Context: an optimization exercise on an open-source flow, tuned for small area, a short achievable clock period and few clock cycles per item. The choices shown serve that exercise and are no tape-out recipe.
In this exercise RTL edits were held to simulation tests only and were not proved equivalent to the original.
The series may have gaps, and a smaller design here may also do less where the tests do not look.

### design/flow/run.sh
#!/bin/bash
# synth_recipe.tcl (not shown) runs the flow's synth.tcl, then flattens the netlist and writes it again
# the make line also repeats each setting of config.mk as NAME=value (left out here)
make -C /OpenROAD-flow-scripts/flow DESIGN_CONFIG=/design/flow/config.mk WORK_HOME=/design/flow/orfs CLKGATE_MAP_FILE= SYNTH_SCRIPT=/design/flow/synth_recipe.tcl finish
### design/flow/design.v
module mp_cache_data_array(
    clk0,csb0,web0,wmask0,addr0,din0,dout0
  );
  parameter NUM_WMASKS = 32 ;
  parameter DATA_WIDTH = 256 ;
  parameter ADDR_WIDTH = 4 ;
  parameter RAM_DEPTH = 1 << ADDR_WIDTH;
  input  clk0;  
  input   csb0;  
  input  web0;  
  input [ADDR_WIDTH-1:0]  addr0;
  input [NUM_WMASKS-1:0]   wmask0;  
  input [DATA_WIDTH-1:0]  din0;
  output [DATA_WIDTH-1:0] dout0;
  reg  web0_reg;
  reg [NUM_WMASKS-1:0]   wmask0_reg;
  reg [ADDR_WIDTH-1:0]  addr0_reg;
  reg [DATA_WIDTH-1:0]  din0_reg;
  reg [DATA_WIDTH-1:0]  dout0;
  always @(posedge clk0)
  begin
    if( !csb0 ) begin
      web0_reg <= web0;
      wmask0_reg <= wmask0;
      addr0_reg <= addr0;
      din0_reg <= din0;
    end
  end
  wire [DATA_WIDTH*RAM_DEPTH-1:0] mem_flat;
  genvar r, b;
  generate
    for (r = 0; r < RAM_DEPTH; r = r + 1) begin : row
      reg [DATA_WIDTH-1:0] q;
      for (b = 0; b < NUM_WMASKS; b = b + 1) begin : lane
        always @(posedge clk0)
          if (!web0_reg && addr0_reg == r && wmask0_reg[b])
            q[b*8 +: 8] <= din0_reg[b*8 +: 8];
      end
      assign mem_flat[r*DATA_WIDTH +: DATA_WIDTH] = q;
    end
  endgenerate
  always @ (*)
  begin : MEM_READ0
    dout0 = mem_flat[addr0_reg*DATA_WIDTH +: DATA_WIDTH];
  end
endmodule
module mp_cache_tag_array(
    clk0,csb0,web0,addr0,din0,dout0
  );
  parameter DATA_WIDTH = 24 ;
  parameter ADDR_WIDTH = 4 ;
  parameter RAM_DEPTH = 1 << ADDR_WIDTH;
  input  clk0;  
  input   csb0;  
  input  web0;  
  input [ADDR_WIDTH-1:0]  addr0;
  input [DATA_WIDTH-1:0]  din0;
  output [DATA_WIDTH-1:0] dout0;
  reg  web0_reg;
  reg [ADDR_WIDTH-1:0]  addr0_reg;
  reg [DATA_WIDTH-1:0]  din0_reg;
  reg [DATA_WIDTH-1:0]  dout0;
  always @(posedge clk0)
  begin
    if( !csb0 ) begin
      web0_reg <= web0;
      addr0_reg <= addr0;
      din0_reg <= din0;
    end
  end
  wire [DATA_WIDTH*RAM_DEPTH-1:0] mem_flat;
  genvar r;
  generate
    for (r = 0; r < RAM_DEPTH; r = r + 1) begin : row
      reg [DATA_WIDTH-1:0] q;
      always @(posedge clk0)
        if (!web0_reg && addr0_reg == r)
          q <= din0_reg;
      assign mem_flat[r*DATA_WIDTH +: DATA_WIDTH] = q;
    end
  endgenerate
  always @ (*)
  begin : MEM_READ0
    dout0 = mem_flat[addr0_reg*DATA_WIDTH +: DATA_WIDTH];
  end
endmodule
module valid_array #(
            parameter               S_INDEX     = 4,
            parameter               WIDTH       = 1
)(
    input   logic                   clk0,
    input   logic                   rst0,
    input   logic                   csb0,
    input   logic                   web0,
    input   logic   [S_INDEX-1:0]   addr0,
    input   logic   [WIDTH-1:0]     din0,
    output  logic   [WIDTH-1:0]     dout0
);
            localparam              NUM_SETS    = 2**S_INDEX;
            logic                   web0_reg;
            logic   [S_INDEX-1:0]   addr0_reg;
            logic   [WIDTH-1:0]     din0_reg;
            logic   [WIDTH-1:0]     internal_array [NUM_SETS];
    always_ff @(posedge clk0) begin
        if (rst0) begin
            web0_reg  <= 1'b1;
            addr0_reg <= 'x;
            din0_reg  <= 'x;
        end else begin
            if (!csb0) begin
                web0_reg  <= web0;
                addr0_reg <= addr0;
                din0_reg  <= din0;
            end
        end
    end
    always_ff @(posedge clk0) begin
        if (rst0) begin
            for (int i = 0; i < NUM_SETS; i++) begin
                internal_array[i] <= '0;
            end
        end else begin
            if (!web0_reg) begin
                internal_array[addr0_reg] <= din0_reg;
            end
        end
    end
    always_comb begin
        dout0 = internal_array[addr0_reg];
    end
endmodule : valid_array
module lru_array #(
            parameter               S_INDEX     = 4,
            parameter               WIDTH       = 3
)(
    input   logic                   clk0,
    input   logic                   rst0,
    input   logic                   csb0,
    input   logic                   web0,
    input   logic   [S_INDEX-1:0]   addr0,
    input   logic   [WIDTH-1:0]     din0,
    output  logic   [WIDTH-1:0]     dout0,
    input   logic                   csb1,
    input   logic                   web1,
    input   logic   [S_INDEX-1:0]   addr1,
    input   logic   [WIDTH-1:0]     din1,
    output  logic   [WIDTH-1:0]     dout1
);
            localparam              NUM_SETS    = 2**S_INDEX;
            logic                   web0_reg;
            logic   [S_INDEX-1:0]   addr0_reg;
            logic   [WIDTH-1:0]     din0_reg;
            logic                   web1_reg;
            logic   [S_INDEX-1:0]   addr1_reg;
            logic   [WIDTH-1:0]     din1_reg;
            logic   [WIDTH-1:0]     internal_array [NUM_SETS];
    always_ff @(posedge clk0) begin
        if (rst0) begin
            web0_reg  <= 1'b1;
            addr0_reg <= 'x;
            din0_reg  <= 'x;
            web1_reg  <= 1'b1;
            addr1_reg <= 'x;
            din1_reg  <= 'x;
        end else begin
            if (!csb0) begin
                web0_reg  <= web0;
                addr0_reg <= addr0;
                din0_reg  <= din0;
            end
            if (!csb1) begin
                web1_reg  <= web1;
                addr1_reg <= addr1;
                din1_reg  <= din1;
            end
        end
    end
    always_ff @(posedge clk0) begin
        if (rst0) begin
            for (int i = 0; i < NUM_SETS; i++) begin
                internal_array[i] <= '0;
            end
        end else begin
            if (!web0_reg) begin
                internal_array[addr0_reg] <= din0_reg;
            end
            if (!web1_reg) begin
                internal_array[addr1_reg] <= din1_reg;
            end
        end
    end
    always_comb begin
        dout0 = (!web1_reg && (addr0_reg==addr1_reg)) ? din1_reg : internal_array[addr0_reg];
        dout1 = internal_array[addr1_reg];
    end
endmodule : lru_array
module cache (
    input   logic           clk,
    input   logic           rst,
    input   logic   [31:0]  ufp_addr,
    input   logic   [3:0]   ufp_rmask,
    input   logic   [3:0]   ufp_wmask,
    output  logic   [31:0]  ufp_rdata,
    input   logic   [31:0]  ufp_wdata,
    output  logic           ufp_resp,
    output  logic   [31:0]  dfp_addr,
    output  logic           dfp_read,
    output  logic           dfp_write,
    input   logic   [255:0] dfp_rdata,
    output  logic   [255:0] dfp_wdata,
    input   logic           dfp_resp
);
localparam  IDLE     = 3'H0 ;
localparam  CMP_TAG  = 3'H2 ;
localparam  RESP     = 3'H3 ;
localparam  ALLOCATE = 3'H4 ;
localparam  UPDATE   = 3'H5 ;
localparam  STALL    = 3'H6 ;
localparam  WR_BACK  = 3'H7 ;
logic [2:0] state_r ;
logic [2:0] state_nxt ;
logic [31:2]   ufp_addr_r  ;
logic [31:0]   ufp_wdata_r ;
logic [3:0]    ufp_wmask_r ;
logic [3:0]    ufp_rmask_r ;
wire ufp_ready ;
logic [0:0]    ufp_addr_set  ;
logic [0:0]    ufp_addr_set_r  ;
logic [25:0]   ufp_addr_tag_r        ;
logic [2:0]    ufp_addr_offset_r   ;
logic [255:0]  data_out       ;
logic [31:0]   dfp_addr_r     ;
wire x = |ufp_addr[1:0] ;
assign ufp_addr_set     = ufp_addr[5:5] ;
assign ufp_addr_set_r   = ufp_addr_r[5:5] ;
assign ufp_addr_tag_r   = ufp_addr_r[31:6] ;
assign ufp_addr_offset_r= ufp_addr_r[4:2] ;
logic       cache_line_csb ;
logic       cache_line_rd ;
logic [0:0] cache_line_addr ;
logic [3:0] cache_line_web ;
logic [3:0] update_write ;
logic [3:0] allocate_write ;
logic [255:0]  cache_data_out [0:3] ;
logic [255:0]  cache_data_din  ;
logic [31:0]   cache_data_wmask ;
logic [26:0]   cache_tag_out  [0:3] ;
logic [26:0]   cache_tag_din  ;
logic [3:0]    cache_valid_out ;
logic [3:0]    way_hit     ;
logic [3:0]    way_dirty   ;
logic          hit         ;
logic          dirty       ;
logic [3:0]    hit_write   ;
logic [2:0]    plru_cur ;
logic [2:0]    plru_nxt ;
logic [3:0]    way_sel  ;
logic [3:0]    way_sel_r;
logic ufp_access_valid ;
logic [1:0] way_num ;
assign way_num =  ((state_r == WR_BACK || state_r == ALLOCATE) ? way_sel_r[3] : way_sel[3]) ? 2'H3 :
                  ((state_r == WR_BACK || state_r == ALLOCATE) ? way_sel_r[2] : way_sel[2]) ? 2'H2 :
                  ((state_r == WR_BACK || state_r == ALLOCATE) ? way_sel_r[1] : way_sel[1]) ? 2'H1 :
                  ((state_r == WR_BACK || state_r == ALLOCATE) ? way_sel_r[0] : way_sel[0]) ? 2'H0 : 2'H0 ;
assign ufp_ready = ((state_r == IDLE) || ufp_resp || (state_r == STALL && ufp_access_valid)) ;
always_ff@(posedge clk)
begin
   if( rst )
   begin
      ufp_addr_r <= '0 ;
      ufp_wdata_r <= '0 ;
      ufp_rmask_r <= '0 ;
      ufp_wmask_r <= '0 ;
   end
   else if(ufp_ready)
   begin
      ufp_addr_r <= ufp_addr[31:2] ;
      ufp_wdata_r <= ufp_wdata ;
      ufp_rmask_r <= ufp_rmask ;
      ufp_wmask_r <= ufp_wmask ;
   end
end
assign ufp_rdata= data_out[ ufp_addr_offset_r*32 +: 32] ;
assign ufp_resp = (state_r == CMP_TAG) && hit || state_r == RESP ;
always_ff@(posedge clk)
begin
   if( rst )
      state_r <= IDLE ;
   else
      state_r <= state_nxt ;
end
assign ufp_access_valid =  |ufp_rmask || |ufp_wmask ;
always_comb
begin
   state_nxt = state_r ;
   unique case( state_r )
   IDLE : 
   begin
      if( ufp_access_valid )
         state_nxt = CMP_TAG ;
   end
   CMP_TAG :
   begin
      if( hit )
      begin
         if( |ufp_wmask_r )
            state_nxt = STALL ;
         else if( ~ufp_access_valid )
            state_nxt = IDLE ;
      end
      else
      begin
         state_nxt = dirty ? WR_BACK : ALLOCATE ;
      end
   end
   ALLOCATE :
      if( dfp_resp )
         state_nxt = UPDATE ;
   UPDATE :
      state_nxt = RESP ;
   RESP :
      if( |ufp_wmask_r )
         state_nxt = STALL ;
      else if( ufp_access_valid )
         state_nxt = CMP_TAG ;
      else
         state_nxt = IDLE ;
   STALL :
      if( |ufp_rmask_r || |ufp_wmask_r || ufp_access_valid )
         state_nxt = CMP_TAG ;
      else
         state_nxt = IDLE ;
   WR_BACK:
      if( dfp_resp )
         state_nxt = ALLOCATE ;
   default :
      state_nxt = state_r ;
   endcase
end
always_ff@(posedge clk)
begin
   if( rst )
      dfp_addr_r <= '0 ;
   else if( ufp_ready )
      dfp_addr_r <= {ufp_addr[31:5],5'H00} ;
   else if( state_r == CMP_TAG && dirty )
      dfp_addr_r[31:6] <= cache_tag_out[way_num][25:0] ;
   else if( state_r == WR_BACK && dfp_resp )
      dfp_addr_r[31:6] <= ufp_addr_r[31:6] ;
end
assign dfp_addr[5:0] =  dfp_addr_r[5:0] ;
assign dfp_addr[31:6] = dirty ? cache_tag_out[way_num][25:0] : dfp_addr_r[31:6] ;
assign dfp_read = (state_r == ALLOCATE) || (( state_r == CMP_TAG) && ~hit && ~dirty) ;
assign dfp_write = dirty || (state_r == WR_BACK ) ;
assign dfp_wdata =  cache_data_out[way_num] ;
assign hit     = |way_hit  ;
assign dirty   = ~hit && cache_valid_out[way_num] & way_dirty[way_num] & (state_r == CMP_TAG );
assign data_out = ({256{way_hit[0]||(way_sel_r[0]&&state_r==RESP)}} & cache_data_out[0]) |
                  ({256{way_hit[1]||(way_sel_r[1]&&state_r==RESP)}} & cache_data_out[1]) |
                  ({256{way_hit[2]||(way_sel_r[2]&&state_r==RESP)}} & cache_data_out[2]) |
                  ({256{way_hit[3]||(way_sel_r[3]&&state_r==RESP)}} & cache_data_out[3]) ;
assign way_sel[0] = plru_cur[1:0] == 2'B00 ;
assign way_sel[1] = plru_cur[1:0] == 2'B10 ;
assign way_sel[2] = {plru_cur[2],plru_cur[0]} == 2'B01 ;
assign way_sel[3] = {plru_cur[2],plru_cur[0]} == 2'B11 ;
always_ff@(posedge clk)
begin
   if( rst )
      way_sel_r <= '0 ;
   else if( state_r == CMP_TAG  )
      way_sel_r <= way_sel ;
end
assign cache_line_rd  = state_r == IDLE || state_r == RESP ||
                        (state_r == CMP_TAG && hit && |ufp_rmask_r ) ||  
                        (state_r == STALL && (|ufp_rmask_r || |ufp_wmask_r || ufp_access_valid )) ;
assign cache_line_csb = ~cache_line_rd & (&cache_line_web) ;
always_comb
begin
   cache_line_addr = ufp_addr_set_r ;
   unique case( state_r )
   IDLE,
   RESP:  cache_line_addr = ufp_addr_set ;
   STALL : cache_line_addr = ufp_access_valid ? ufp_addr_set : ufp_addr_set_r ;
   CMP_TAG: cache_line_addr = |hit_write ? ufp_addr_set_r : ufp_addr_set ;
   default: cache_line_addr = ufp_addr_set_r ;
   endcase
end
assign cache_tag_din = {(|hit_write)||(|update_write),ufp_addr_tag_r} ;
assign cache_data_din = (|hit_write)||(|update_write) ? {8{ufp_wdata_r}} : dfp_rdata ;
always_comb
begin
   if( (|hit_write) || (|update_write) )
   begin
   unique case( ufp_addr_offset_r )
   3'H0 : cache_data_wmask = {{28{1'H0}},ufp_wmask_r,{ 0{1'H0}}} ;
   3'H1 : cache_data_wmask = {{24{1'H0}},ufp_wmask_r,{ 4{1'H0}}} ;
   3'H2 : cache_data_wmask = {{20{1'H0}},ufp_wmask_r,{ 8{1'H0}}} ;
   3'H3 : cache_data_wmask = {{16{1'H0}},ufp_wmask_r,{12{1'H0}}} ;
   3'H4 : cache_data_wmask = {{12{1'H0}},ufp_wmask_r,{16{1'H0}}} ;
   3'H5 : cache_data_wmask = {{ 8{1'H0}},ufp_wmask_r,{20{1'H0}}} ;
   3'H6 : cache_data_wmask = {{ 4{1'H0}},ufp_wmask_r,{24{1'H0}}} ;
   3'H7 : cache_data_wmask = {{ 0{1'H0}},ufp_wmask_r,{28{1'H0}}} ;
   endcase
   end
   else
   begin
      cache_data_wmask = '1 ;
   end
end
    generate for (genvar i = 0; i < 4; i++) begin : arrays
        mp_cache_data_array #(.ADDR_WIDTH(1)) data_array (
            .clk0       ( clk                ),
            .csb0       ( cache_line_csb     ),
            .web0       ( cache_line_web[i]  ),
            .wmask0     ( cache_data_wmask   ),
            .addr0      ( cache_line_addr    ),
            .din0       ( cache_data_din     ),
            .dout0      ( cache_data_out[i]  )
        );
        mp_cache_tag_array #(.ADDR_WIDTH(1), .DATA_WIDTH(27)) tag_array (
            .clk0       ( clk                ),
            .csb0       ( cache_line_csb     ),
            .web0       ( cache_line_web[i]  ),
            .addr0      ( cache_line_addr    ),
            .din0       ( cache_tag_din      ),
            .dout0      ( cache_tag_out[i]   )
        );
        valid_array #(.S_INDEX(1)) valid_array (
            .clk0       ( clk                ),
            .rst0       ( rst                ),
            .csb0       ( 1'H0               ),
            .web0       ( ~allocate_write[i] ),
            .addr0      ( cache_line_addr    ),
            .din0       ( 1'H1               ),
            .dout0      ( cache_valid_out[i] )
        );
        assign way_hit[i] = (state_r == CMP_TAG) && cache_valid_out[i] && (cache_tag_out[i][25:0] == ufp_addr_tag_r) ;
        assign way_dirty[i] = cache_tag_out[i][26] ;
   assign update_write[i]  = ((state_r == UPDATE) && |ufp_wmask_r && way_sel_r[i]) ;
   assign allocate_write[i]= ((state_r == ALLOCATE) && dfp_resp && way_sel_r[i]) ;
   assign hit_write[i]     = way_hit[i] && |ufp_wmask_r ;
   assign cache_line_web[i]= ~(allocate_write[i] | hit_write[i] | update_write[i]) ;
    end endgenerate
logic       lru_rp_csb  ;
logic       lru_rp_web  ;
logic [0:0] lru_rp_addr ;
logic [2:0] lru_rp_din  ;
logic [2:0] lru_rp_dout ;
logic       lru_wp_csb  ;
logic       lru_wp_web  ;
logic [0:0] lru_wp_addr ;
logic [2:0] lru_wp_din  ;
logic [2:0] lru_wp_dout ;
always_comb
begin
   plru_nxt = plru_cur ;
   if( hit )
   begin
      unique case( way_hit )
      4'B0001 : plru_nxt = {plru_cur[2],2'B11} ;
      4'B0010 : plru_nxt = {plru_cur[2],2'B01} ;
      4'B0100 : plru_nxt = {1'B1,plru_cur[1],1'B0} ;
      4'B1000 : plru_nxt = {1'B0,plru_cur[1],1'B0} ;
      default : plru_nxt = plru_cur ;
      endcase
   end
   else
   begin
      casez( plru_cur ) 
      3'B?00 : plru_nxt = {plru_cur[2],2'B11} ;
      3'B?10 : plru_nxt = {plru_cur[2],2'B01} ;
      3'B0?1 : plru_nxt = {1'B1,plru_cur[1],1'B0} ;
      3'B1?1 : plru_nxt = {1'B0,plru_cur[1],1'B0} ;
      default: plru_nxt = plru_cur ;
      endcase
   end
end
assign lru_rp_csb = ~cache_line_rd ;
assign lru_rp_web = '1 ;
assign lru_rp_addr= cache_line_addr;
assign lru_rp_din = '0 ;
assign plru_cur   = lru_rp_dout ;
assign lru_wp_csb = '0 ;
assign lru_wp_web = ~(state_r == CMP_TAG) ;
assign lru_wp_addr= ufp_addr_set_r ; 
assign lru_wp_din = plru_nxt  ;
    lru_array #(.S_INDEX(1)) lru_array (
        .clk0       ( clk  ),
        .rst0       ( rst  ),
        .csb0       ( lru_rp_csb    ),
        .web0       ( lru_rp_web    ),
        .addr0      ( lru_rp_addr   ),
        .din0       ( lru_rp_din    ),
        .dout0      ( lru_rp_dout   ),
        .csb1       ( lru_wp_csb    ),
        .web1       ( lru_wp_web    ),
        .addr1      ( lru_wp_addr   ),
        .din1       ( lru_wp_din    ),
        .dout1      ( lru_wp_dout   )
    );
endmodule
### design/flow/constraint.sdc
create_clock -name core_clock -period 11.0 [get_ports {clk}]
set_input_delay 2.2000 -clock core_clock [delete_from_list [all_inputs] [get_ports {clk}]]
set_output_delay 2.2000 -clock core_clock [all_outputs]
set_load 0.01 [all_outputs]
### design/flow/config.mk
export PLATFORM = sky130hd
export DESIGN_NAME = cache
export DESIGN_NICKNAME = cache
export VERILOG_FILES = /design/flow/design.v
export SDC_FILE = /design/flow/constraint.sdc
export NUM_CORES = 4
export LEC_CHECK = 0
export CAP_MARGIN = 20
export CORE_MARGIN = 2
export CORE_UTILIZATION = 40
export SLEW_MARGIN = 20
export SYNTH_MEMORY_MAX_BITS = 65536
run_1/layers.png
The bar under the picture is 200 µm long. Only two layers are drawn.
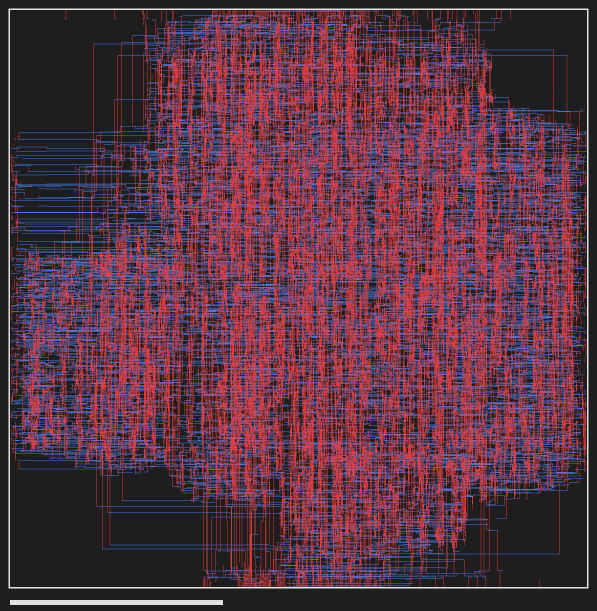
Key: blue = M1 [wire length 173 mm]; red = M2 [wire length 198 mm]
Total GRT Usage: 31.0%
average wire length per cell after detail routing: 36.8 µm
count of vias placed by the detailed router: 79.9k
final wirelength: 471,000 µm

run_1/blocks.png
The bar under the picture is 200 µm long.
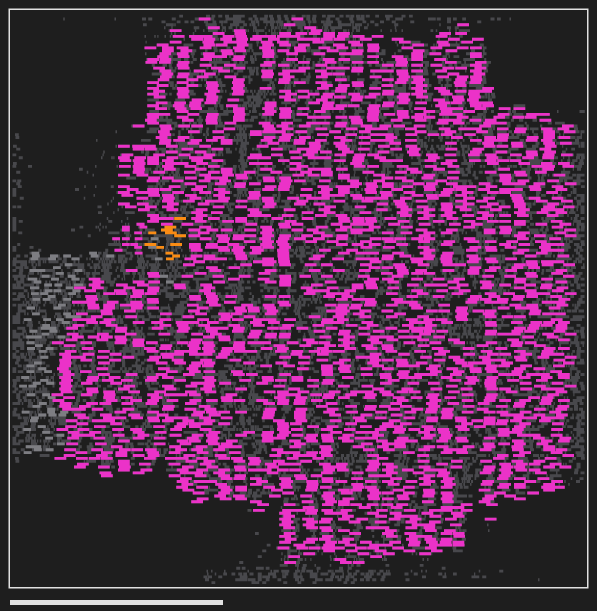
Key: orange = `lru_array` [sequential cells 12, where west]; magenta = `arrays` [sequential cells 2,597, where spread over the die]
Final Instance Count excl. Fillers: 12.8k
Die Footprint: 295,000 µm²
Final Core Density: 47.2%

==> reports/metrics.sh, run 1 <==
STATUS='complete, no violations'
RELSLEWSLACK_PCT=5.59
TIMING.RR.START='arrays[0].tag_array.addr0_reg'
GLOBALPLACE.CONGESTION=0.984
YOSYS_WARNINGS=7
XOR_XNOR_SHARE_OF_THE_SYNTHESIZED_AREA_PCT=0.799
SYNTH_LARGEST_AREA_CELL='sky130_fd_sc_hd__edfxtp_1'
COUNT_OF_STATE_ELEMENTS_AFTER_SYNTHESIS=2713
SYNTH-ASYNC-RESET-RATIO_PCT=0
NETLIST_TOP_CELLS_AREA='sky130_fd_sc_hd__edfxtp_1 67%, sky130_fd_sc_hd__mux2i_1 7.6%, sky130_fd_sc_hd__nand2_1 3.1%'
SYNTHCELLS=8122
AREA_GROWTH_FROM_SYNTHESIS_TO_FINAL_LAYOUT_PCT=17.3
HTREEDEPTH=5
CTSHOLDBUFFERS=0
PORTBUFFERS=646
CLOCK-SKEW-FINAL_NS=0.0864
SYNTH_EDF_COUNT=2591
CP_MAX_FO=45
CP.ARRIVAL_NS=7.89
CRITPATHLAUNCHTYPE='register'
GRT-OVFL-TOTAL=0
FIRST_PASS_GRT_WIRE_LENGTH_UM=625000
CORE_AREA_UM2=289000
UNIQUE_MASTERS_POST_SYNTH=90
HOLDCRITPATHCLASS='reg2reg'
CLKTRANSATPATHREGS_NS=0.06
FIRST_GLOBAL_VIAS=74900
DRCVIOLATIONCOUNT=0
TIMING.FINAL.SETUP_VIOLATIONS=0
POSTSYNTH.TOPFLOPCELL='sky130_fd_sc_hd__edfxtp_1'
CTS_INSERTED_BUFFERS=296
NUMBER_OF_FLIP_FLOPS_UNDER_THE_LARGEST_REGISTER_NAME=2048
SYNTHESIS.AREA_PER_INSTANCE_UM2=14.3
MAXSLEWVIOLCOUNT=0
DIE_H_UM=543
Testbench counts for the RTL of run 1, summed over its fixed seeds: cycles 105,753, requests 16,000.
run_1/critical_path.png
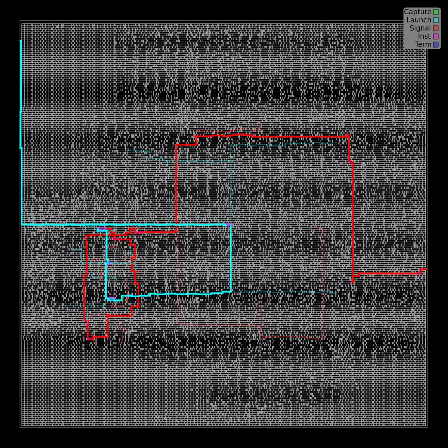
final critical path time including I/O delays and setup: 10.09 ns
setup TNS: 0 ns

run_1/gates.png
The bar under the picture is 200 µm long.
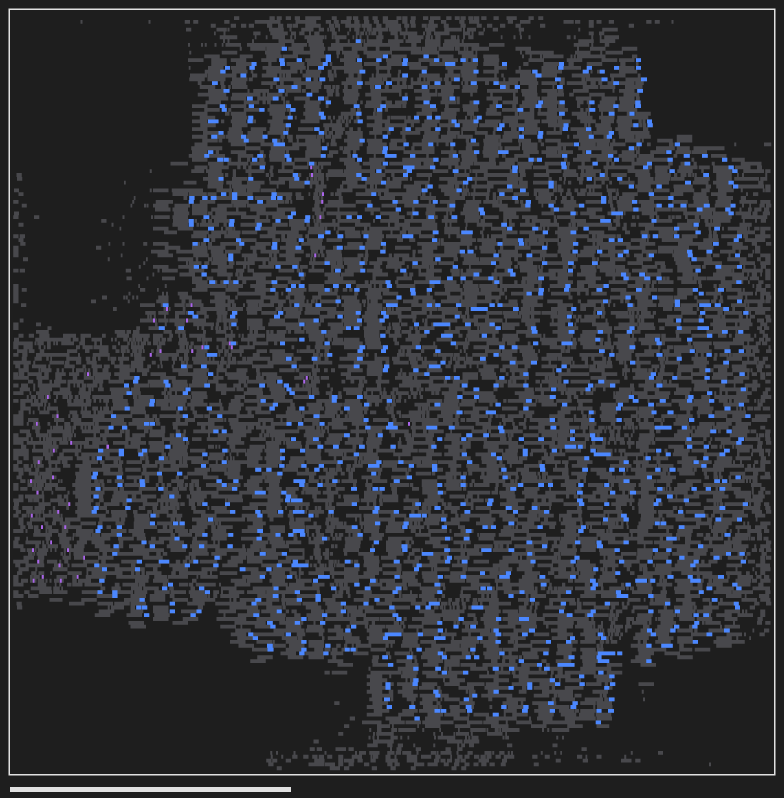
Key: blue = mux cells [cells 1,182, where spread over the die]; purple = inv cells [cells 45]
most common cell after layout, fill and taps aside: sky130_fd_sc_hd__edfxtp_1
fraction of standard cell area in multi-input logic: 24.5%

==> run 1: synthesized netlist by cell type, drive strengths merged, types with 5 or more instances <==
library cell     n
mux2i          877
a31o             9
buf            239
nor2           241
a211oi         269
mux4            33
inv             44
nand3           19
o211ai          41
or3             33
xnor2          105
o31a            22
a221oi          35
dfxtp          122
a21oi          447
nand2b           6
a2bb2oi         13
nand4           18
a21o             7
a22o             9
mux2           272
o32a             7
a22oi           27
nor4            45
a211o           11
o21ai          188
a311oi          25
a222oi           6
nand2          980
o221ai          61
and2           265
nor2b            5
clkbuf         353
o32ai            7
o22ai          389
edfxtp        2591
nor3            50
or4             12
o21a             8
o22a            52
a2bb2o          64
o2111ai         20
nor3b            5
o31ai           30
a31oi           14
==> run 1: routing by layer <==
metal	share of wire (%)	GRT usage, %	up-vias
met5	0.054	0	-
met4	7.6	19.8	40
met3	14	9.34	1126
met2	42	44.3	6176
met1	37	40.9	40000
li1	-	-	32600
==> run 1: metrics by stage <==
stage / cell area, µm² / instances / utilization (%)
final: 136000 / 12800 / 47.2
after global placement: 127000 / 12200 / 43.9
after CTS: 136000 / 12800 / 47.2
after floorplan: 116000 / 8126 / -
after global routing: 136000 / 12800 / 47.2
after detailed placement: 127000 / 12200 / 43.9
==> run 1: worst paths after layout <==
| check | to | slack (ns) | depth (start not counted) |
|---|---|---|---|
| max | ufp_rdata[18] | 0.91 | 12 |
| min | ufp_wdata_r[4] | 0.46 | 2 |
| max reg2reg | arrays[1].data_array.din0_reg[62] | 4.10 | 14 |
| min reg2reg | ufp_wdata_r[4] | 0.46 | 2 |
==> run 1: tightest hold or removal path: stages, from the launching register on <==
cell,delay (ns)
sky130_fd_sc_hd__dfxtp_1,0.31
sky130_fd_sc_hd__nand2_1,0.05
sky130_fd_sc_hd__a21oi_1,0.05
==> run 1: placed cells by master (no fill, tap or decap), drive strengths merged, types with 64 or more instances in the layout <==
cell type      count
buf              176
a211oi           269
dfxtp            122
clkbuf           354
mux2             272
mux2i            877
edfxtp          2591
a21oi            447
and2             265
o22ai            389
clkdlybuf4s50    645
clkinv           122
nor2             241
o21ai            188
nand2            980
a2bb2o            64
xnor2            105
==> run 1: logic make-up (layout without fill, tap and decap cells) <==
family                     count (synthesis)  count (layout)
and+or+nand+nor                         1693            1693
muxes                                   1182            1182
buffers and inverters                    637            1389
other                                      1              42
DFF                                     2713            2713
xor gates and xnor gates                 106             106
AOI/OAI and AO/OA                       1788            1788
adders and majority gates                  2               2
==> run 1: layout make-up <==
cell class	instances	area (µm²)
fillers	24900	152000
flip-flops and latches	2713	80300
multi-input cells	4776	33500
repair buffers	821	8110
clock buffers	354	7820
well taps	3880	4850
clock inverters	169	1560
inverters	45	170
diodes	37	92.6
run_1/ff_map.png
The bar under the picture is 200 µm long.
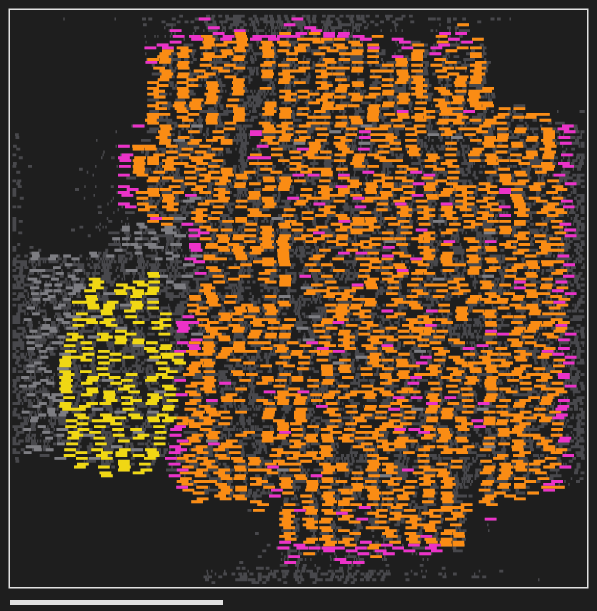

## Run 2: files that changed since run 1, shown whole
==> design/flow/design.v <==
module mp_cache_data_array(
    clk0,csb0,web0,wmask0,addr0,din0,dout0
  );
  parameter NUM_WMASKS = 32 ;
  parameter DATA_WIDTH = 256 ;
  parameter ADDR_WIDTH = 4 ;
  parameter RAM_DEPTH = 1 << ADDR_WIDTH;
  input  clk0;  
  input   csb0;  
  input  web0;  
  input [ADDR_WIDTH-1:0]  addr0;
  input [NUM_WMASKS-1:0]   wmask0;  
  input [DATA_WIDTH-1:0]  din0;
  output [DATA_WIDTH-1:0] dout0;
  reg  web0_reg;
  reg [NUM_WMASKS-1:0]   wmask0_reg;
  reg [ADDR_WIDTH-1:0]  addr0_reg;
  reg [DATA_WIDTH-1:0]  din0_reg;
  reg [DATA_WIDTH-1:0]  dout0;
  always @(posedge clk0)
  begin
    if( !csb0 ) begin
      web0_reg <= web0;
      wmask0_reg <= wmask0;
      addr0_reg <= addr0;
      din0_reg <= din0;
    end
  end
  wire [DATA_WIDTH*RAM_DEPTH-1:0] mem_flat;
  genvar r, b;
  generate
    for (r = 0; r < RAM_DEPTH; r = r + 1) begin : row
      reg [DATA_WIDTH-1:0] q;
      for (b = 0; b < NUM_WMASKS; b = b + 1) begin : lane
        always @(posedge clk0)
          if (!web0_reg && addr0_reg == r && wmask0_reg[b])
            q[b*8 +: 8] <= din0_reg[b*8 +: 8];
      end
      assign mem_flat[r*DATA_WIDTH +: DATA_WIDTH] = q;
    end
  endgenerate
  always @ (*)
  begin : MEM_READ0
    dout0 = mem_flat[addr0_reg*DATA_WIDTH +: DATA_WIDTH];
  end
endmodule
module mp_cache_tag_array(
    clk0,csb0,web0,addr0,din0,dout0
  );
  parameter DATA_WIDTH = 24 ;
  parameter ADDR_WIDTH = 4 ;
  parameter RAM_DEPTH = 1 << ADDR_WIDTH;
  input  clk0;  
  input   csb0;  
  input  web0;  
  input [ADDR_WIDTH-1:0]  addr0;
  input [DATA_WIDTH-1:0]  din0;
  output [DATA_WIDTH-1:0] dout0;
  reg  web0_reg;
  reg [ADDR_WIDTH-1:0]  addr0_reg;
  reg [DATA_WIDTH-1:0]  din0_reg;
  reg [DATA_WIDTH-1:0]  dout0;
  always @(posedge clk0)
  begin
    if( !csb0 ) begin
      web0_reg <= web0;
      addr0_reg <= addr0;
      din0_reg <= din0;
    end
  end
  wire [DATA_WIDTH*RAM_DEPTH-1:0] mem_flat;
  genvar r;
  generate
    for (r = 0; r < RAM_DEPTH; r = r + 1) begin : row
      reg [DATA_WIDTH-1:0] q;
      always @(posedge clk0)
        if (!web0_reg && addr0_reg == r)
          q <= din0_reg;
      assign mem_flat[r*DATA_WIDTH +: DATA_WIDTH] = q;
    end
  endgenerate
  always @ (*)
  begin : MEM_READ0
    dout0 = mem_flat[addr0_reg*DATA_WIDTH +: DATA_WIDTH];
  end
endmodule
module valid_array #(
            parameter               S_INDEX     = 4,
            parameter               WIDTH       = 1
)(
    input   logic                   clk0,
    input   logic                   rst0,
    input   logic                   csb0,
    input   logic                   web0,
    input   logic   [S_INDEX-1:0]   addr0,
    input   logic   [WIDTH-1:0]     din0,
    output  logic   [WIDTH-1:0]     dout0
);
            localparam              NUM_SETS    = 2**S_INDEX;
            logic                   web0_reg;
            logic   [S_INDEX-1:0]   addr0_reg;
            logic   [WIDTH-1:0]     din0_reg;
            logic   [WIDTH-1:0]     internal_array [NUM_SETS];
    always_ff @(posedge clk0) begin
        if (rst0) begin
            web0_reg  <= 1'b1;
            addr0_reg <= 'x;
            din0_reg  <= 'x;
        end else begin
            if (!csb0) begin
                web0_reg  <= web0;
                addr0_reg <= addr0;
                din0_reg  <= din0;
            end
        end
    end
    always_ff @(posedge clk0) begin
        if (rst0) begin
            for (int i = 0; i < NUM_SETS; i++) begin
                internal_array[i] <= '0;
            end
        end else begin
            if (!web0_reg) begin
                internal_array[addr0_reg] <= din0_reg;
            end
        end
    end
    always_comb begin
        dout0 = internal_array[addr0_reg];
    end
endmodule : valid_array
module lru_array #(
            parameter               S_INDEX     = 4,
            parameter               WIDTH       = 3
)(
    input   logic                   clk0,
    input   logic                   rst0,
    input   logic                   csb0,
    input   logic                   web0,
    input   logic   [S_INDEX-1:0]   addr0,
    input   logic   [WIDTH-1:0]     din0,
    output  logic   [WIDTH-1:0]     dout0,
    input   logic                   csb1,
    input   logic                   web1,
    input   logic   [S_INDEX-1:0]   addr1,
    input   logic   [WIDTH-1:0]     din1,
    output  logic   [WIDTH-1:0]     dout1
);
            localparam              NUM_SETS    = 2**S_INDEX;
            logic                   web0_reg;
            logic   [S_INDEX-1:0]   addr0_reg;
            logic   [WIDTH-1:0]     din0_reg;
            logic                   web1_reg;
            logic   [S_INDEX-1:0]   addr1_reg;
            logic   [WIDTH-1:0]     din1_reg;
            logic   [WIDTH-1:0]     internal_array [NUM_SETS];
    always_ff @(posedge clk0) begin
        if (rst0) begin
            web0_reg  <= 1'b1;
            addr0_reg <= 'x;
            din0_reg  <= 'x;
            web1_reg  <= 1'b1;
            addr1_reg <= 'x;
            din1_reg  <= 'x;
        end else begin
            if (!csb0) begin
                web0_reg  <= web0;
                addr0_reg <= addr0;
                din0_reg  <= din0;
            end
            if (!csb1) begin
                web1_reg  <= web1;
                addr1_reg <= addr1;
                din1_reg  <= din1;
            end
        end
    end
    always_ff @(posedge clk0) begin
        if (rst0) begin
            for (int i = 0; i < NUM_SETS; i++) begin
                internal_array[i] <= '0;
            end
        end else begin
            if (!web0_reg) begin
                internal_array[addr0_reg] <= din0_reg;
            end
            if (!web1_reg) begin
                internal_array[addr1_reg] <= din1_reg;
            end
        end
    end
    always_comb begin
        dout0 = (!web1_reg && (addr0_reg==addr1_reg)) ? din1_reg : internal_array[addr0_reg];
        dout1 = internal_array[addr1_reg];
    end
endmodule : lru_array
module cache (
    input   logic           clk,
    input   logic           rst,
    input   logic   [31:0]  ufp_addr,
    input   logic   [3:0]   ufp_rmask,
    input   logic   [3:0]   ufp_wmask,
    output  logic   [31:0]  ufp_rdata,
    input   logic   [31:0]  ufp_wdata,
    output  logic           ufp_resp,
    output  logic   [31:0]  dfp_addr,
    output  logic           dfp_read,
    output  logic           dfp_write,
    input   logic   [255:0] dfp_rdata,
    output  logic   [255:0] dfp_wdata,
    input   logic           dfp_resp
);
logic [255:0] line_q  [8];
logic [25:0]  tag_q   [8];
logic [7:0]   valid_q ;
logic [7:0]   dirty_q ;
logic [2:0]   plru_q  [2];
logic         st_wb ;       
logic         st_rd ;       
logic         resp_r ;
logic [31:0]  rdata_r ;
logic [255:0] wb_r ;
logic [25:0]  dtag_r ;      
logic [31:2]  addr_r ;
logic [31:0]  wdata_r ;
logic [3:0]   wmask_r ;
logic [7:0]   lsel_r ;      
wire ready  = ~st_wb & ~st_rd ;
wire accept = ready & ((|ufp_rmask) | (|ufp_wmask)) ;
wire is_wr  = |ufp_wmask ;
wire        in_set = ufp_addr[5] ;
wire [25:0] in_tag = ufp_addr[31:6] ;
wire [2:0]  in_off = ufp_addr[4:2] ;
logic [7:0] hit8 ;
logic [3:0] hitv ;
logic [3:0] vic ;
logic [2:0] p ;
logic [2:0] pnext ;
logic [3:0] wayv ;
logic [7:0] lsel ;
logic       hit ;
logic       vdirty ;
logic [25:0] vtag ;
always_comb
begin
   for (int l = 0; l < 8; l++)
      hit8[l] = valid_q[l] && (tag_q[l] == in_tag) ;
   hitv = in_set ? hit8[7:4] : hit8[3:0] ;
   hit  = |hitv ;
   p    = in_set ? plru_q[1] : plru_q[0] ;
   vic[0] = p[1:0] == 2'b00 ;
   vic[1] = p[1:0] == 2'b10 ;
   vic[2] = {p[2],p[0]} == 2'b01 ;
   vic[3] = {p[2],p[0]} == 2'b11 ;
   wayv = hit ? hitv : vic ;
   lsel = in_set ? {wayv, 4'b0000} : {4'b0000, wayv} ;
   vdirty = 1'b0 ;
   vtag   = '0 ;
   for (int w = 0; w < 4; w++) begin
      if (vic[w]) begin
         vdirty = vdirty | (in_set ? valid_q[4+w] & dirty_q[4+w] : valid_q[w] & dirty_q[w]) ;
         vtag   = vtag | (in_set ? tag_q[4+w] : tag_q[w]) ;
      end
   end
   pnext = p ;
   if (wayv[0]) pnext = {p[2], 2'b11} ;
   if (wayv[1]) pnext = {p[2], 2'b01} ;
   if (wayv[2]) pnext = {1'b1, p[1], 1'b0} ;
   if (wayv[3]) pnext = {1'b0, p[1], 1'b0} ;
end
logic [31:0] wword [4] ;
logic [31:0] hword ;
always_comb
begin
   hword = '0 ;
   for (int w = 0; w < 4; w++) begin
      wword[w] = in_set ? line_q[4+w][in_off*32 +: 32] : line_q[w][in_off*32 +: 32] ;
      hword = hword | ({32{hitv[w]}} & wword[w]) ;
   end
end
logic [255:0] vline ;
always_comb
begin
   vline = '0 ;
   for (int w = 0; w < 4; w++)
      vline = vline | ({256{vic[w]}} & (in_set ? line_q[4+w] : line_q[w])) ;
end
wire fill = st_rd & dfp_resp ;
logic [31:0]  wbyte ;        
logic [255:0] din ;
always_comb
begin
   for (int b = 0; b < 32; b++) begin
      if (st_rd)
         wbyte[b] = (addr_r[4:2] == b/4) && wmask_r[b%4] ;
      else
         wbyte[b] = 1'b1 ;
      din[b*8 +: 8] = wbyte[b] ? (st_rd ? wdata_r[(b%4)*8 +: 8] : ufp_wdata[(b%4)*8 +: 8])
                               : dfp_rdata[b*8 +: 8] ;
   end
end
wire hitwr = accept & hit & is_wr ;
logic [31:0] hbyte ;         
always_comb
   for (int b = 0; b < 32; b++)
      hbyte[b] = (in_off == b/4) && ufp_wmask[b%4] ;
generate for (genvar l = 0; l < 8; l++) begin : lines
   for (genvar b = 0; b < 32; b++) begin : bytes
      always_ff @(posedge clk)
         if ((fill && lsel_r[l]) || (hitwr && lsel[l] && hbyte[b]))
            line_q[l][b*8 +: 8] <= din[b*8 +: 8] ;
   end
   always_ff @(posedge clk)
      if (fill && lsel_r[l])
         tag_q[l] <= addr_r[31:6] ;
   always_ff @(posedge clk)
      if (rst)
         valid_q[l] <= 1'b0 ;
      else if (fill && lsel_r[l])
         valid_q[l] <= 1'b1 ;
   always_ff @(posedge clk)
      if (fill && lsel_r[l])
         dirty_q[l] <= |wmask_r ;
      else if (hitwr && lsel[l])
         dirty_q[l] <= 1'b1 ;
end endgenerate
always_ff @(posedge clk)
begin
   if (rst) begin
      st_wb  <= 1'b0 ;
      st_rd  <= 1'b0 ;
      resp_r <= 1'b0 ;
      plru_q[0] <= '0 ;
      plru_q[1] <= '0 ;
   end
   else begin
      resp_r <= 1'b0 ;
      if (accept) begin
         plru_q[in_set] <= pnext ;
         if (hit)
            resp_r <= 1'b1 ;
         else begin
            st_wb <= vdirty ;
            st_rd <= ~vdirty ;
         end
      end
      if (st_wb && dfp_resp) begin
         st_wb <= 1'b0 ;
         st_rd <= 1'b1 ;
      end
      if (fill) begin
         st_rd  <= 1'b0 ;
         resp_r <= 1'b1 ;
      end
   end
end
always_ff @(posedge clk)
begin
   if (ready) begin
      addr_r  <= ufp_addr[31:2] ;
      wdata_r <= ufp_wdata ;
      wmask_r <= ufp_wmask ;
      lsel_r  <= lsel ;
      wb_r    <= vline ;
      dtag_r  <= vdirty ? vtag : in_tag ;
   end
   else if (st_wb && dfp_resp)
      dtag_r  <= addr_r[31:6] ;
end
always_ff @(posedge clk)
   rdata_r <= st_rd ? dfp_rdata[addr_r[4:2]*32 +: 32] : hword ;
assign ufp_resp  = resp_r ;
assign ufp_rdata = rdata_r ;
assign dfp_read  = st_rd ;
assign dfp_write = st_wb ;
assign dfp_addr  = {dtag_r, addr_r[5], 5'b00000} ;
assign dfp_wdata = wb_r ;
endmodule
run_2/ff_map.png
The bar under the picture is 200 µm long.
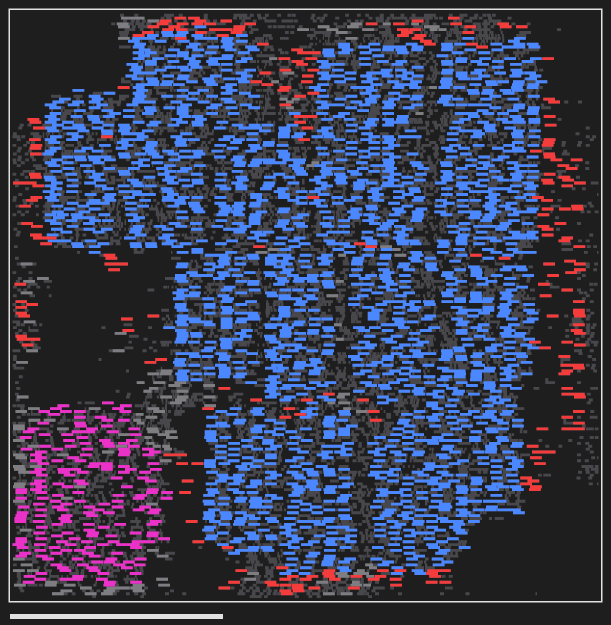
Key: blue = `line_q` [sequential cells 2,048]; red = `wb_r` [sequential cells 256, where spread over the die]; magenta = `tag_q` [sequential cells 208, where south-west]
Another 157 sequential cells are not coloured.
Final Core Density: 47.3%
sequential standard cell area: 79,700 µm²
sequential share of cell area: 55.6%

run_2/critical_path.png
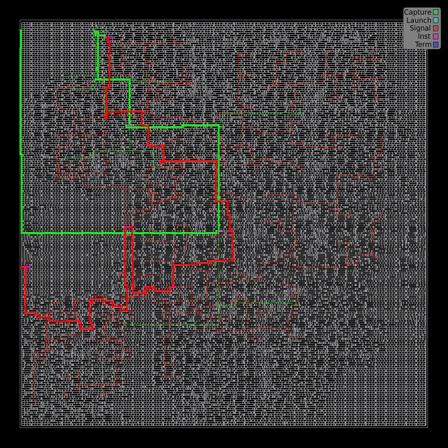
Final Instance Count excl. Fillers: 12.7k
final critical path time including I/O delays and setup: 6.39 ns

==> run 2 against run 1 <==
Effect of this change: worst setup slack better by 3.7 ns; critical path depth down 5; global-route usage decreased by 0.73 points; non-clock buffer count is 189 higher; clock skew decreased by 0.015 ns; synthesized cell count fell by 4.8%; sequential share of layout area down 3.2 points; synthesized area rose by 4.8%; still clean on timing, DRC and antenna; design area up 5.1%; register-to-register slack better by 2.3 ns.
==> reports/metrics.sh, run 2 <==
STATUS='complete, no violations'
SYNTH.TOP_CELLS.BY_COUNT='2,626 x sky130_fd_sc_hd__edfxtp_1, 1,294 x sky130_fd_sc_hd__mux2i_1, 626 x sky130_fd_sc_hd__o22ai_1'
UNIQUE_MASTERS_POST_SYNTH=59  # -34%
SYNTHMOSTINSTANTIATEDCELL='sky130_fd_sc_hd__edfxtp_1'
RELSLEWSLACK_PCT=14.9  # +9.3 points
NFILLCELLS=26100  # +4.6%
DIE-AREA_UM2=309000  # +4.7%
NUMPLACEDINSTANCES=12100  # -0.87%
CP_MAX_FO=129  # +190%
CRITPATHLAUNCHTYPE='input port'
CLKTRANSATPATHREGS_NS=0.06  # about the same
MULTIINPUTGATEAREA_UM2=39300  # +17%
LAYOUT.CELL_AREA.NON_FILLER_UM2=143000  # +5.1%
SYNTHCELLS=7733  # -4.8%
PORTBUFFERS=646  # unchanged
MAXSLEWVIOLCOUNT=0  # unchanged
SYNTH_LARGEST_AREA_CELL='sky130_fd_sc_hd__edfxtp_1'
DETAIL_ROUTE.WL_PER_CELL_UM=38.0  # +3.2%
CP.ARRIVAL_NS=7.03  # -0.86 ns
FIRST_PASS_GRT_WIRE_LENGTH_UM=642000  # +2.6%
FIN_SETUP_TNS_NS=0  # unchanged
DRCVIOLATIONCOUNT=0  # unchanged
AREA_GROWTH_FROM_SYNTHESIS_TO_FINAL_LAYOUT_PCT=17.7
CLOCK-SKEW-FINAL_NS=0.0709  # -0.0155 ns
GLOBALPLACE.CONGESTION=1.02  # +3.5%
NETLIST_TOP_CELLS_AREA='sky130_fd_sc_hd__edfxtp_1 65%, sky130_fd_sc_hd__mux2i_1 11%, sky130_fd_sc_hd__mux4_2 8.1%'
FIRST_GLOBAL_VIAS=75300  # +0.52%
TIMING.FINAL.SETUP_VIOLATIONS=0  # unchanged
POSTSYNTH.TOPFLOPCELL='sky130_fd_sc_hd__edfxtp_1'
DIE_H_UM=556  # +2.3%
SYNTHESIS.AREA_PER_INSTANCE_UM2=15.7  # +10%
HOLDCRITPATHCLASS='reg2reg'
SYNTH_EDF_COUNT=2626  # +1.4%
COUNT_OF_STATE_ELEMENTS_AFTER_SYNTHESIS=2669  # -1.6%
CTS_INSERTED_BUFFERS=300  # +1.4%
NUMBER_OF_FLIP_FLOPS_UNDER_THE_LARGEST_REGISTER_NAME=2048  # unchanged
MOSTFREQUENTLAYOUTCELLS='2,626 x sky130_fd_sc_hd__edfxtp_1, 1,277 x sky130_fd_sc_hd__mux2i_1, 642 x sky130_fd_sc_hd__clkdlybuf4s50_1'
Testbench counts for the RTL of run 2, summed over its fixed seeds: cycles 93,084, requests 16,000.
run_2/gates.png
The bar under the picture is 200 µm long.
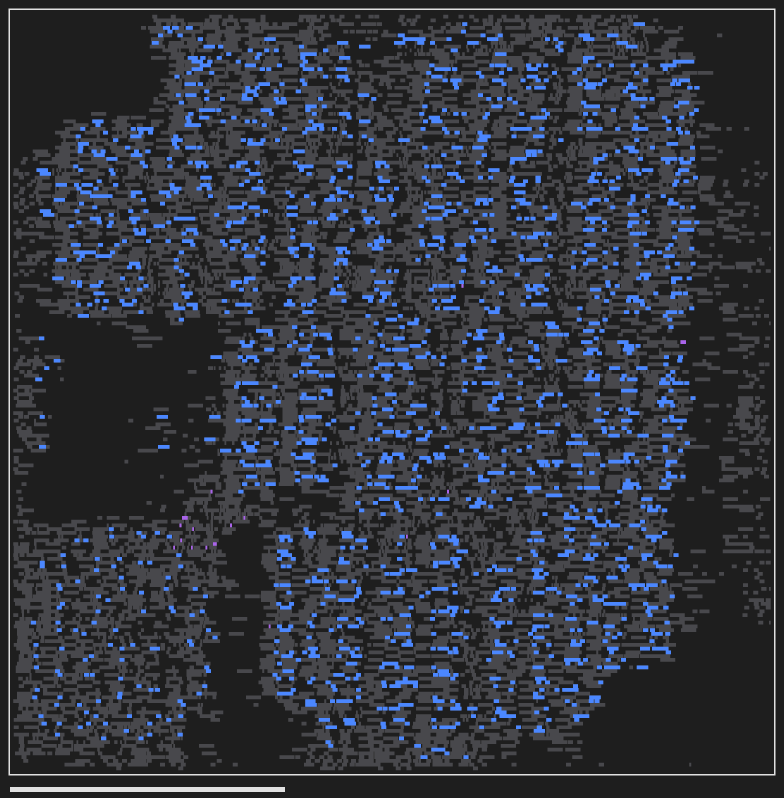
Key: blue = mux cells [cells 1,735, where spread over the die]; purple = inv cells [cells 17]
fraction of standard cell area in multi-input logic: 27.4%

run_2/layers.png
The bar under the picture is 200 µm long. Only two layers are drawn.
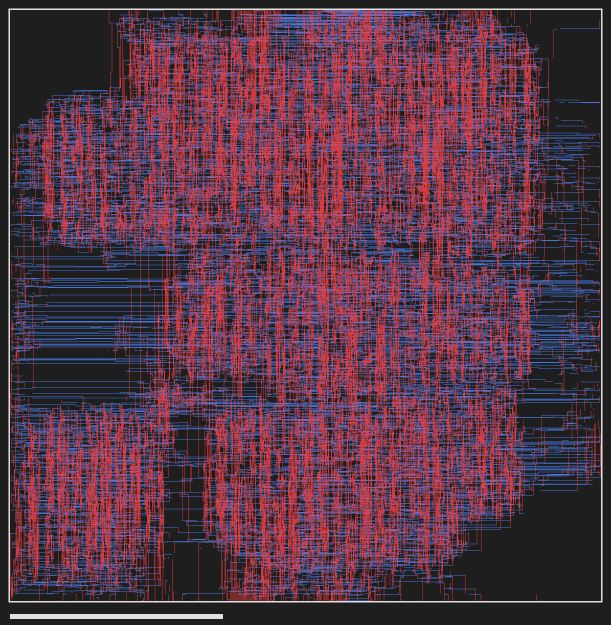
Key: red = M2 [wire length 196 mm]; blue = M1 [wire length 193 mm]
Total GRT Usage: 30.3%
final wirelength: 482,000 µm
count of vias placed by the detailed router: 81.0k

[run 2: changes by cell type in the layout (fill, tap and decap cells not counted), moves of 238 or more]
cell | before | now
sky130_fd_sc_hd__and2_1 | 265 | 12
sky130_fd_sc_hd__mux2_2 | 272 | 3
sky130_fd_sc_hd__a211oi_1 | 265 | 4
sky130_fd_sc_hd__mux2i_1 | 877 | 1277
sky130_fd_sc_hd__or2_2 | 2 | 258
sky130_fd_sc_hd__mux4_2 | 33 | 438
sky130_fd_sc_hd__nand2_1 | 950 | 184
sky130_fd_sc_hd__o22ai_1 | 388 | 626
[run 2: per-layer routing]
metal	vias to the layer above	part of all wire [%]	global-route usage [%]
li1	32600	-	-
met1	41500	40	43.6
met2	5971	41	41.5
met3	885	15	11.1
met4	64	4.3	11.0
met5	-	0.10	0.266
[run 2: cells by family after synthesis]
family	after synthesis	share of synthesized area, %
xor+xnor	208	1.50
flops	2669	65.5
simple gates	961	3.80
mux	1735	18.8
compound gates	1547	7.88
buf+inv	612	2.56
other cells	1	0.00308
[run 2: through the flow]
step	hold WS, ns	util (%)	setup slack (ns)
5_1_grt	0.511	47.3	4.58
6_report	0.463	47.3	4.61
3_5_place_dp	0.452	44.1	3.89
3_3_place_gp	0.446	44.0	3.89
4_1_cts	0.465	47.3	4.87
2_1_floorplan	0.432	-	0.805
[run 2: final cells by class]
class | instances | share of cell area, %
Clock buffer | 370 | 5.54
Multi-Input combinational cell | 4456 | 27.4
Sequential cell | 2669 | 55.6
Clock inverter | 170 | 1.25
Tap cell | 3978 | 3.47
Inverter | 17 | 0.0550
Timing Repair Buffer | 1010 | 6.60
Antenna cell | 25 | 0.0437
[run 2: worst min-delay path: stages, from the launching register on]
cell and delay [ns]:
sky130_fd_sc_hd__dfxtp_1 0.32, sky130_fd_sc_hd__nor2_1 0.04, sky130_fd_sc_hd__nor2_1 0.07
[run 2: path summary, 6_finish.rpt]
kind	startpoint	to	slack, ns	depth (start not counted)
hold reg to reg	valid_q[3]	valid_q[3]	0.46	2
setup reg to reg	st_rd	line_q[6][35]	6.41	5
setup / recovery	ufp_addr[5]	wb_r[43]	4.61	7
hold / removal	valid_q[3]	valid_q[3]	0.46	2
--- run 3 (diff from run 2) ---
--- a/design/flow/design.v
+++ b/design/flow/design.v
@@ -219,7 +219,8 @@
 logic         st_rd ;       
 logic         resp_r ;
 logic [31:0]  rdata_r ;
-logic [255:0] wb_r ;
+logic [255:0] wb_r ;        
+logic [7:0]   osel_r ;      
 logic [25:0]  dtag_r ;      
 logic [31:2]  addr_r ;
 logic [31:0]  wdata_r ;
@@ -268,22 +269,12 @@
    if (wayv[2]) pnext = {1'b1, p[1], 1'b0} ;
    if (wayv[3]) pnext = {1'b0, p[1], 1'b0} ;
 end
-logic [31:0] wword [4] ;
-logic [31:0] hword ;
+logic [255:0] sline ;
 always_comb
 begin
-   hword = '0 ;
-   for (int w = 0; w < 4; w++) begin
-      wword[w] = in_set ? line_q[4+w][in_off*32 +: 32] : line_q[w][in_off*32 +: 32] ;
-      hword = hword | ({32{hitv[w]}} & wword[w]) ;
-   end
-end
-logic [255:0] vline ;
-always_comb
-begin
-   vline = '0 ;
-   for (int w = 0; w < 4; w++)
-      vline = vline | ({256{vic[w]}} & (in_set ? line_q[4+w] : line_q[w])) ;
+   sline = '0 ;
+   for (int l = 0; l < 8; l++)
+      sline = sline | ({256{lsel[l]}} & line_q[l]) ;
 end
 wire fill = st_rd & dfp_resp ;
 logic [31:0]  wbyte ;        
@@ -361,14 +352,21 @@
       wdata_r <= ufp_wdata ;
       wmask_r <= ufp_wmask ;
       lsel_r  <= lsel ;
-      wb_r    <= vline ;
+      wb_r    <= sline ;
+      osel_r  <= 8'b1 << in_off ;
       dtag_r  <= vdirty ? vtag : in_tag ;
    end
    else if (st_wb && dfp_resp)
       dtag_r  <= addr_r[31:6] ;
+   else if (fill)
+      wb_r    <= din ;
+end
+always_comb
+begin
+   rdata_r = '0 ;
+   for (int k = 0; k < 8; k++)
+      rdata_r = rdata_r | ({32{osel_r[k]}} & wb_r[k*32 +: 32]) ;
 end
-always_ff @(posedge clk)
-   rdata_r <= st_rd ? dfp_rdata[addr_r[4:2]*32 +: 32] : hword ;
 assign ufp_resp  = resp_r ;
 assign ufp_rdata = rdata_r ;
 assign dfp_read  = st_rd ;
run_3/gates.png
The bar under the picture is 200 µm long.
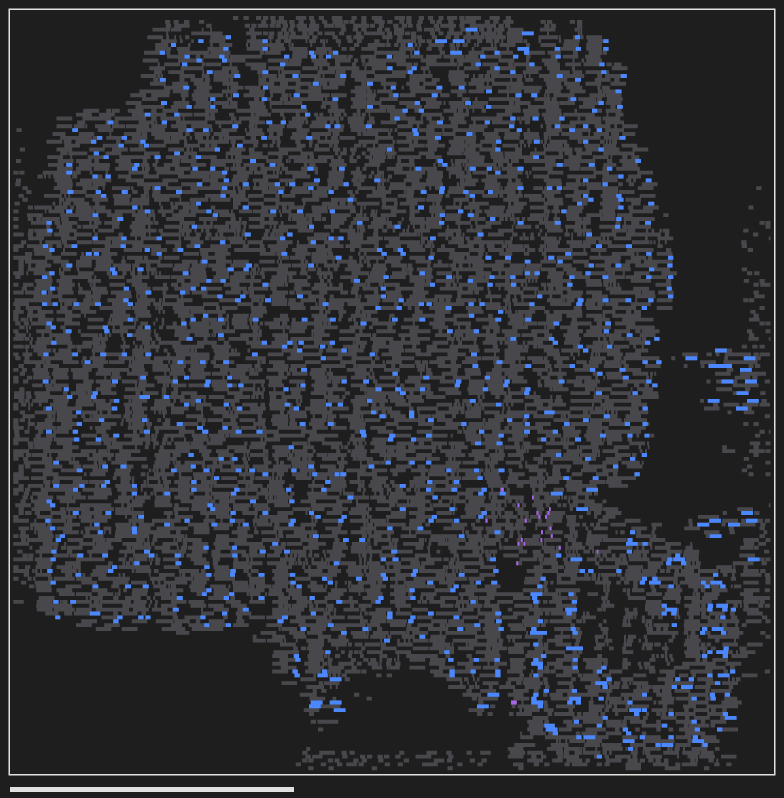
Key: purple = inv cells [cells 21]; blue = mux cells [cells 906, where spread over the die]
Final Instance Count excl. Fillers: 12.1k
fraction of standard cell area in multi-input logic: 24.5%

run_3/layers.png
The bar under the picture is 200 µm long. Only two layers are drawn.
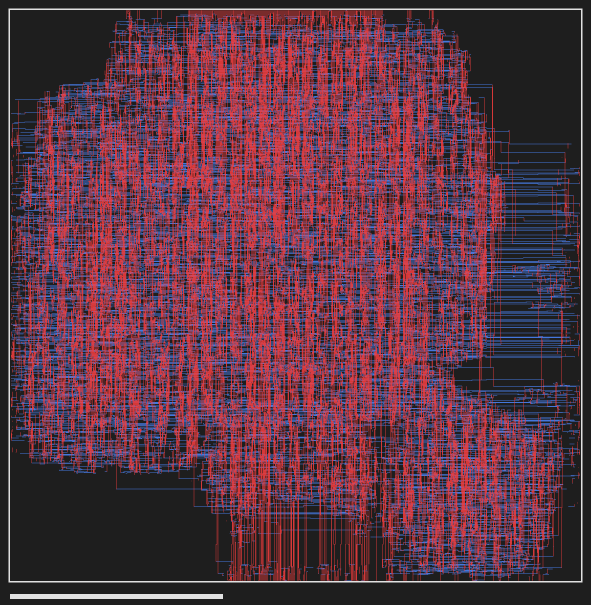
Key: red = M2 [wire length 206 mm]; blue = M1 [wire length 173 mm]

run_3/critical_path.png
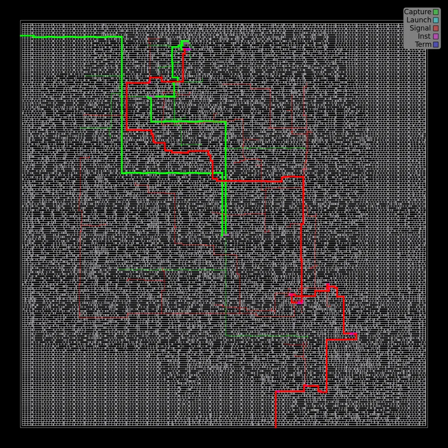
Final Core Density: 47.6%
final critical path time including I/O delays and setup: 7.21 ns

run_3/ff_map.png
The bar under the picture is 200 µm long.
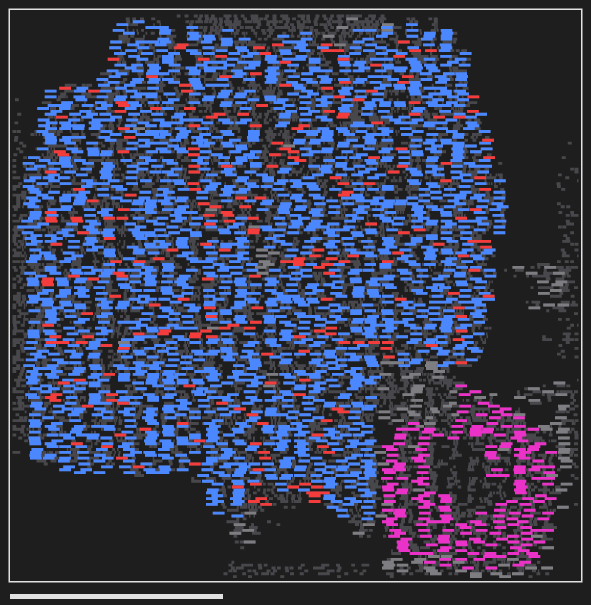
Key: red = `wb_r` [sequential cells 256, where spread over the die]; blue = `line_q` [sequential cells 2,048, where spread over the die]; magenta = `tag_q` [sequential cells 208, where south-east]
sequential share of cell area: 59.0%
sequential standard cell area: 79,300 µm²

==> run 3 against run 2 <==
Effect of this change: wire length up 1.1%; register-to-register slack worse by 0.89 ns; design area down 6.2%; non-clock buffer count down 149; synthesized cell count down 3.0%; die area down 6.5%; via count down 1.0%; clock skew up 0.027 ns; sequential cell count down 24; worst setup slack worse by 0.82 ns; critical path type unchanged; highest routed layer unchanged.
==> reports/metrics.sh, run 3 <==
HOLDCRITPATHCLASS='reg2reg'
POSTSYNTH.TOPFLOPCELL='sky130_fd_sc_hd__edfxtp_1'
CP.ARRIVAL_NS=7.75  # +0.72 ns
TIMING.RR.START='tag_q[7][16]'
TIMING.FINAL.SETUP_VIOLATIONS=0  # unchanged
NETLIST_TOP_CELLS_AREA='sky130_fd_sc_hd__edfxtp_1 70%, sky130_fd_sc_hd__mux2i_1 5.3%, sky130_fd_sc_hd__mux2_2 2.8%'
PORTBUFFERS=646  # unchanged
MAXSLEWVIOLCOUNT=0  # unchanged
CLKTRANSATPATHREGS_NS=0.06  # about the same
CP_MAX_FO=45  # -65%
DIE_H_UM=537  # -3.3%
CLOCK-SKEW-FINAL_NS=0.0982  # +0.0273 ns
STATUS='complete, no violations'
FIN_WS_NS=3.79  # -0.819 ns
RELSLEWSLACK_PCT=10.1  # -4.7 points
CRITPATHLAUNCHTYPE='input port'
DRCVIOLATIONCOUNT=0  # unchanged
GLOBALPLACE.CONGESTION=0.980  # -3.9%
SYNTHMOSTINSTANTIATEDCELL='sky130_fd_sc_hd__edfxtp_1'
DIE-AREA_UM2=289000  # -6.5%
NFILLCELLS=24200  # -7.1%
DETAIL_ROUTE.WL_PER_CELL_UM=40.2  # +5.8%
FIRST_GLOBAL_VIAS=74000  # -1.6%
NUM_VIAS=80200  # -1.0%
MOSTFREQUENTLAYOUTCELLS='2,634 x sky130_fd_sc_hd__edfxtp_1, 643 x sky130_fd_sc_hd__clkdlybuf4s50_1, 566 x sky130_fd_sc_hd__mux2i_1'
SYNTH_EDF_COUNT=2634  # +0.30%
UNIQUE_MASTERS_POST_SYNTH=67  # +14%
NUMBER_OF_FLIP_FLOPS_UNDER_THE_LARGEST_REGISTER_NAME=2048  # unchanged
SYNTHESIS.AREA_PER_INSTANCE_UM2=15.2  # -3.7%
FIRST_PASS_GRT_WIRE_LENGTH_UM=639000  # -0.38%
Testbench counts for the RTL of run 3, summed over its fixed seeds: cycles 93,084, requests 16,000.
[run 3: cell types whose count changed in the layout (fill, tap and decap cells not counted), sizes merged, moves of 233 or more]
cell and delta:
a221o +233, nand2 +265, mux4 -412, mux2i -693
mux2 +276, or2 -255, o22ai -623
[run 3: logic make-up (layout without fill, tap and decap cells)]
group                     Yosys count  count (layout)  synth area share [%]
DFF                              2645            2645                  69.7
xor gates and xnor gates          208             208                  1.60
other                               1              87               0.00330
and+or+nand+nor                  1297            1297                  4.99
AOI/OAI and AO/OA                1869            1869                  13.0
buffers and inverters             577            1380                  2.18
muxes                             906             906                  8.56
[run 3: metal layers]
metal | vias to the layer above | GRT usage [%] | routed length [µm]
met5 | - | 0.625 | 290
met4 | 28 | 23.0 | 38900
met3 | 1498 | 12.0 | 69600
met2 | 6795 | 46.3 | 206000
li1 | 31300 | - | -
met1 | 40600 | 41.2 | 173000
[run 3: worst max-delay path by stage]
| stage | cells past startpoint | to | from |
|---|---|---|---|
| after CTS | 11 | line_q[6][151] | ufp_addr[22] |
| after detailed placement | 11 | line_q[1][104] | ufp_addr[22] |
| final | 11 | line_q[6][100] | ufp_addr[22] |
| after floorplan | 2 | wb_r[0] | dfp_resp |
| after global placement | 11 | line_q[6][151] | ufp_addr[22] |
| after global routing | 13 | wb_r[3] | ufp_addr[21] |
[run 3: metrics by stage]
step	hold slack (ns)	util (%)	cells
detailed placement	0.455	44.3	11500
CTS	0.470	47.4	12000
finish	0.469	47.6	12100
global route	0.520	47.5	12100
global placement	0.442	44.2	11500
floorplan	0.432	-	7507
[run 3: final cells by class]
type                    count  area [µm²]  share of cell area (%)
well taps                3743        4680                    3.48
diodes                     82         205                   0.153
flip-flops and latches   2645       79300                    59.0
clock inverters           145        1320                   0.982
inverters                  21        88.8                  0.0661
multi-input cells        4285       33000                    24.5
clock buffers             353        7590                    5.65
repair buffers            861        8250                    6.14
[run 3: critical path: cells and delay by family]
family	cells	cell delay, ns
AOI/OAI and AO/OA	4	2.22
buffers and inverters	3	1.70
and+or+nand+nor	3	1.21
xor gates and xnor gates	1	0.32
--- run 4 (diff from run 3) ---
--- a/design/flow/design.v
+++ b/design/flow/design.v
@@ -218,9 +218,9 @@
 logic         st_wb ;       
 logic         st_rd ;       
 logic         resp_r ;
+logic         wrhit_r ;     
 logic [31:0]  rdata_r ;
-logic [255:0] wb_r ;        
-logic [7:0]   osel_r ;      
+logic [255:0] wb_r ;
 logic [25:0]  dtag_r ;      
 logic [31:2]  addr_r ;
 logic [31:0]  wdata_r ;
@@ -239,6 +239,7 @@
 logic [2:0] pnext ;
 logic [3:0] wayv ;
 logic [7:0] lsel ;
+logic [7:0] vsel ;
 logic       hit ;
 logic       vdirty ;
 logic [25:0] vtag ;
@@ -255,13 +256,12 @@
    vic[3] = {p[2],p[0]} == 2'b11 ;
    wayv = hit ? hitv : vic ;
    lsel = in_set ? {wayv, 4'b0000} : {4'b0000, wayv} ;
+   vsel = in_set ? {vic, 4'b0000} : {4'b0000, vic} ;
    vdirty = 1'b0 ;
    vtag   = '0 ;
-   for (int w = 0; w < 4; w++) begin
-      if (vic[w]) begin
-         vdirty = vdirty | (in_set ? valid_q[4+w] & dirty_q[4+w] : valid_q[w] & dirty_q[w]) ;
-         vtag   = vtag | (in_set ? tag_q[4+w] : tag_q[w]) ;
-      end
+   for (int l = 0; l < 8; l++) begin
+      vdirty = vdirty | (vsel[l] & valid_q[l] & dirty_q[l]) ;
+      vtag   = vtag | ({26{vsel[l]}} & tag_q[l]) ;
    end
    pnext = p ;
    if (wayv[0]) pnext = {p[2], 2'b11} ;
@@ -269,36 +269,46 @@
    if (wayv[2]) pnext = {1'b1, p[1], 1'b0} ;
    if (wayv[3]) pnext = {1'b0, p[1], 1'b0} ;
 end
-logic [255:0] sline ;
+logic [31:0] wword [4] ;
+logic [31:0] hword ;
+logic        fwd ;
 always_comb
 begin
-   sline = '0 ;
+   hword = '0 ;
+   for (int w = 0; w < 4; w++) begin
+      wword[w] = in_set ? line_q[4+w][in_off*32 +: 32] : line_q[w][in_off*32 +: 32] ;
+      hword = hword | ({32{hitv[w]}} & wword[w]) ;
+   end
+   fwd = wrhit_r && (ufp_addr[31:2] == addr_r) ;
+   for (int b = 0; b < 4; b++)
+      if (fwd && wmask_r[b])
+         hword[b*8 +: 8] = wdata_r[b*8 +: 8] ;
+end
+logic [7:0]   wsel ;
+logic [255:0] vline ;
+always_comb
+begin
+   wsel  = ready ? vsel : lsel_r ;
+   vline = '0 ;
    for (int l = 0; l < 8; l++)
-      sline = sline | ({256{lsel[l]}} & line_q[l]) ;
+      vline = vline | ({256{wsel[l]}} & line_q[l]) ;
 end
 wire fill = st_rd & dfp_resp ;
 logic [31:0]  wbyte ;        
+logic [31:0]  we ;           
 logic [255:0] din ;
 always_comb
 begin
    for (int b = 0; b < 32; b++) begin
-      if (st_rd)
-         wbyte[b] = (addr_r[4:2] == b/4) && wmask_r[b%4] ;
-      else
-         wbyte[b] = 1'b1 ;
-      din[b*8 +: 8] = wbyte[b] ? (st_rd ? wdata_r[(b%4)*8 +: 8] : ufp_wdata[(b%4)*8 +: 8])
-                               : dfp_rdata[b*8 +: 8] ;
+      wbyte[b] = (addr_r[4:2] == b/4) && wmask_r[b%4] ;
+      we[b]    = fill || (wrhit_r && wbyte[b]) ;
+      din[b*8 +: 8] = wbyte[b] ? wdata_r[(b%4)*8 +: 8] : dfp_rdata[b*8 +: 8] ;
    end
 end
-wire hitwr = accept & hit & is_wr ;
-logic [31:0] hbyte ;         
-always_comb
-   for (int b = 0; b < 32; b++)
-      hbyte[b] = (in_off == b/4) && ufp_wmask[b%4] ;
 generate for (genvar l = 0; l < 8; l++) begin : lines
    for (genvar b = 0; b < 32; b++) begin : bytes
       always_ff @(posedge clk)
-         if ((fill && lsel_r[l]) || (hitwr && lsel[l] && hbyte[b]))
+         if (lsel_r[l] && we[b])
             line_q[l][b*8 +: 8] <= din[b*8 +: 8] ;
    end
    always_ff @(posedge clk)
@@ -312,24 +322,28 @@
    always_ff @(posedge clk)
       if (fill && lsel_r[l])
          dirty_q[l] <= |wmask_r ;
-      else if (hitwr && lsel[l])
+      else if (wrhit_r && lsel_r[l])
          dirty_q[l] <= 1'b1 ;
 end endgenerate
 always_ff @(posedge clk)
 begin
    if (rst) begin
-      st_wb  <= 1'b0 ;
-      st_rd  <= 1'b0 ;
-      resp_r <= 1'b0 ;
+      st_wb   <= 1'b0 ;
+      st_rd   <= 1'b0 ;
+      resp_r  <= 1'b0 ;
+      wrhit_r <= 1'b0 ;
       plru_q[0] <= '0 ;
       plru_q[1] <= '0 ;
    end
    else begin
-      resp_r <= 1'b0 ;
+      resp_r  <= 1'b0 ;
+      wrhit_r <= 1'b0 ;
       if (accept) begin
          plru_q[in_set] <= pnext ;
-         if (hit)
-            resp_r <= 1'b1 ;
+         if (hit) begin
+            resp_r  <= 1'b1 ;
+            wrhit_r <= is_wr ;
+         end
          else begin
             st_wb <= vdirty ;
             st_rd <= ~vdirty ;
@@ -352,20 +366,15 @@
       wdata_r <= ufp_wdata ;
       wmask_r <= ufp_wmask ;
       lsel_r  <= lsel ;
-      wb_r    <= sline ;
-      osel_r  <= 8'b1 << in_off ;
       dtag_r  <= vdirty ? vtag : in_tag ;
    end
    else if (st_wb && dfp_resp)
       dtag_r  <= addr_r[31:6] ;
-   else if (fill)
-      wb_r    <= din ;
 end
-always_comb
+always_ff @(posedge clk)
 begin
-   rdata_r = '0 ;
-   for (int k = 0; k < 8; k++)
-      rdata_r = rdata_r | ({32{osel_r[k]}} & wb_r[k*32 +: 32]) ;
+   wb_r    <= vline ;
+   rdata_r <= st_rd ? dfp_rdata[addr_r[4:2]*32 +: 32] : hword ;
 end
 assign ufp_resp  = resp_r ;
 assign ufp_rdata = rdata_r ;
--- a/design/flow/config.mk
+++ b/design/flow/config.mk
@@ -8,5 +8,6 @@
 export CAP_MARGIN = 20
 export CORE_MARGIN = 2
 export CORE_UTILIZATION = 40
+export SETUP_SLACK_MARGIN = 5
 export SLEW_MARGIN = 20
 export SYNTH_MEMORY_MAX_BITS = 65536
run_4/ff_map.png
The bar under the picture is 200 µm long.
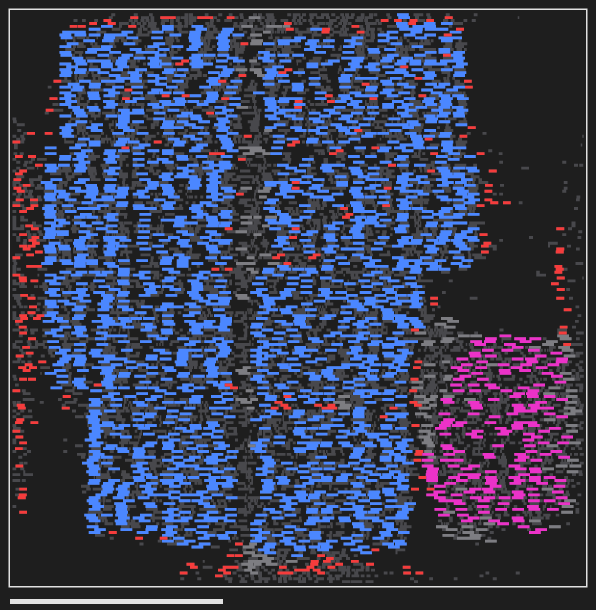
Key: red = `wb_r` [sequential cells 256, where spread over the die]; blue = `line_q` [sequential cells 2,048]; magenta = `tag_q` [sequential cells 208, where south-east]
Another 158 sequential cells are not coloured.
sequential standard cell area: 77,200 µm²
Final Core Density: 47.3%
sequential share of cell area: 56.7%

run_4/layers.png
The bar under the picture is 200 µm long. Only two layers are drawn.
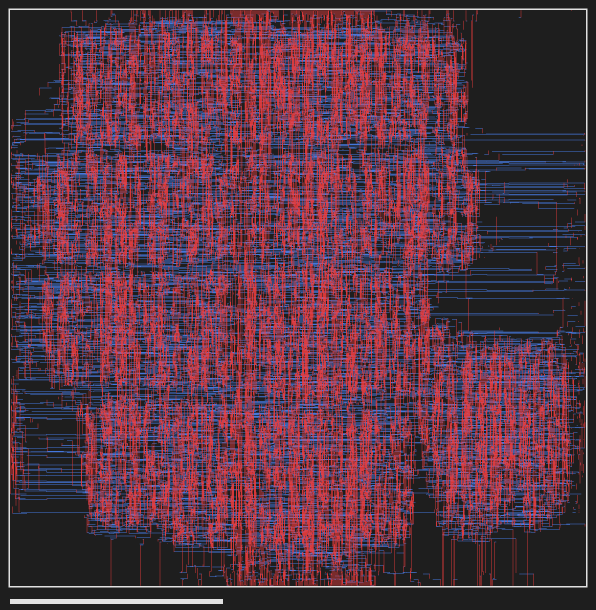
Key: red = M2 [wire length 194 mm]; blue = M1 [wire length 176 mm]
average wire length per cell after detail routing: 41.4 µm
final wirelength: 477,000 µm
count of vias placed by the detailed router: 78.3k

==> run 4 against run 3 <==
Effect of this change: wire length fell by 2.2%; design area rose by 1.3%; via count fell by 2.4%; register-to-register slack improved by 0.57 ns; synthesized cell count fell by 8.2%; worst setup slack improved by 1.3 ns; worst hold slack got worse by 0.0018 ns; first-iteration DRC count rose by 13%; still clean on timing, DRC and antenna; critical path type unchanged; critical path depth fell by 1.
==> reports/metrics.sh, run 4 <==
STATUS='complete, no violations'
RELSLEWSLACK_PCT=16.8  # +6.7 points
GRT.MET1_USAGE_PCT=43.2  # +2.0 points
MAXSLEWVIOLCOUNT=0  # unchanged
HOLDCRITPATHCLASS='reg2reg'
POSTSYNTH.TOPFLOPCELL='sky130_fd_sc_hd__edfxtp_1'
CRITPATHLAUNCHTYPE='input port'
MULTIINPUTGATEAREA_UM2=36300  # +10%
NETLIST_TOP_CELLS_AREA='sky130_fd_sc_hd__edfxtp_1 62%, sky130_fd_sc_hd__mux4_2 12%, sky130_fd_sc_hd__a22oi_1 7.3%'
GLOBALPLACE.CONGESTION=0.974  # -0.56%
GLOBAL_ROUTE.USAGE.MET3_PCT=13.0  # +1.1 points
NUMBER_OF_FLIP_FLOPS_UNDER_THE_LARGEST_REGISTER_NAME=2048  # unchanged
SYNTHMOSTINSTANTIATEDCELL='sky130_fd_sc_hd__edfxtp_1'
TIMING.FINAL.SETUP_VIOLATIONS=0  # unchanged
CP_MAX_FO=68  # +51%
FIRST_PASS_GRT_WIRE_LENGTH_UM=636000  # -0.45%
CLOCK-SKEW-FINAL_NS=0.0869  # -0.0113 ns
DIE-AREA_UM2=293000  # +1.6%
USE_MET2_PCT=43.1  # -3.3 points
DRCVIOLATIONCOUNT=0  # unchanged
FIRST_GLOBAL_VIAS=74400  # +0.46%
SYNTHESIS.AREA_PER_INSTANCE_UM2=16.8  # +11%
UNIQUE_MASTERS_POST_SYNTH=66  # -1.5%
PORTBUFFERS=646  # unchanged
SYNTH_EDF_COUNT=2370  # -10%
Testbench counts for the RTL of run 4, summed over its fixed seeds: cycles 93,084, requests 16,000.
run_4/critical_path.png
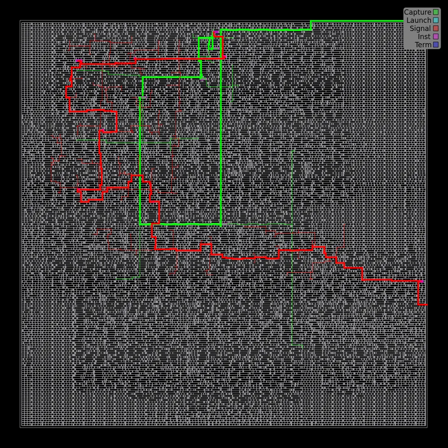
Final Instance Count excl. Fillers: 11.5k
PnR worst setup slack: 5.13 ns
final critical path time including I/O delays and setup: 5.87 ns

run_4/gates.png
The bar under the picture is 200 µm long.
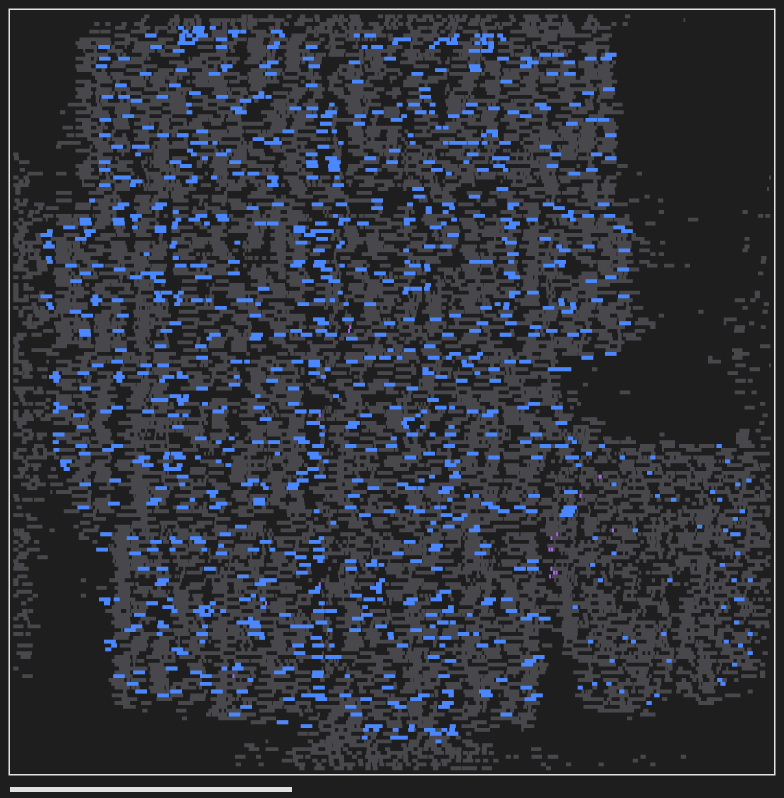
Key: purple = inv cells [cells 18]; blue = mux cells [cells 999]

==> run 4: cell count changes after synthesis, sizes merged, moves of 180 or more <==
| cell | previous run | this run |
|---|---|---|
| dfxtp | 11 | 300 |
| nand2 | 458 | 141 |
| mux2i | 601 | 98 |
| a22oi | 156 | 1132 |
| mux4 | 26 | 630 |
| o22a | 229 | 0 |
| a21oi | 551 | 36 |
| a221o | 233 | 0 |
| edfxtp | 2634 | 2370 |
| nor2 | 529 | 349 |
| a31oi | 208 | 14 |
==> run 4: worst paths after layout <==
kind / start / end / slack, ns / depth (start not counted)
setup reg to reg: addr_r[2] / line_q[1][111] / 6.09 / 7
hold / removal: valid_q[3] / valid_q[3] / 0.47 / 2
hold reg to reg: valid_q[3] / valid_q[3] / 0.47 / 2
setup / recovery: ufp_addr[5] / rdata_r[19] / 5.13 / 10
==> run 4: cells by family after synthesis <==
kind of cell    synth area share [%]
other cells                  0.00324
xor+xnor                        1.81
compound gates                  9.26
flops                           66.7
simple gates                    4.24
mux                             15.8
buf+inv                         2.19
==> run 4: cell type report <==
| cell class | instances | area share [%] |
|---|---|---|
| flip-flops and latches | 2670 | 56.7 |
| diodes | 34 | 0.0625 |
| repair buffers | 836 | 5.94 |
| clock buffers | 381 | 5.92 |
| inverters | 18 | 0.0515 |
| clock inverters | 145 | 1.20 |
| well taps | 3781 | 3.47 |
| multi-input cells | 3664 | 26.7 |
==> run 4: routing by layer <==
layer  part of all wire [%]  up-vias
met5                  0.057        -
met4                    5.7       46
met3                     17      937
met2                     41     6992
met1                     37    40300
li1                       -    30000
==> run 4: through the flow <==
| step | hold slack (ns) | area [µm²] | instances | setup WS (ns) |
|---|---|---|---|---|
| 2_1_floorplan | 0.432 | 116000 | 6892 | 6.73 |
| 3_3_place_gp | 0.444 | 126000 | 11000 | 4.41 |
| 3_5_place_dp | 0.452 | 126000 | 11000 | 4.41 |
| 4_1_cts | 0.465 | 136000 | 11500 | 5.37 |
| 5_1_grt | 0.504 | 136000 | 11500 | 5.19 |
| 6_report | 0.467 | 136000 | 11500 | 5.13 |
==> run 4: critical path: stages <==
cell,delay (ns)
sky130_fd_sc_hd__buf_8,0.43
sky130_fd_sc_hd__buf_4,0.70
sky130_fd_sc_hd__buf_4,0.81
sky130_fd_sc_hd__buf_4,0.64
sky130_fd_sc_hd__mux4_2,0.46
sky130_fd_sc_hd__a22oi_1,0.51
sky130_fd_sc_hd__nand2_1,0.10
sky130_fd_sc_hd__o2bb2ai_1,0.14
sky130_fd_sc_hd__o21ai_0,0.29
sky130_fd_sc_hd__nand2_1,0.09
--- run 5 (diff from run 4) ---
==> design/flow/flow/run.sh (new file) <==
#!/bin/bash
# Standard layout, with repair_timing aiming for 6 ns of setup slack.
set -euo pipefail
bash standard.sh SETUP_SLACK_MARGIN=6 finish > flow.log 2>&1
==> design/flow/standard.sh (new file) <==
#!/bin/bash
# synth_recipe.tcl (not shown) runs the flow's synth.tcl, then flattens the netlist and writes it again
# the make line also repeats each setting of config.mk as NAME=value (left out here)
make -C /OpenROAD-flow-scripts/flow DESIGN_CONFIG=/design/flow/config.mk WORK_HOME=/design/flow/orfs CLKGATE_MAP_FILE= SYNTH_SCRIPT=/design/flow/synth_recipe.tcl "${@:-finish}"
--- a/design/flow/config.mk
+++ b/design/flow/config.mk
@@ -8,6 +8,5 @@
 export CAP_MARGIN = 20
 export CORE_MARGIN = 2
 export CORE_UTILIZATION = 40
-export SETUP_SLACK_MARGIN = 5
 export SLEW_MARGIN = 20
 export SYNTH_MEMORY_MAX_BITS = 65536
removed: design/flow/run.sh
run_5/gates.png
The bar under the picture is 200 µm long.
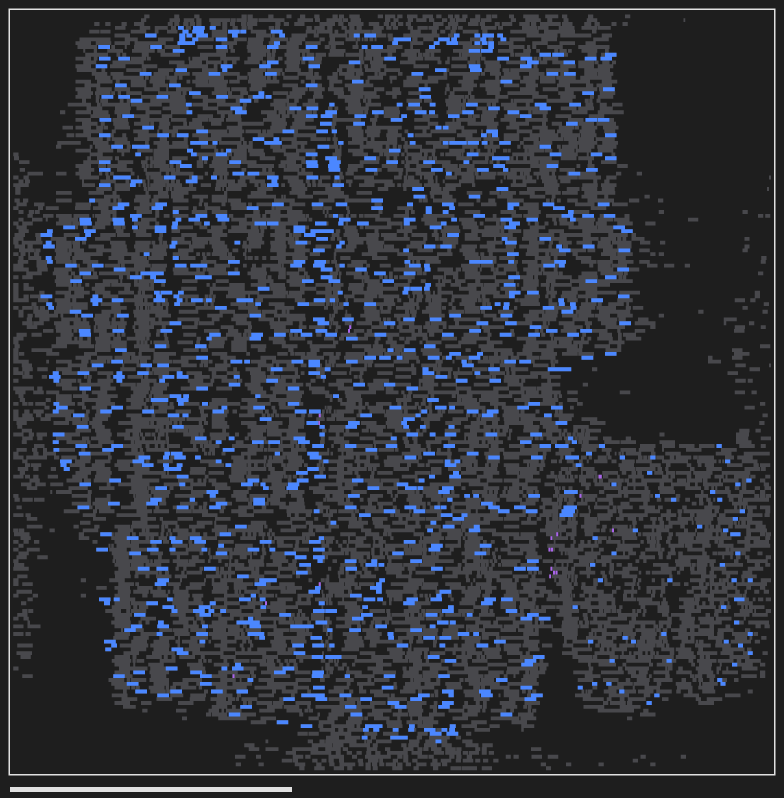
Key: purple = inv cells [cells 18]; blue = mux cells [cells 1,000]
Final Instance Count excl. Fillers: 11.5k
fraction of standard cell area in multi-input logic: 26.9%

run_5/critical_path.png
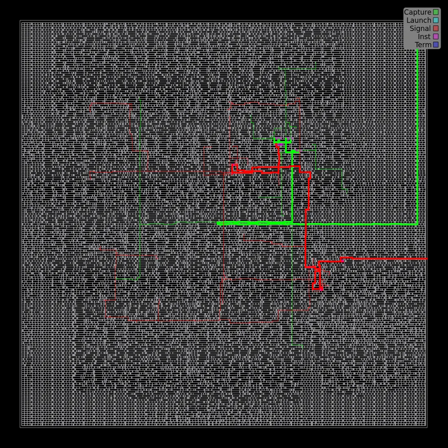
final critical path time including I/O delays and setup: 5.20 ns
PnR worst setup slack: 5.80 ns
Final Core Density: 47.5%

run_5/layers.png
The bar under the picture is 200 µm long. Only two layers are drawn.
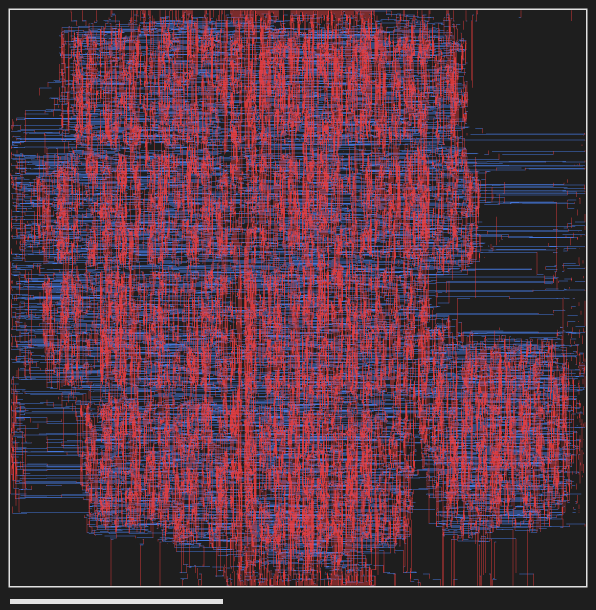
Key: blue = M1 [wire length 176 mm]; red = M2 [wire length 196 mm]
count of vias placed by the detailed router: 78.4k
Total GRT Usage: 31.6%
average wire length per cell after detail routing: 41.6 µm

run_5/ff_map.png
The bar under the picture is 200 µm long.
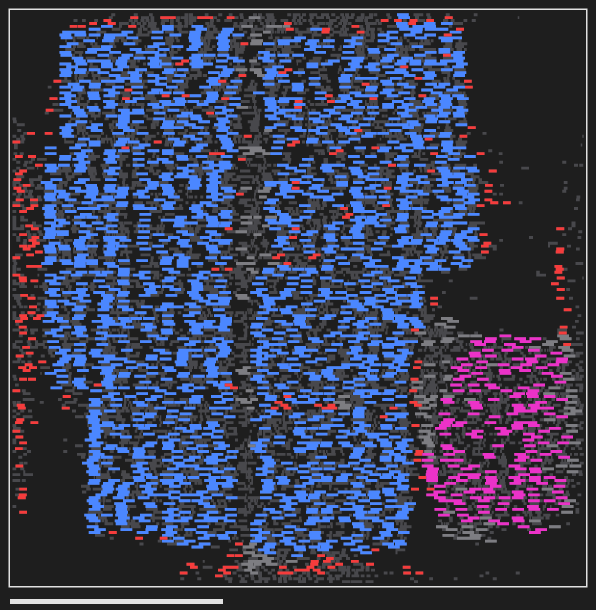
Key: magenta = `tag_q` [sequential cells 208, where south-east]; red = `wb_r` [sequential cells 256, where spread over the die]; blue = `line_q` [sequential cells 2,048]
Another 158 sequential cells are not coloured.
sequential share of cell area: 56.5%

==> run 5 against run 4 <==
Effect of this change: core utilization increased by 0.16 points; sequential cell count unchanged; worst setup slack improved by 0.67 ns; synthesized area unchanged; synthesized cell count unchanged; via count increased by 0.20%; global-route usage about the same; critical path depth decreased by 3; sequential share of layout area decreased by 0.19 points; critical path type unchanged; critical endpoint is now line_q[7][79]; largest cell class unchanged.
==> reports/metrics.sh, run 5 <==
FIN_CRIT_SH_PCT=47.3
GLOBALPLACE.CONGESTION=0.974  # unchanged
DRT-TOTAL-WL_UM=479000  # +0.42%
WORST_HOLD_PATH.ENDPOINT='valid_q[3]'
MAXSLEWVIOLCOUNT=0  # unchanged
NUMBER_OF_FLIP_FLOPS_UNDER_THE_LARGEST_REGISTER_NAME=2048  # unchanged
FIRST_GLOBAL_VIAS=74300  # -0.13%
WORST-R2R-SETUP-SLACK_NS=6.15  # +0.06 ns
CRITICAL_PATH.REG2REG.ENDPOINT='line_q[1][113]'
TIMING.RR.START='addr_r[2]'
STATUS='complete, no violations'
HOLDCRITPATHCLASS='reg2reg'
FIRST_PASS_GRT_WIRE_LENGTH_UM=636000  # about the same
CRITPATHLAUNCHTYPE='input port'
PORTBUFFERS=646  # unchanged
UNIQUE_MASTERS_POST_SYNTH=66  # unchanged
HOLD-PATH-CELL-COUNT=2  # unchanged
RELSLEWSLACK_PCT=16.8  # -0.047 points
POSTSYNTH.TOPFLOPCELL='sky130_fd_sc_hd__edfxtp_1'
WORST_REG_TO_REG_CELLS=8  # +1
SYNTHMOSTINSTANTIATEDCELL='sky130_fd_sc_hd__edfxtp_1'
TIMING.FINAL.SETUP_VIOLATIONS=0  # unchanged
CP_MAX_FO=33  # -51%
NETLIST_TOP_CELLS_AREA='sky130_fd_sc_hd__edfxtp_1 62%, sky130_fd_sc_hd__mux4_2 12%, sky130_fd_sc_hd__a22oi_1 7.3%'
DIE-AREA_UM2=293000  # unchanged
CLOCK-SKEW-FINAL_NS=0.0837  # -0.00314 ns
DRCVIOLATIONCOUNT=0  # unchanged
-- run 5: how the worst max path moves through the flow --
stage / startpoint / endpoint / slack [ns] / depth (start not counted)
after global placement: ufp_addr[5] / rdata_r[19] / 4.41 / 10
after global routing: dfp_resp / line_q[7][79] / 5.97 / 7
final: dfp_resp / line_q[7][79] / 5.80 / 7
after CTS: dfp_resp / line_q[4][197] / 5.86 / 6
after floorplan: ufp_addr[5] / dtag_r[22] / 6.73 / 12
after detailed placement: ufp_addr[5] / rdata_r[19] / 4.41 / 10
-- run 5: timing repair --
item,CTS,global route
endpoints found under the setup margin,1314,306
gates resized for setup,139,46
gates cloned,0,3
-- run 5: stage by stage --
| step | hold slack, ns | cell area, µm² | worst slack, ns | utilization, % | instances |
|---|---|---|---|---|---|
| after floorplan | 0.432 | 116000 | 6.73 | - | 6892 |
| after global placement | 0.444 | 126000 | 4.41 | 43.8 | 11000 |
| after detailed placement | 0.452 | 126000 | 4.41 | 43.9 | 11000 |
| after CTS | 0.465 | 136000 | 5.86 | 47.3 | 11500 |
| after global routing | 0.504 | 137000 | 5.97 | 47.4 | 11500 |
| final | 0.462 | 137000 | 5.80 | 47.5 | 11500 |
-- run 5: routing by layer --
| layer | GRT usage [%] | wire, µm |
|---|---|---|
| met1 | 43.1 | 176000 |
| met2 | 43.2 | 196000 |
| met3 | 13.1 | 79700 |
| met4 | 15.3 | 27200 |
| met5 | 0.477 | 491 |
-- run 5: worst max-delay path: stages --
cell                              delay, ns
sky130_fd_sc_hd__clkdlybuf4s50_1       0.65
sky130_fd_sc_hd__nand2_1               0.76
sky130_fd_sc_hd__nand2b_2              0.35
sky130_fd_sc_hd__nand2_2               0.15
sky130_fd_sc_hd__buf_4                 0.93
sky130_fd_sc_hd__nor2_1                0.41
sky130_fd_sc_hd__buf_4                 0.32
-- run 5: area by class of cell --
class	count	area [µm²]	share of cell area, %
Antenna cell	32	80.1	0.0586
Clock buffer	381	8060	5.90
Clock inverter	145	1630	1.19
Inverter	18	70.1	0.0513
Multi-Input combinational cell	3665	36700	26.9
Sequential cell	2670	77200	56.5
Tap cell	3781	4730	3.46
Timing Repair Buffer	829	8180	5.99
-- run 5: kinds of logic after synthesis --
logic type | after synthesis | share of synthesized area, %
buffers and inverters | 558 | 2.19
multiplexers | 999 | 15.8
XOR/XNOR | 239 | 1.81
AND/OR/NAND/NOR | 985 | 4.24
flip-flops | 2670 | 66.7
AO/OA/AOI/OAI | 1436 | 9.26
other | 1 | 0.00324
--- run 6 (diff from run 5) ---
--- a/design/flow/design.v
+++ b/design/flow/design.v
@@ -235,6 +235,7 @@
 logic [7:0] hit8 ;
 logic [3:0] hitv ;
 logic [3:0] vic ;
+logic [3:0] vic0, vic1 ;    
 logic [2:0] p ;
 logic [2:0] pnext ;
 logic [3:0] wayv ;
@@ -250,10 +251,7 @@
    hitv = in_set ? hit8[7:4] : hit8[3:0] ;
    hit  = |hitv ;
    p    = in_set ? plru_q[1] : plru_q[0] ;
-   vic[0] = p[1:0] == 2'b00 ;
-   vic[1] = p[1:0] == 2'b10 ;
-   vic[2] = {p[2],p[0]} == 2'b01 ;
-   vic[3] = {p[2],p[0]} == 2'b11 ;
+   vic  = in_set ? vic1 : vic0 ;
    wayv = hit ? hitv : vic ;
    lsel = in_set ? {wayv, 4'b0000} : {4'b0000, wayv} ;
    vsel = in_set ? {vic, 4'b0000} : {4'b0000, vic} ;
@@ -269,29 +267,43 @@
    if (wayv[2]) pnext = {1'b1, p[1], 1'b0} ;
    if (wayv[3]) pnext = {1'b0, p[1], 1'b0} ;
 end
-logic [31:0] wword [4] ;
+logic [7:0]  hsel ;
 logic [31:0] hword ;
 logic        fwd ;
 always_comb
 begin
+   hsel  = {{4{in_set}} & hit8[7:4], {4{~in_set}} & hit8[3:0]} ;
    hword = '0 ;
-   for (int w = 0; w < 4; w++) begin
-      wword[w] = in_set ? line_q[4+w][in_off*32 +: 32] : line_q[w][in_off*32 +: 32] ;
-      hword = hword | ({32{hitv[w]}} & wword[w]) ;
-   end
+   for (int l = 0; l < 8; l++)
+      hword = hword | ({32{hsel[l]}} & line_q[l][in_off*32 +: 32]) ;
    fwd = wrhit_r && (ufp_addr[31:2] == addr_r) ;
    for (int b = 0; b < 4; b++)
       if (fwd && wmask_r[b])
          hword[b*8 +: 8] = wdata_r[b*8 +: 8] ;
 end
-logic [7:0]   wsel ;
-logic [255:0] vline ;
+logic [3:0]   wsel0, wsel1 ;
+logic         wset ;
+logic [255:0] vline0, vline1, vline ;
 always_comb
 begin
-   wsel  = ready ? vsel : lsel_r ;
-   vline = '0 ;
-   for (int l = 0; l < 8; l++)
-      vline = vline | ({256{wsel[l]}} & line_q[l]) ;
+   vic0[0] = plru_q[0][1:0] == 2'b00 ;
+   vic0[1] = plru_q[0][1:0] == 2'b10 ;
+   vic0[2] = {plru_q[0][2],plru_q[0][0]} == 2'b01 ;
+   vic0[3] = {plru_q[0][2],plru_q[0][0]} == 2'b11 ;
+   vic1[0] = plru_q[1][1:0] == 2'b00 ;
+   vic1[1] = plru_q[1][1:0] == 2'b10 ;
+   vic1[2] = {plru_q[1][2],plru_q[1][0]} == 2'b01 ;
+   vic1[3] = {plru_q[1][2],plru_q[1][0]} == 2'b11 ;
+   wsel0 = ready ? vic0 : lsel_r[3:0] ;
+   wsel1 = ready ? vic1 : lsel_r[7:4] ;
+   wset  = ready ? in_set : addr_r[5] ;
+   vline0 = '0 ;
+   vline1 = '0 ;
+   for (int w = 0; w < 4; w++) begin
+      vline0 = vline0 | ({256{wsel0[w]}} & line_q[w]) ;
+      vline1 = vline1 | ({256{wsel1[w]}} & line_q[4+w]) ;
+   end
+   vline = wset ? vline1 : vline0 ;
 end
 wire fill = st_rd & dfp_resp ;
 logic [31:0]  wbyte ;        
==> design/flow/flow/run.sh (replaced) <==
#!/bin/bash
# Standard layout (settings from config.mk) with two changes: ports are
# buffered with buf_1 (resized later where timing needs it), and
# repair_timing aims for 7.2 ns of setup slack so that it keeps improving
# the achieved period.  make's output goes to flow.log.
set -euo pipefail
bash standard.sh SETUP_SLACK_MARGIN=7.2 "BUFFER_PORTS_ARGS=-buffer_cell sky130_fd_sc_hd__buf_1" finish > flow.log 2>&1
==> design/flow/config.mk (replaced) <==
export PLATFORM = sky130hd
export DESIGN_NAME = cache
export DESIGN_NICKNAME = cache
export VERILOG_FILES = /design/flow/design.v
export SDC_FILE = /design/flow/constraint.sdc
export NUM_CORES = 4
export LEC_CHECK = 0
export CAP_MARGIN = 35
export CORE_MARGIN = 2
export CORE_UTILIZATION = 40
export CTS_CLUSTER_DIAMETER = 80
export CTS_CLUSTER_SIZE = 20
export SLEW_MARGIN = 35
export SYNTH_MEMORY_MAX_BITS = 65536
run_6/gates.png
The bar under the picture is 200 µm long.
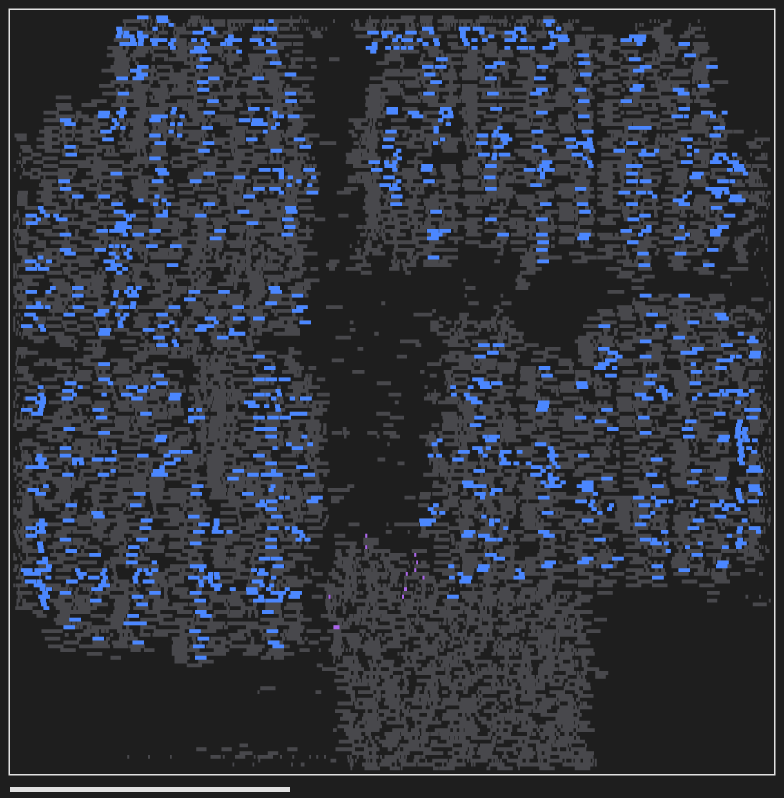
Key: blue = mux cells [cells 1,120, where spread over the die]; purple = inv cells [cells 11, where south]
Final Instance Count excl. Fillers: 11.9k
fraction of standard cell area in multi-input logic: 29.8%

run_6/critical_path.png
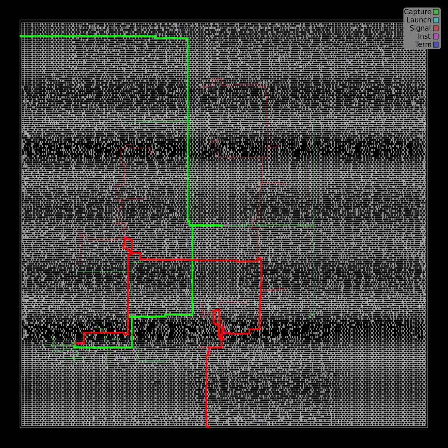
Final Core Density: 47.1%
PnR worst setup slack: 7.00 ns

==> run 6 against run 5 <==
Effect of this change: worst hold slack better by 0.027 ns; clock skew shrank 0.012 ns; core utilization decreased by 0.38 points; count of clock-buffer cells in the layout decreased by 116.
==> reports/metrics.sh, run 6 <==
STATUS='complete, no violations'
PERIOD_MINUS_SLACK_NS=4.00  # -1.20 ns
SEQUENTIAL_CELL_AREA_UM2=77200  # about the same
MAXSLEWVIOLCOUNT=0  # unchanged
CLOCK-SKEW-FINAL_NS=0.0718  # -0.0119 ns
CRIT_PATH_CELL_TRACE='buf_1 -> buf_4 -> nand2_1 -> nand2b_2 -> nand2_2 -> buf_6 -> nor2_2'
SYNTH_TOP_FAMILY_BY_AREA='multiplexers'
MET2ROUTEDLENGTH_UM=228000  # +17%
XOR_XNOR_SHARE_OF_THE_SYNTHESIZED_AREA_PCT=1.78  # -0.031 points
TIMING.CRITICAL_PATH.DEPTH=7  # unchanged
CRIT_PATH_START='dfp_resp'
TIMING.CRITICAL_PATH.BUF_INV=3  # unchanged
DIE-AREA_UM2=297000  # +1.3%
PORTBUFFERS=646  # unchanged
DR.MAX_LAYER_USED='met5'
MET3_WIRELENGTH_UM=76800  # -3.6%
RELSLEWSLACK_PCT=21.8  # +5.0 points
HOLDCRITPATHCLASS='reg2reg'
CTS_INSERTED_BUFFERS=171
POST_SYNTH_AND_OR_NAND_NOR_AREA_FRACTION_PCT=3.89  # -0.35 points
SYNTHMOSTINSTANTIATEDCELL='sky130_fd_sc_hd__edfxtp_1'
TIMING.FINAL.SETUP_VIOLATIONS=0  # unchanged
DRCVIOLATIONCOUNT=0  # unchanged
CP_MAX_FO=33  # unchanged
HOLD-PATH-CELL-COUNT=2  # unchanged
SYNTH_COMPOUND_GATE_AREA_SHARE_PCT=10.3  # +1.0 points
UNIQUE_MASTERS_POST_SYNTH=59  # -11%
NUMBER_OF_FLIP_FLOPS_UNDER_THE_LARGEST_REGISTER_NAME=2048  # unchanged
WORST_REG_TO_REG_CELLS=6  # -2
SLOWEST_DELAY_NS=0.92  # about the same
SYNTH_FA_HA_AREA_SHARE_PCT=0  # unchanged
TIMING.RR.START='addr_r[4]'
MULTIINPUTGATEAREA_UM2=40900  # +11%
NETLIST_TOP_CELLS_AREA='sky130_fd_sc_hd__edfxtp_1 61%, sky130_fd_sc_hd__mux4_2 11%, sky130_fd_sc_hd__a22oi_1 7.0%'
ROUTED_LENGTH_ON_MET1_UM=178000  # +1.4%
FIRST_GLOBAL_VIAS=79100  # +6.5%
WORST_HOLD_SLACK_NS=0.489  # +0.0271 ns
FIRST_PASS_GRT_WIRE_LENGTH_UM=680000  # +6.9%
Testbench counts for the RTL of run 6, summed over its fixed seeds: cycles 93,084, requests 16,000.
run_6/ff_map.png
The bar under the picture is 200 µm long.
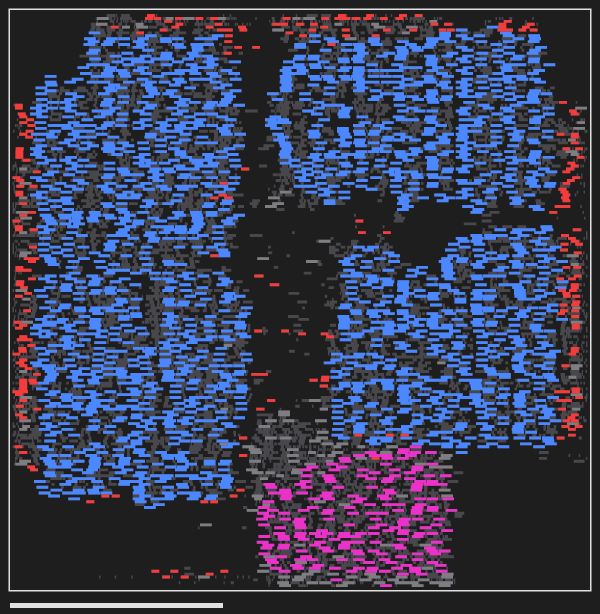
Key: magenta = `tag_q` [sequential cells 208, where south]; blue = `line_q` [sequential cells 2,048, where spread over the die]; red = `wb_r` [sequential cells 256, where spread over the die]
sequential share of cell area: 56.3%

run_6/layers.png
The bar under the picture is 200 µm long. Only two layers are drawn.
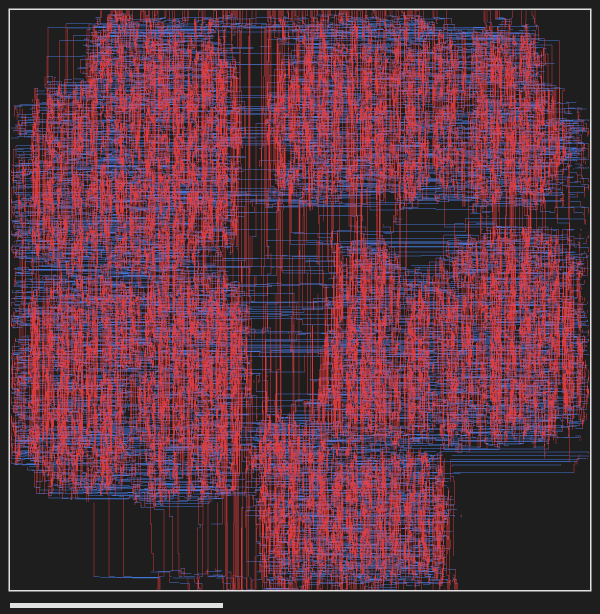
Key: red = M2 [wire length 228 mm]; blue = M1 [wire length 178 mm]
average wire length per cell after detail routing: 44.0 µm
count of vias placed by the detailed router: 83.3k
Total GRT Usage: 33.3%
final wirelength: 523,000 µm

run 6: cell type report:
class | count | share of cell area [%]
multi-input combinational | 3930 | 29.8
inverter | 11 | 0.0374
antenna | 39 | 0.0712
timing repair buffer | 1045 | 6.26
clock buffer | 265 | 3.52
tap | 3900 | 3.56
sequential | 2670 | 56.3
clock inverter | 44 | 0.389
run 6: per-layer routing:
metal,track usage (%),up-vias
met1,42.0,42200
li1,-,31200
met5,0.176,-
met4,21.0,28
met2,49.5,8156
met3,10.9,1640
run 6: worst paths after layout:
check	to	slack (ns)
min	valid_q[6]	0.49
max	line_q[0][219]	7.00
min reg2reg	valid_q[6]	0.49
max reg2reg	line_q[5][135]	7.15
run 6: cells by family after synthesis:
kind of cell / Yosys count
flops: 2670
compound gates: 1672
xor+xnor: 238
simple gates: 895
buf+inv: 610
mux: 1120
other cells: 1
run 6: through the flow:
| step | utilization (%) | area [µm²] | instances | worst slack, ns |
|---|---|---|---|---|
| after detailed placement | 43.0 | 125000 | 11400 | 4.63 |
| after global routing | 47.1 | 137000 | 11900 | 7.15 |
| after floorplan | - | 119000 | 7210 | 6.66 |
| after CTS | 46.2 | 135000 | 11800 | 7.15 |
| final | 47.1 | 137000 | 11900 | 7.00 |
| after global placement | 42.8 | 124000 | 11400 | 4.49 |
run 6: what timing repair did:
item                                    in CTS  in global routing
cloned                                      44                 32
setup buffers                               69                 41
gates resized for setup                    445                197
endpoints found under the setup margin    1756                260
pin swaps                                   42                 63
run 6: tightest hold or removal path: cells and delay by family (launching register included):
| kind | cells | cell delay [ns] |
|---|---|---|
| DFF | 1 | 0.34 |
| and+or+nand+nor | 2 | 0.12 |
--- run 7 (diff from run 6) ---
--- a/design/flow/config.mk
+++ b/design/flow/config.mk
@@ -7,7 +7,7 @@
 export LEC_CHECK = 0
 export CAP_MARGIN = 35
 export CORE_MARGIN = 2
-export CORE_UTILIZATION = 40
+export CORE_UTILIZATION = 50
 export CTS_CLUSTER_DIAMETER = 80
 export CTS_CLUSTER_SIZE = 20
 export SLEW_MARGIN = 35
run_7/layers.png
The bar under the picture is 100 µm long. Only two layers are drawn.
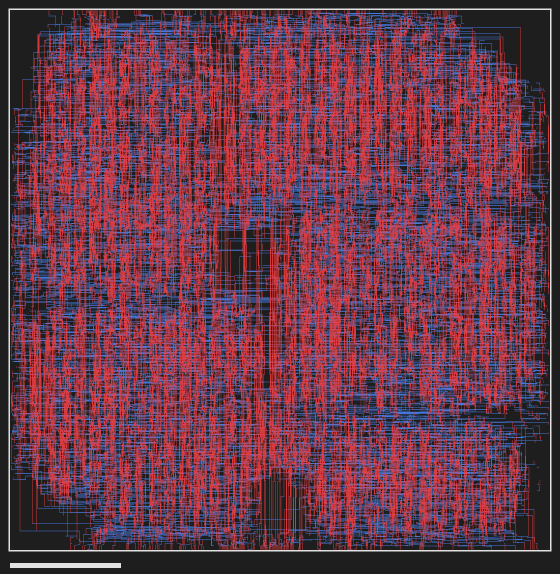
Key: red = M2 [wire length 213 mm]; blue = M1 [wire length 177 mm]
average wire length per cell after detail routing: 45.8 µm
final wirelength: 512,000 µm
count of vias placed by the detailed router: 83.3k
Total GRT Usage: 42.0%

run_7/ff_map.png
The bar under the picture is 100 µm long.
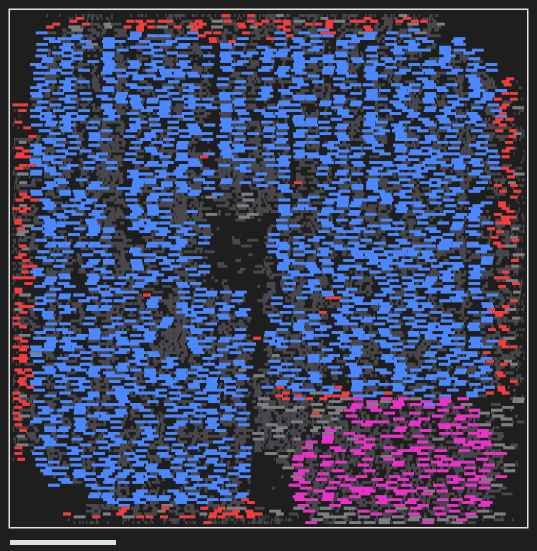
Key: red = `wb_r` [sequential cells 256, where spread over the die]; magenta = `tag_q` [sequential cells 208, where south-east]; blue = `line_q` [sequential cells 2,048, where spread over the die]
Another 158 sequential cells are not coloured.
sequential standard cell area: 77,200 µm²
sequential share of cell area: 56.5%

run_7/critical_path.png
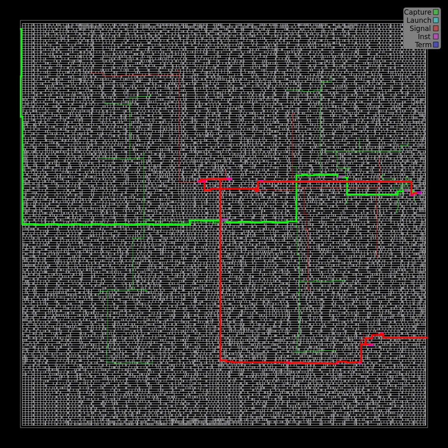
Final Instance Count excl. Fillers: 11.2k
PnR worst setup slack: 6.99 ns
Final Core Density: 58.7%
final critical path time including I/O delays and setup: 4.01 ns

run_7/gates.png
The bar under the picture is 100 µm long.
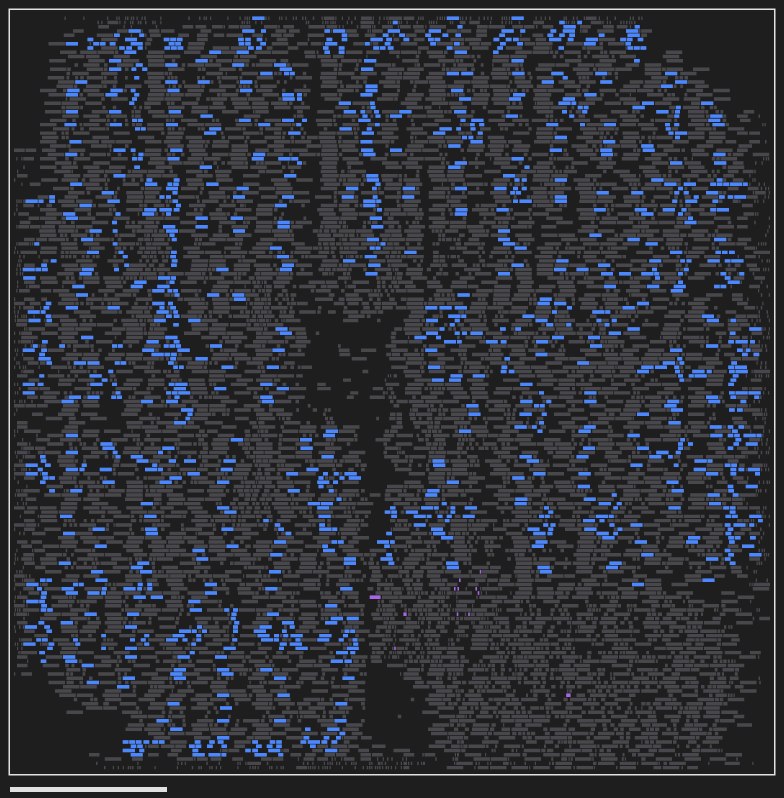
Key: purple = inv cells [cells 12, where south]; blue = mux cells [cells 1,120, where spread over the die]

==> run 7 against run 6 <==
Effect of this change: synthesized area did not move; register-to-register slack improved by 0.02 ns; critical endpoint is now rdata_r[6]; still clean on timing, DRC and antenna.
==> reports/metrics.sh, run 7 <==
HOLDCRITPATHCLASS='reg2reg'
SYNTH_COMPOUND_GATE_AREA_SHARE_PCT=10.3  # unchanged
TIMING.RR.START='st_wb'
NUMCLOCKSINKS=2670
HOLD-PATH-CELL-COUNT=2  # unchanged
SYNTHESIS.AREA_PER_INSTANCE_UM2=16.3
FIRST_PASS_GRT_WIRE_LENGTH_UM=671000  # -1.3%
SYNTHMOSTINSTANTIATEDCELL='sky130_fd_sc_hd__edfxtp_1'
UNIQUE_MASTERS_POST_SYNTH=59  # unchanged
CLOCK-SKEW-FINAL_NS=0.0421  # -0.0297 ns
PORTBUFFERS=646  # unchanged
DRCVIOLATIONCOUNT=0  # unchanged
WORST-SLEW-PIN-TRANSITION_NS=1.03
CP_MAX_FO=11  # -67%
MAXSLEWVIOLCOUNT=0  # unchanged
RELSLEWSLACK_PCT=31.2  # +9.4 points
LAYOUT.CELL_AREA.NON_FILLER_UM2=137000  # -0.30%
NETLIST_TOP_CELLS_AREA='sky130_fd_sc_hd__edfxtp_1 61%, sky130_fd_sc_hd__mux4_2 11%, sky130_fd_sc_hd__a22oi_1 7.0%'
TIMING.FINAL.SETUP_VIOLATIONS=0  # unchanged
STATUS='complete, no violations'
SYNTH_TOP_CELL_AREA_SHARE_PCT=60.8
SYNTH_TOP_FAMILY_BY_AREA='multiplexers'
DIE-AREA_UM2=238000  # -20%
WORST_HOLD_SLACK_NS=0.483  # -0.00636 ns
SYNTH_FA_HA_AREA_SHARE_PCT=0  # unchanged
XOR_XNOR_SHARE_OF_THE_SYNTHESIZED_AREA_PCT=1.78  # unchanged
CRITICAL_PATH.REG2REG.ENDPOINT='wb_r[38]'
SYN-CELL-AREA_UM2=117000
WORST-R2R-SETUP-SLACK_NS=7.17  # +0.02 ns
WORST_HOLD_PATH.ENDPOINT='valid_q[2]'
NUMBER_OF_FLIP_FLOPS_UNDER_THE_LARGEST_REGISTER_NAME=2048  # unchanged
## run 7: cell counts after synthesis
No cell type changed its count.
## run 7: how the worst max path moves through the flow
stage / start / end / slack [ns] / depth (start not counted)
after CTS: ufp_addr[2] / rdata_r[19] / 6.94 / 8
after global placement: ufp_addr[6] / rdata_r[6] / 4.61 / 9
final: ufp_addr[29] / rdata_r[6] / 6.99 / 10
after floorplan: ufp_addr[14] / lsel_r[0] / 6.66 / 10
after detailed placement: ufp_addr[30] / rdata_r[4] / 4.68 / 9
after global routing: ufp_addr[10] / rdata_r[6] / 7.04 / 11
## run 7: cell type report
class	instances	area share [%]
clock inverter	40	0.261
antenna	31	0.0568
inverter	11	0.0440
tap	3132	2.87
sequential	2670	56.5
timing repair buffer	1095	6.74
timing repair inverter	1	0.00641
clock buffer	251	3.29
multi-input combinational	3938	30.2
## run 7: metal layers
metal  global-route usage (%)  wire length [µm]  up-vias
met5                        0               106        -
met2                     58.5            213000     8131
li1                         -                 -    31300
met3                     16.9             84500     1489
met4                     24.6             38200       14
met1                     55.3            177000    42300
## run 7: logic make-up after synthesis
kind of cell / Yosys count
XOR/XNOR: 238
AO/OA/AOI/OAI: 1672
multiplexers: 1120
other: 1
buffers and inverters: 610
AND/OR/NAND/NOR: 895
flip-flops: 2670
## run 7: worst max-delay path, cell delays in order
cell and delay, ns:
sky130_fd_sc_hd__buf_4 0.19, sky130_fd_sc_hd__xor2_2 0.21, sky130_fd_sc_hd__nor4_1 0.44, sky130_fd_sc_hd__nand4_1 0.30, sky130_fd_sc_hd__or2_4 0.44, sky130_fd_sc_hd__buf_12 0.17, sky130_fd_sc_hd__buf_16 0.18, sky130_fd_sc_hd__o22ai_1 0.23
sky130_fd_sc_hd__or4_4 0.24, sky130_fd_sc_hd__o221a_1 0.19
## run 7: metrics by stage
stage | setup WS (ns) | std cells
global placement | 4.61 | 10600
detailed placement | 4.68 | 10600
floorplan | 6.66 | 7210
global route | 7.04 | 11100
finish | 6.99 | 11200
CTS | 6.94 | 11100
## run 7: timing repair
| action | CTS | global route |
|---|---|---|
| hold buffers | 0 | 0 |
| buffers inserted | 103 | 59 |
| pin swaps | 49 | 84 |
| gates resized for setup | 535 | 145 |
| cloned | 54 | 12 |
| setup endpoints to repair | 2407 | 439 |

[afterwards: timing with drivers on the ports]
How much do the figures lean on ideal ports? The routed layouts below were timed once more, with nothing changed but the port constraints. Step 1: set_driving_cell puts a clkbuf_16 on clk and a buf_2 on each other input, an assumption about the parent block. Step 2 moves the port delays by t, midway between the first and last clock arrival at a register: inputs arrive t later, outputs are due t later. That takes back most of the time a late clock gives input paths. a / b / c = no drivers / after step 1 / after step 2; a / b = the first two.
run	t, ns	setup slack, ns	hold WS [ns]	worst data-port slew with drivers (ns)	cell pins on the clock port's net
run 1	0.957	0.907 / 0.801 / 1.758	0.456 / 0.456 / 0.456	0.11	1
run 2	1.018	4.612 / 4.627 / 3.609	0.463 / 0.463 / 0.463	0.24	1
run 3	1.027	3.793 / 3.861 / 2.833	0.469 / 0.469 / 0.469	0.14	1
run 4	1.004	5.131 / 5.162 / 4.157	0.467 / 0.467 / 0.467	0.27	1
run 5	1.002	5.799 / 5.808 / 4.806	0.462 / 0.462 / 0.462	0.28	1
run 6	1.001	6.999 / 6.992 / 5.991	0.489 / 0.489 / 0.489	0.30	1
run 7	0.970	6.986 / 6.940 / 5.971	0.483 / 0.483 / 0.483	0.25	1
After both steps setup and hold are still met in every run listed. The setup slack of run 7, which loses most, moves by -0.046 ns with the drivers and by -1.015 ns with both steps.
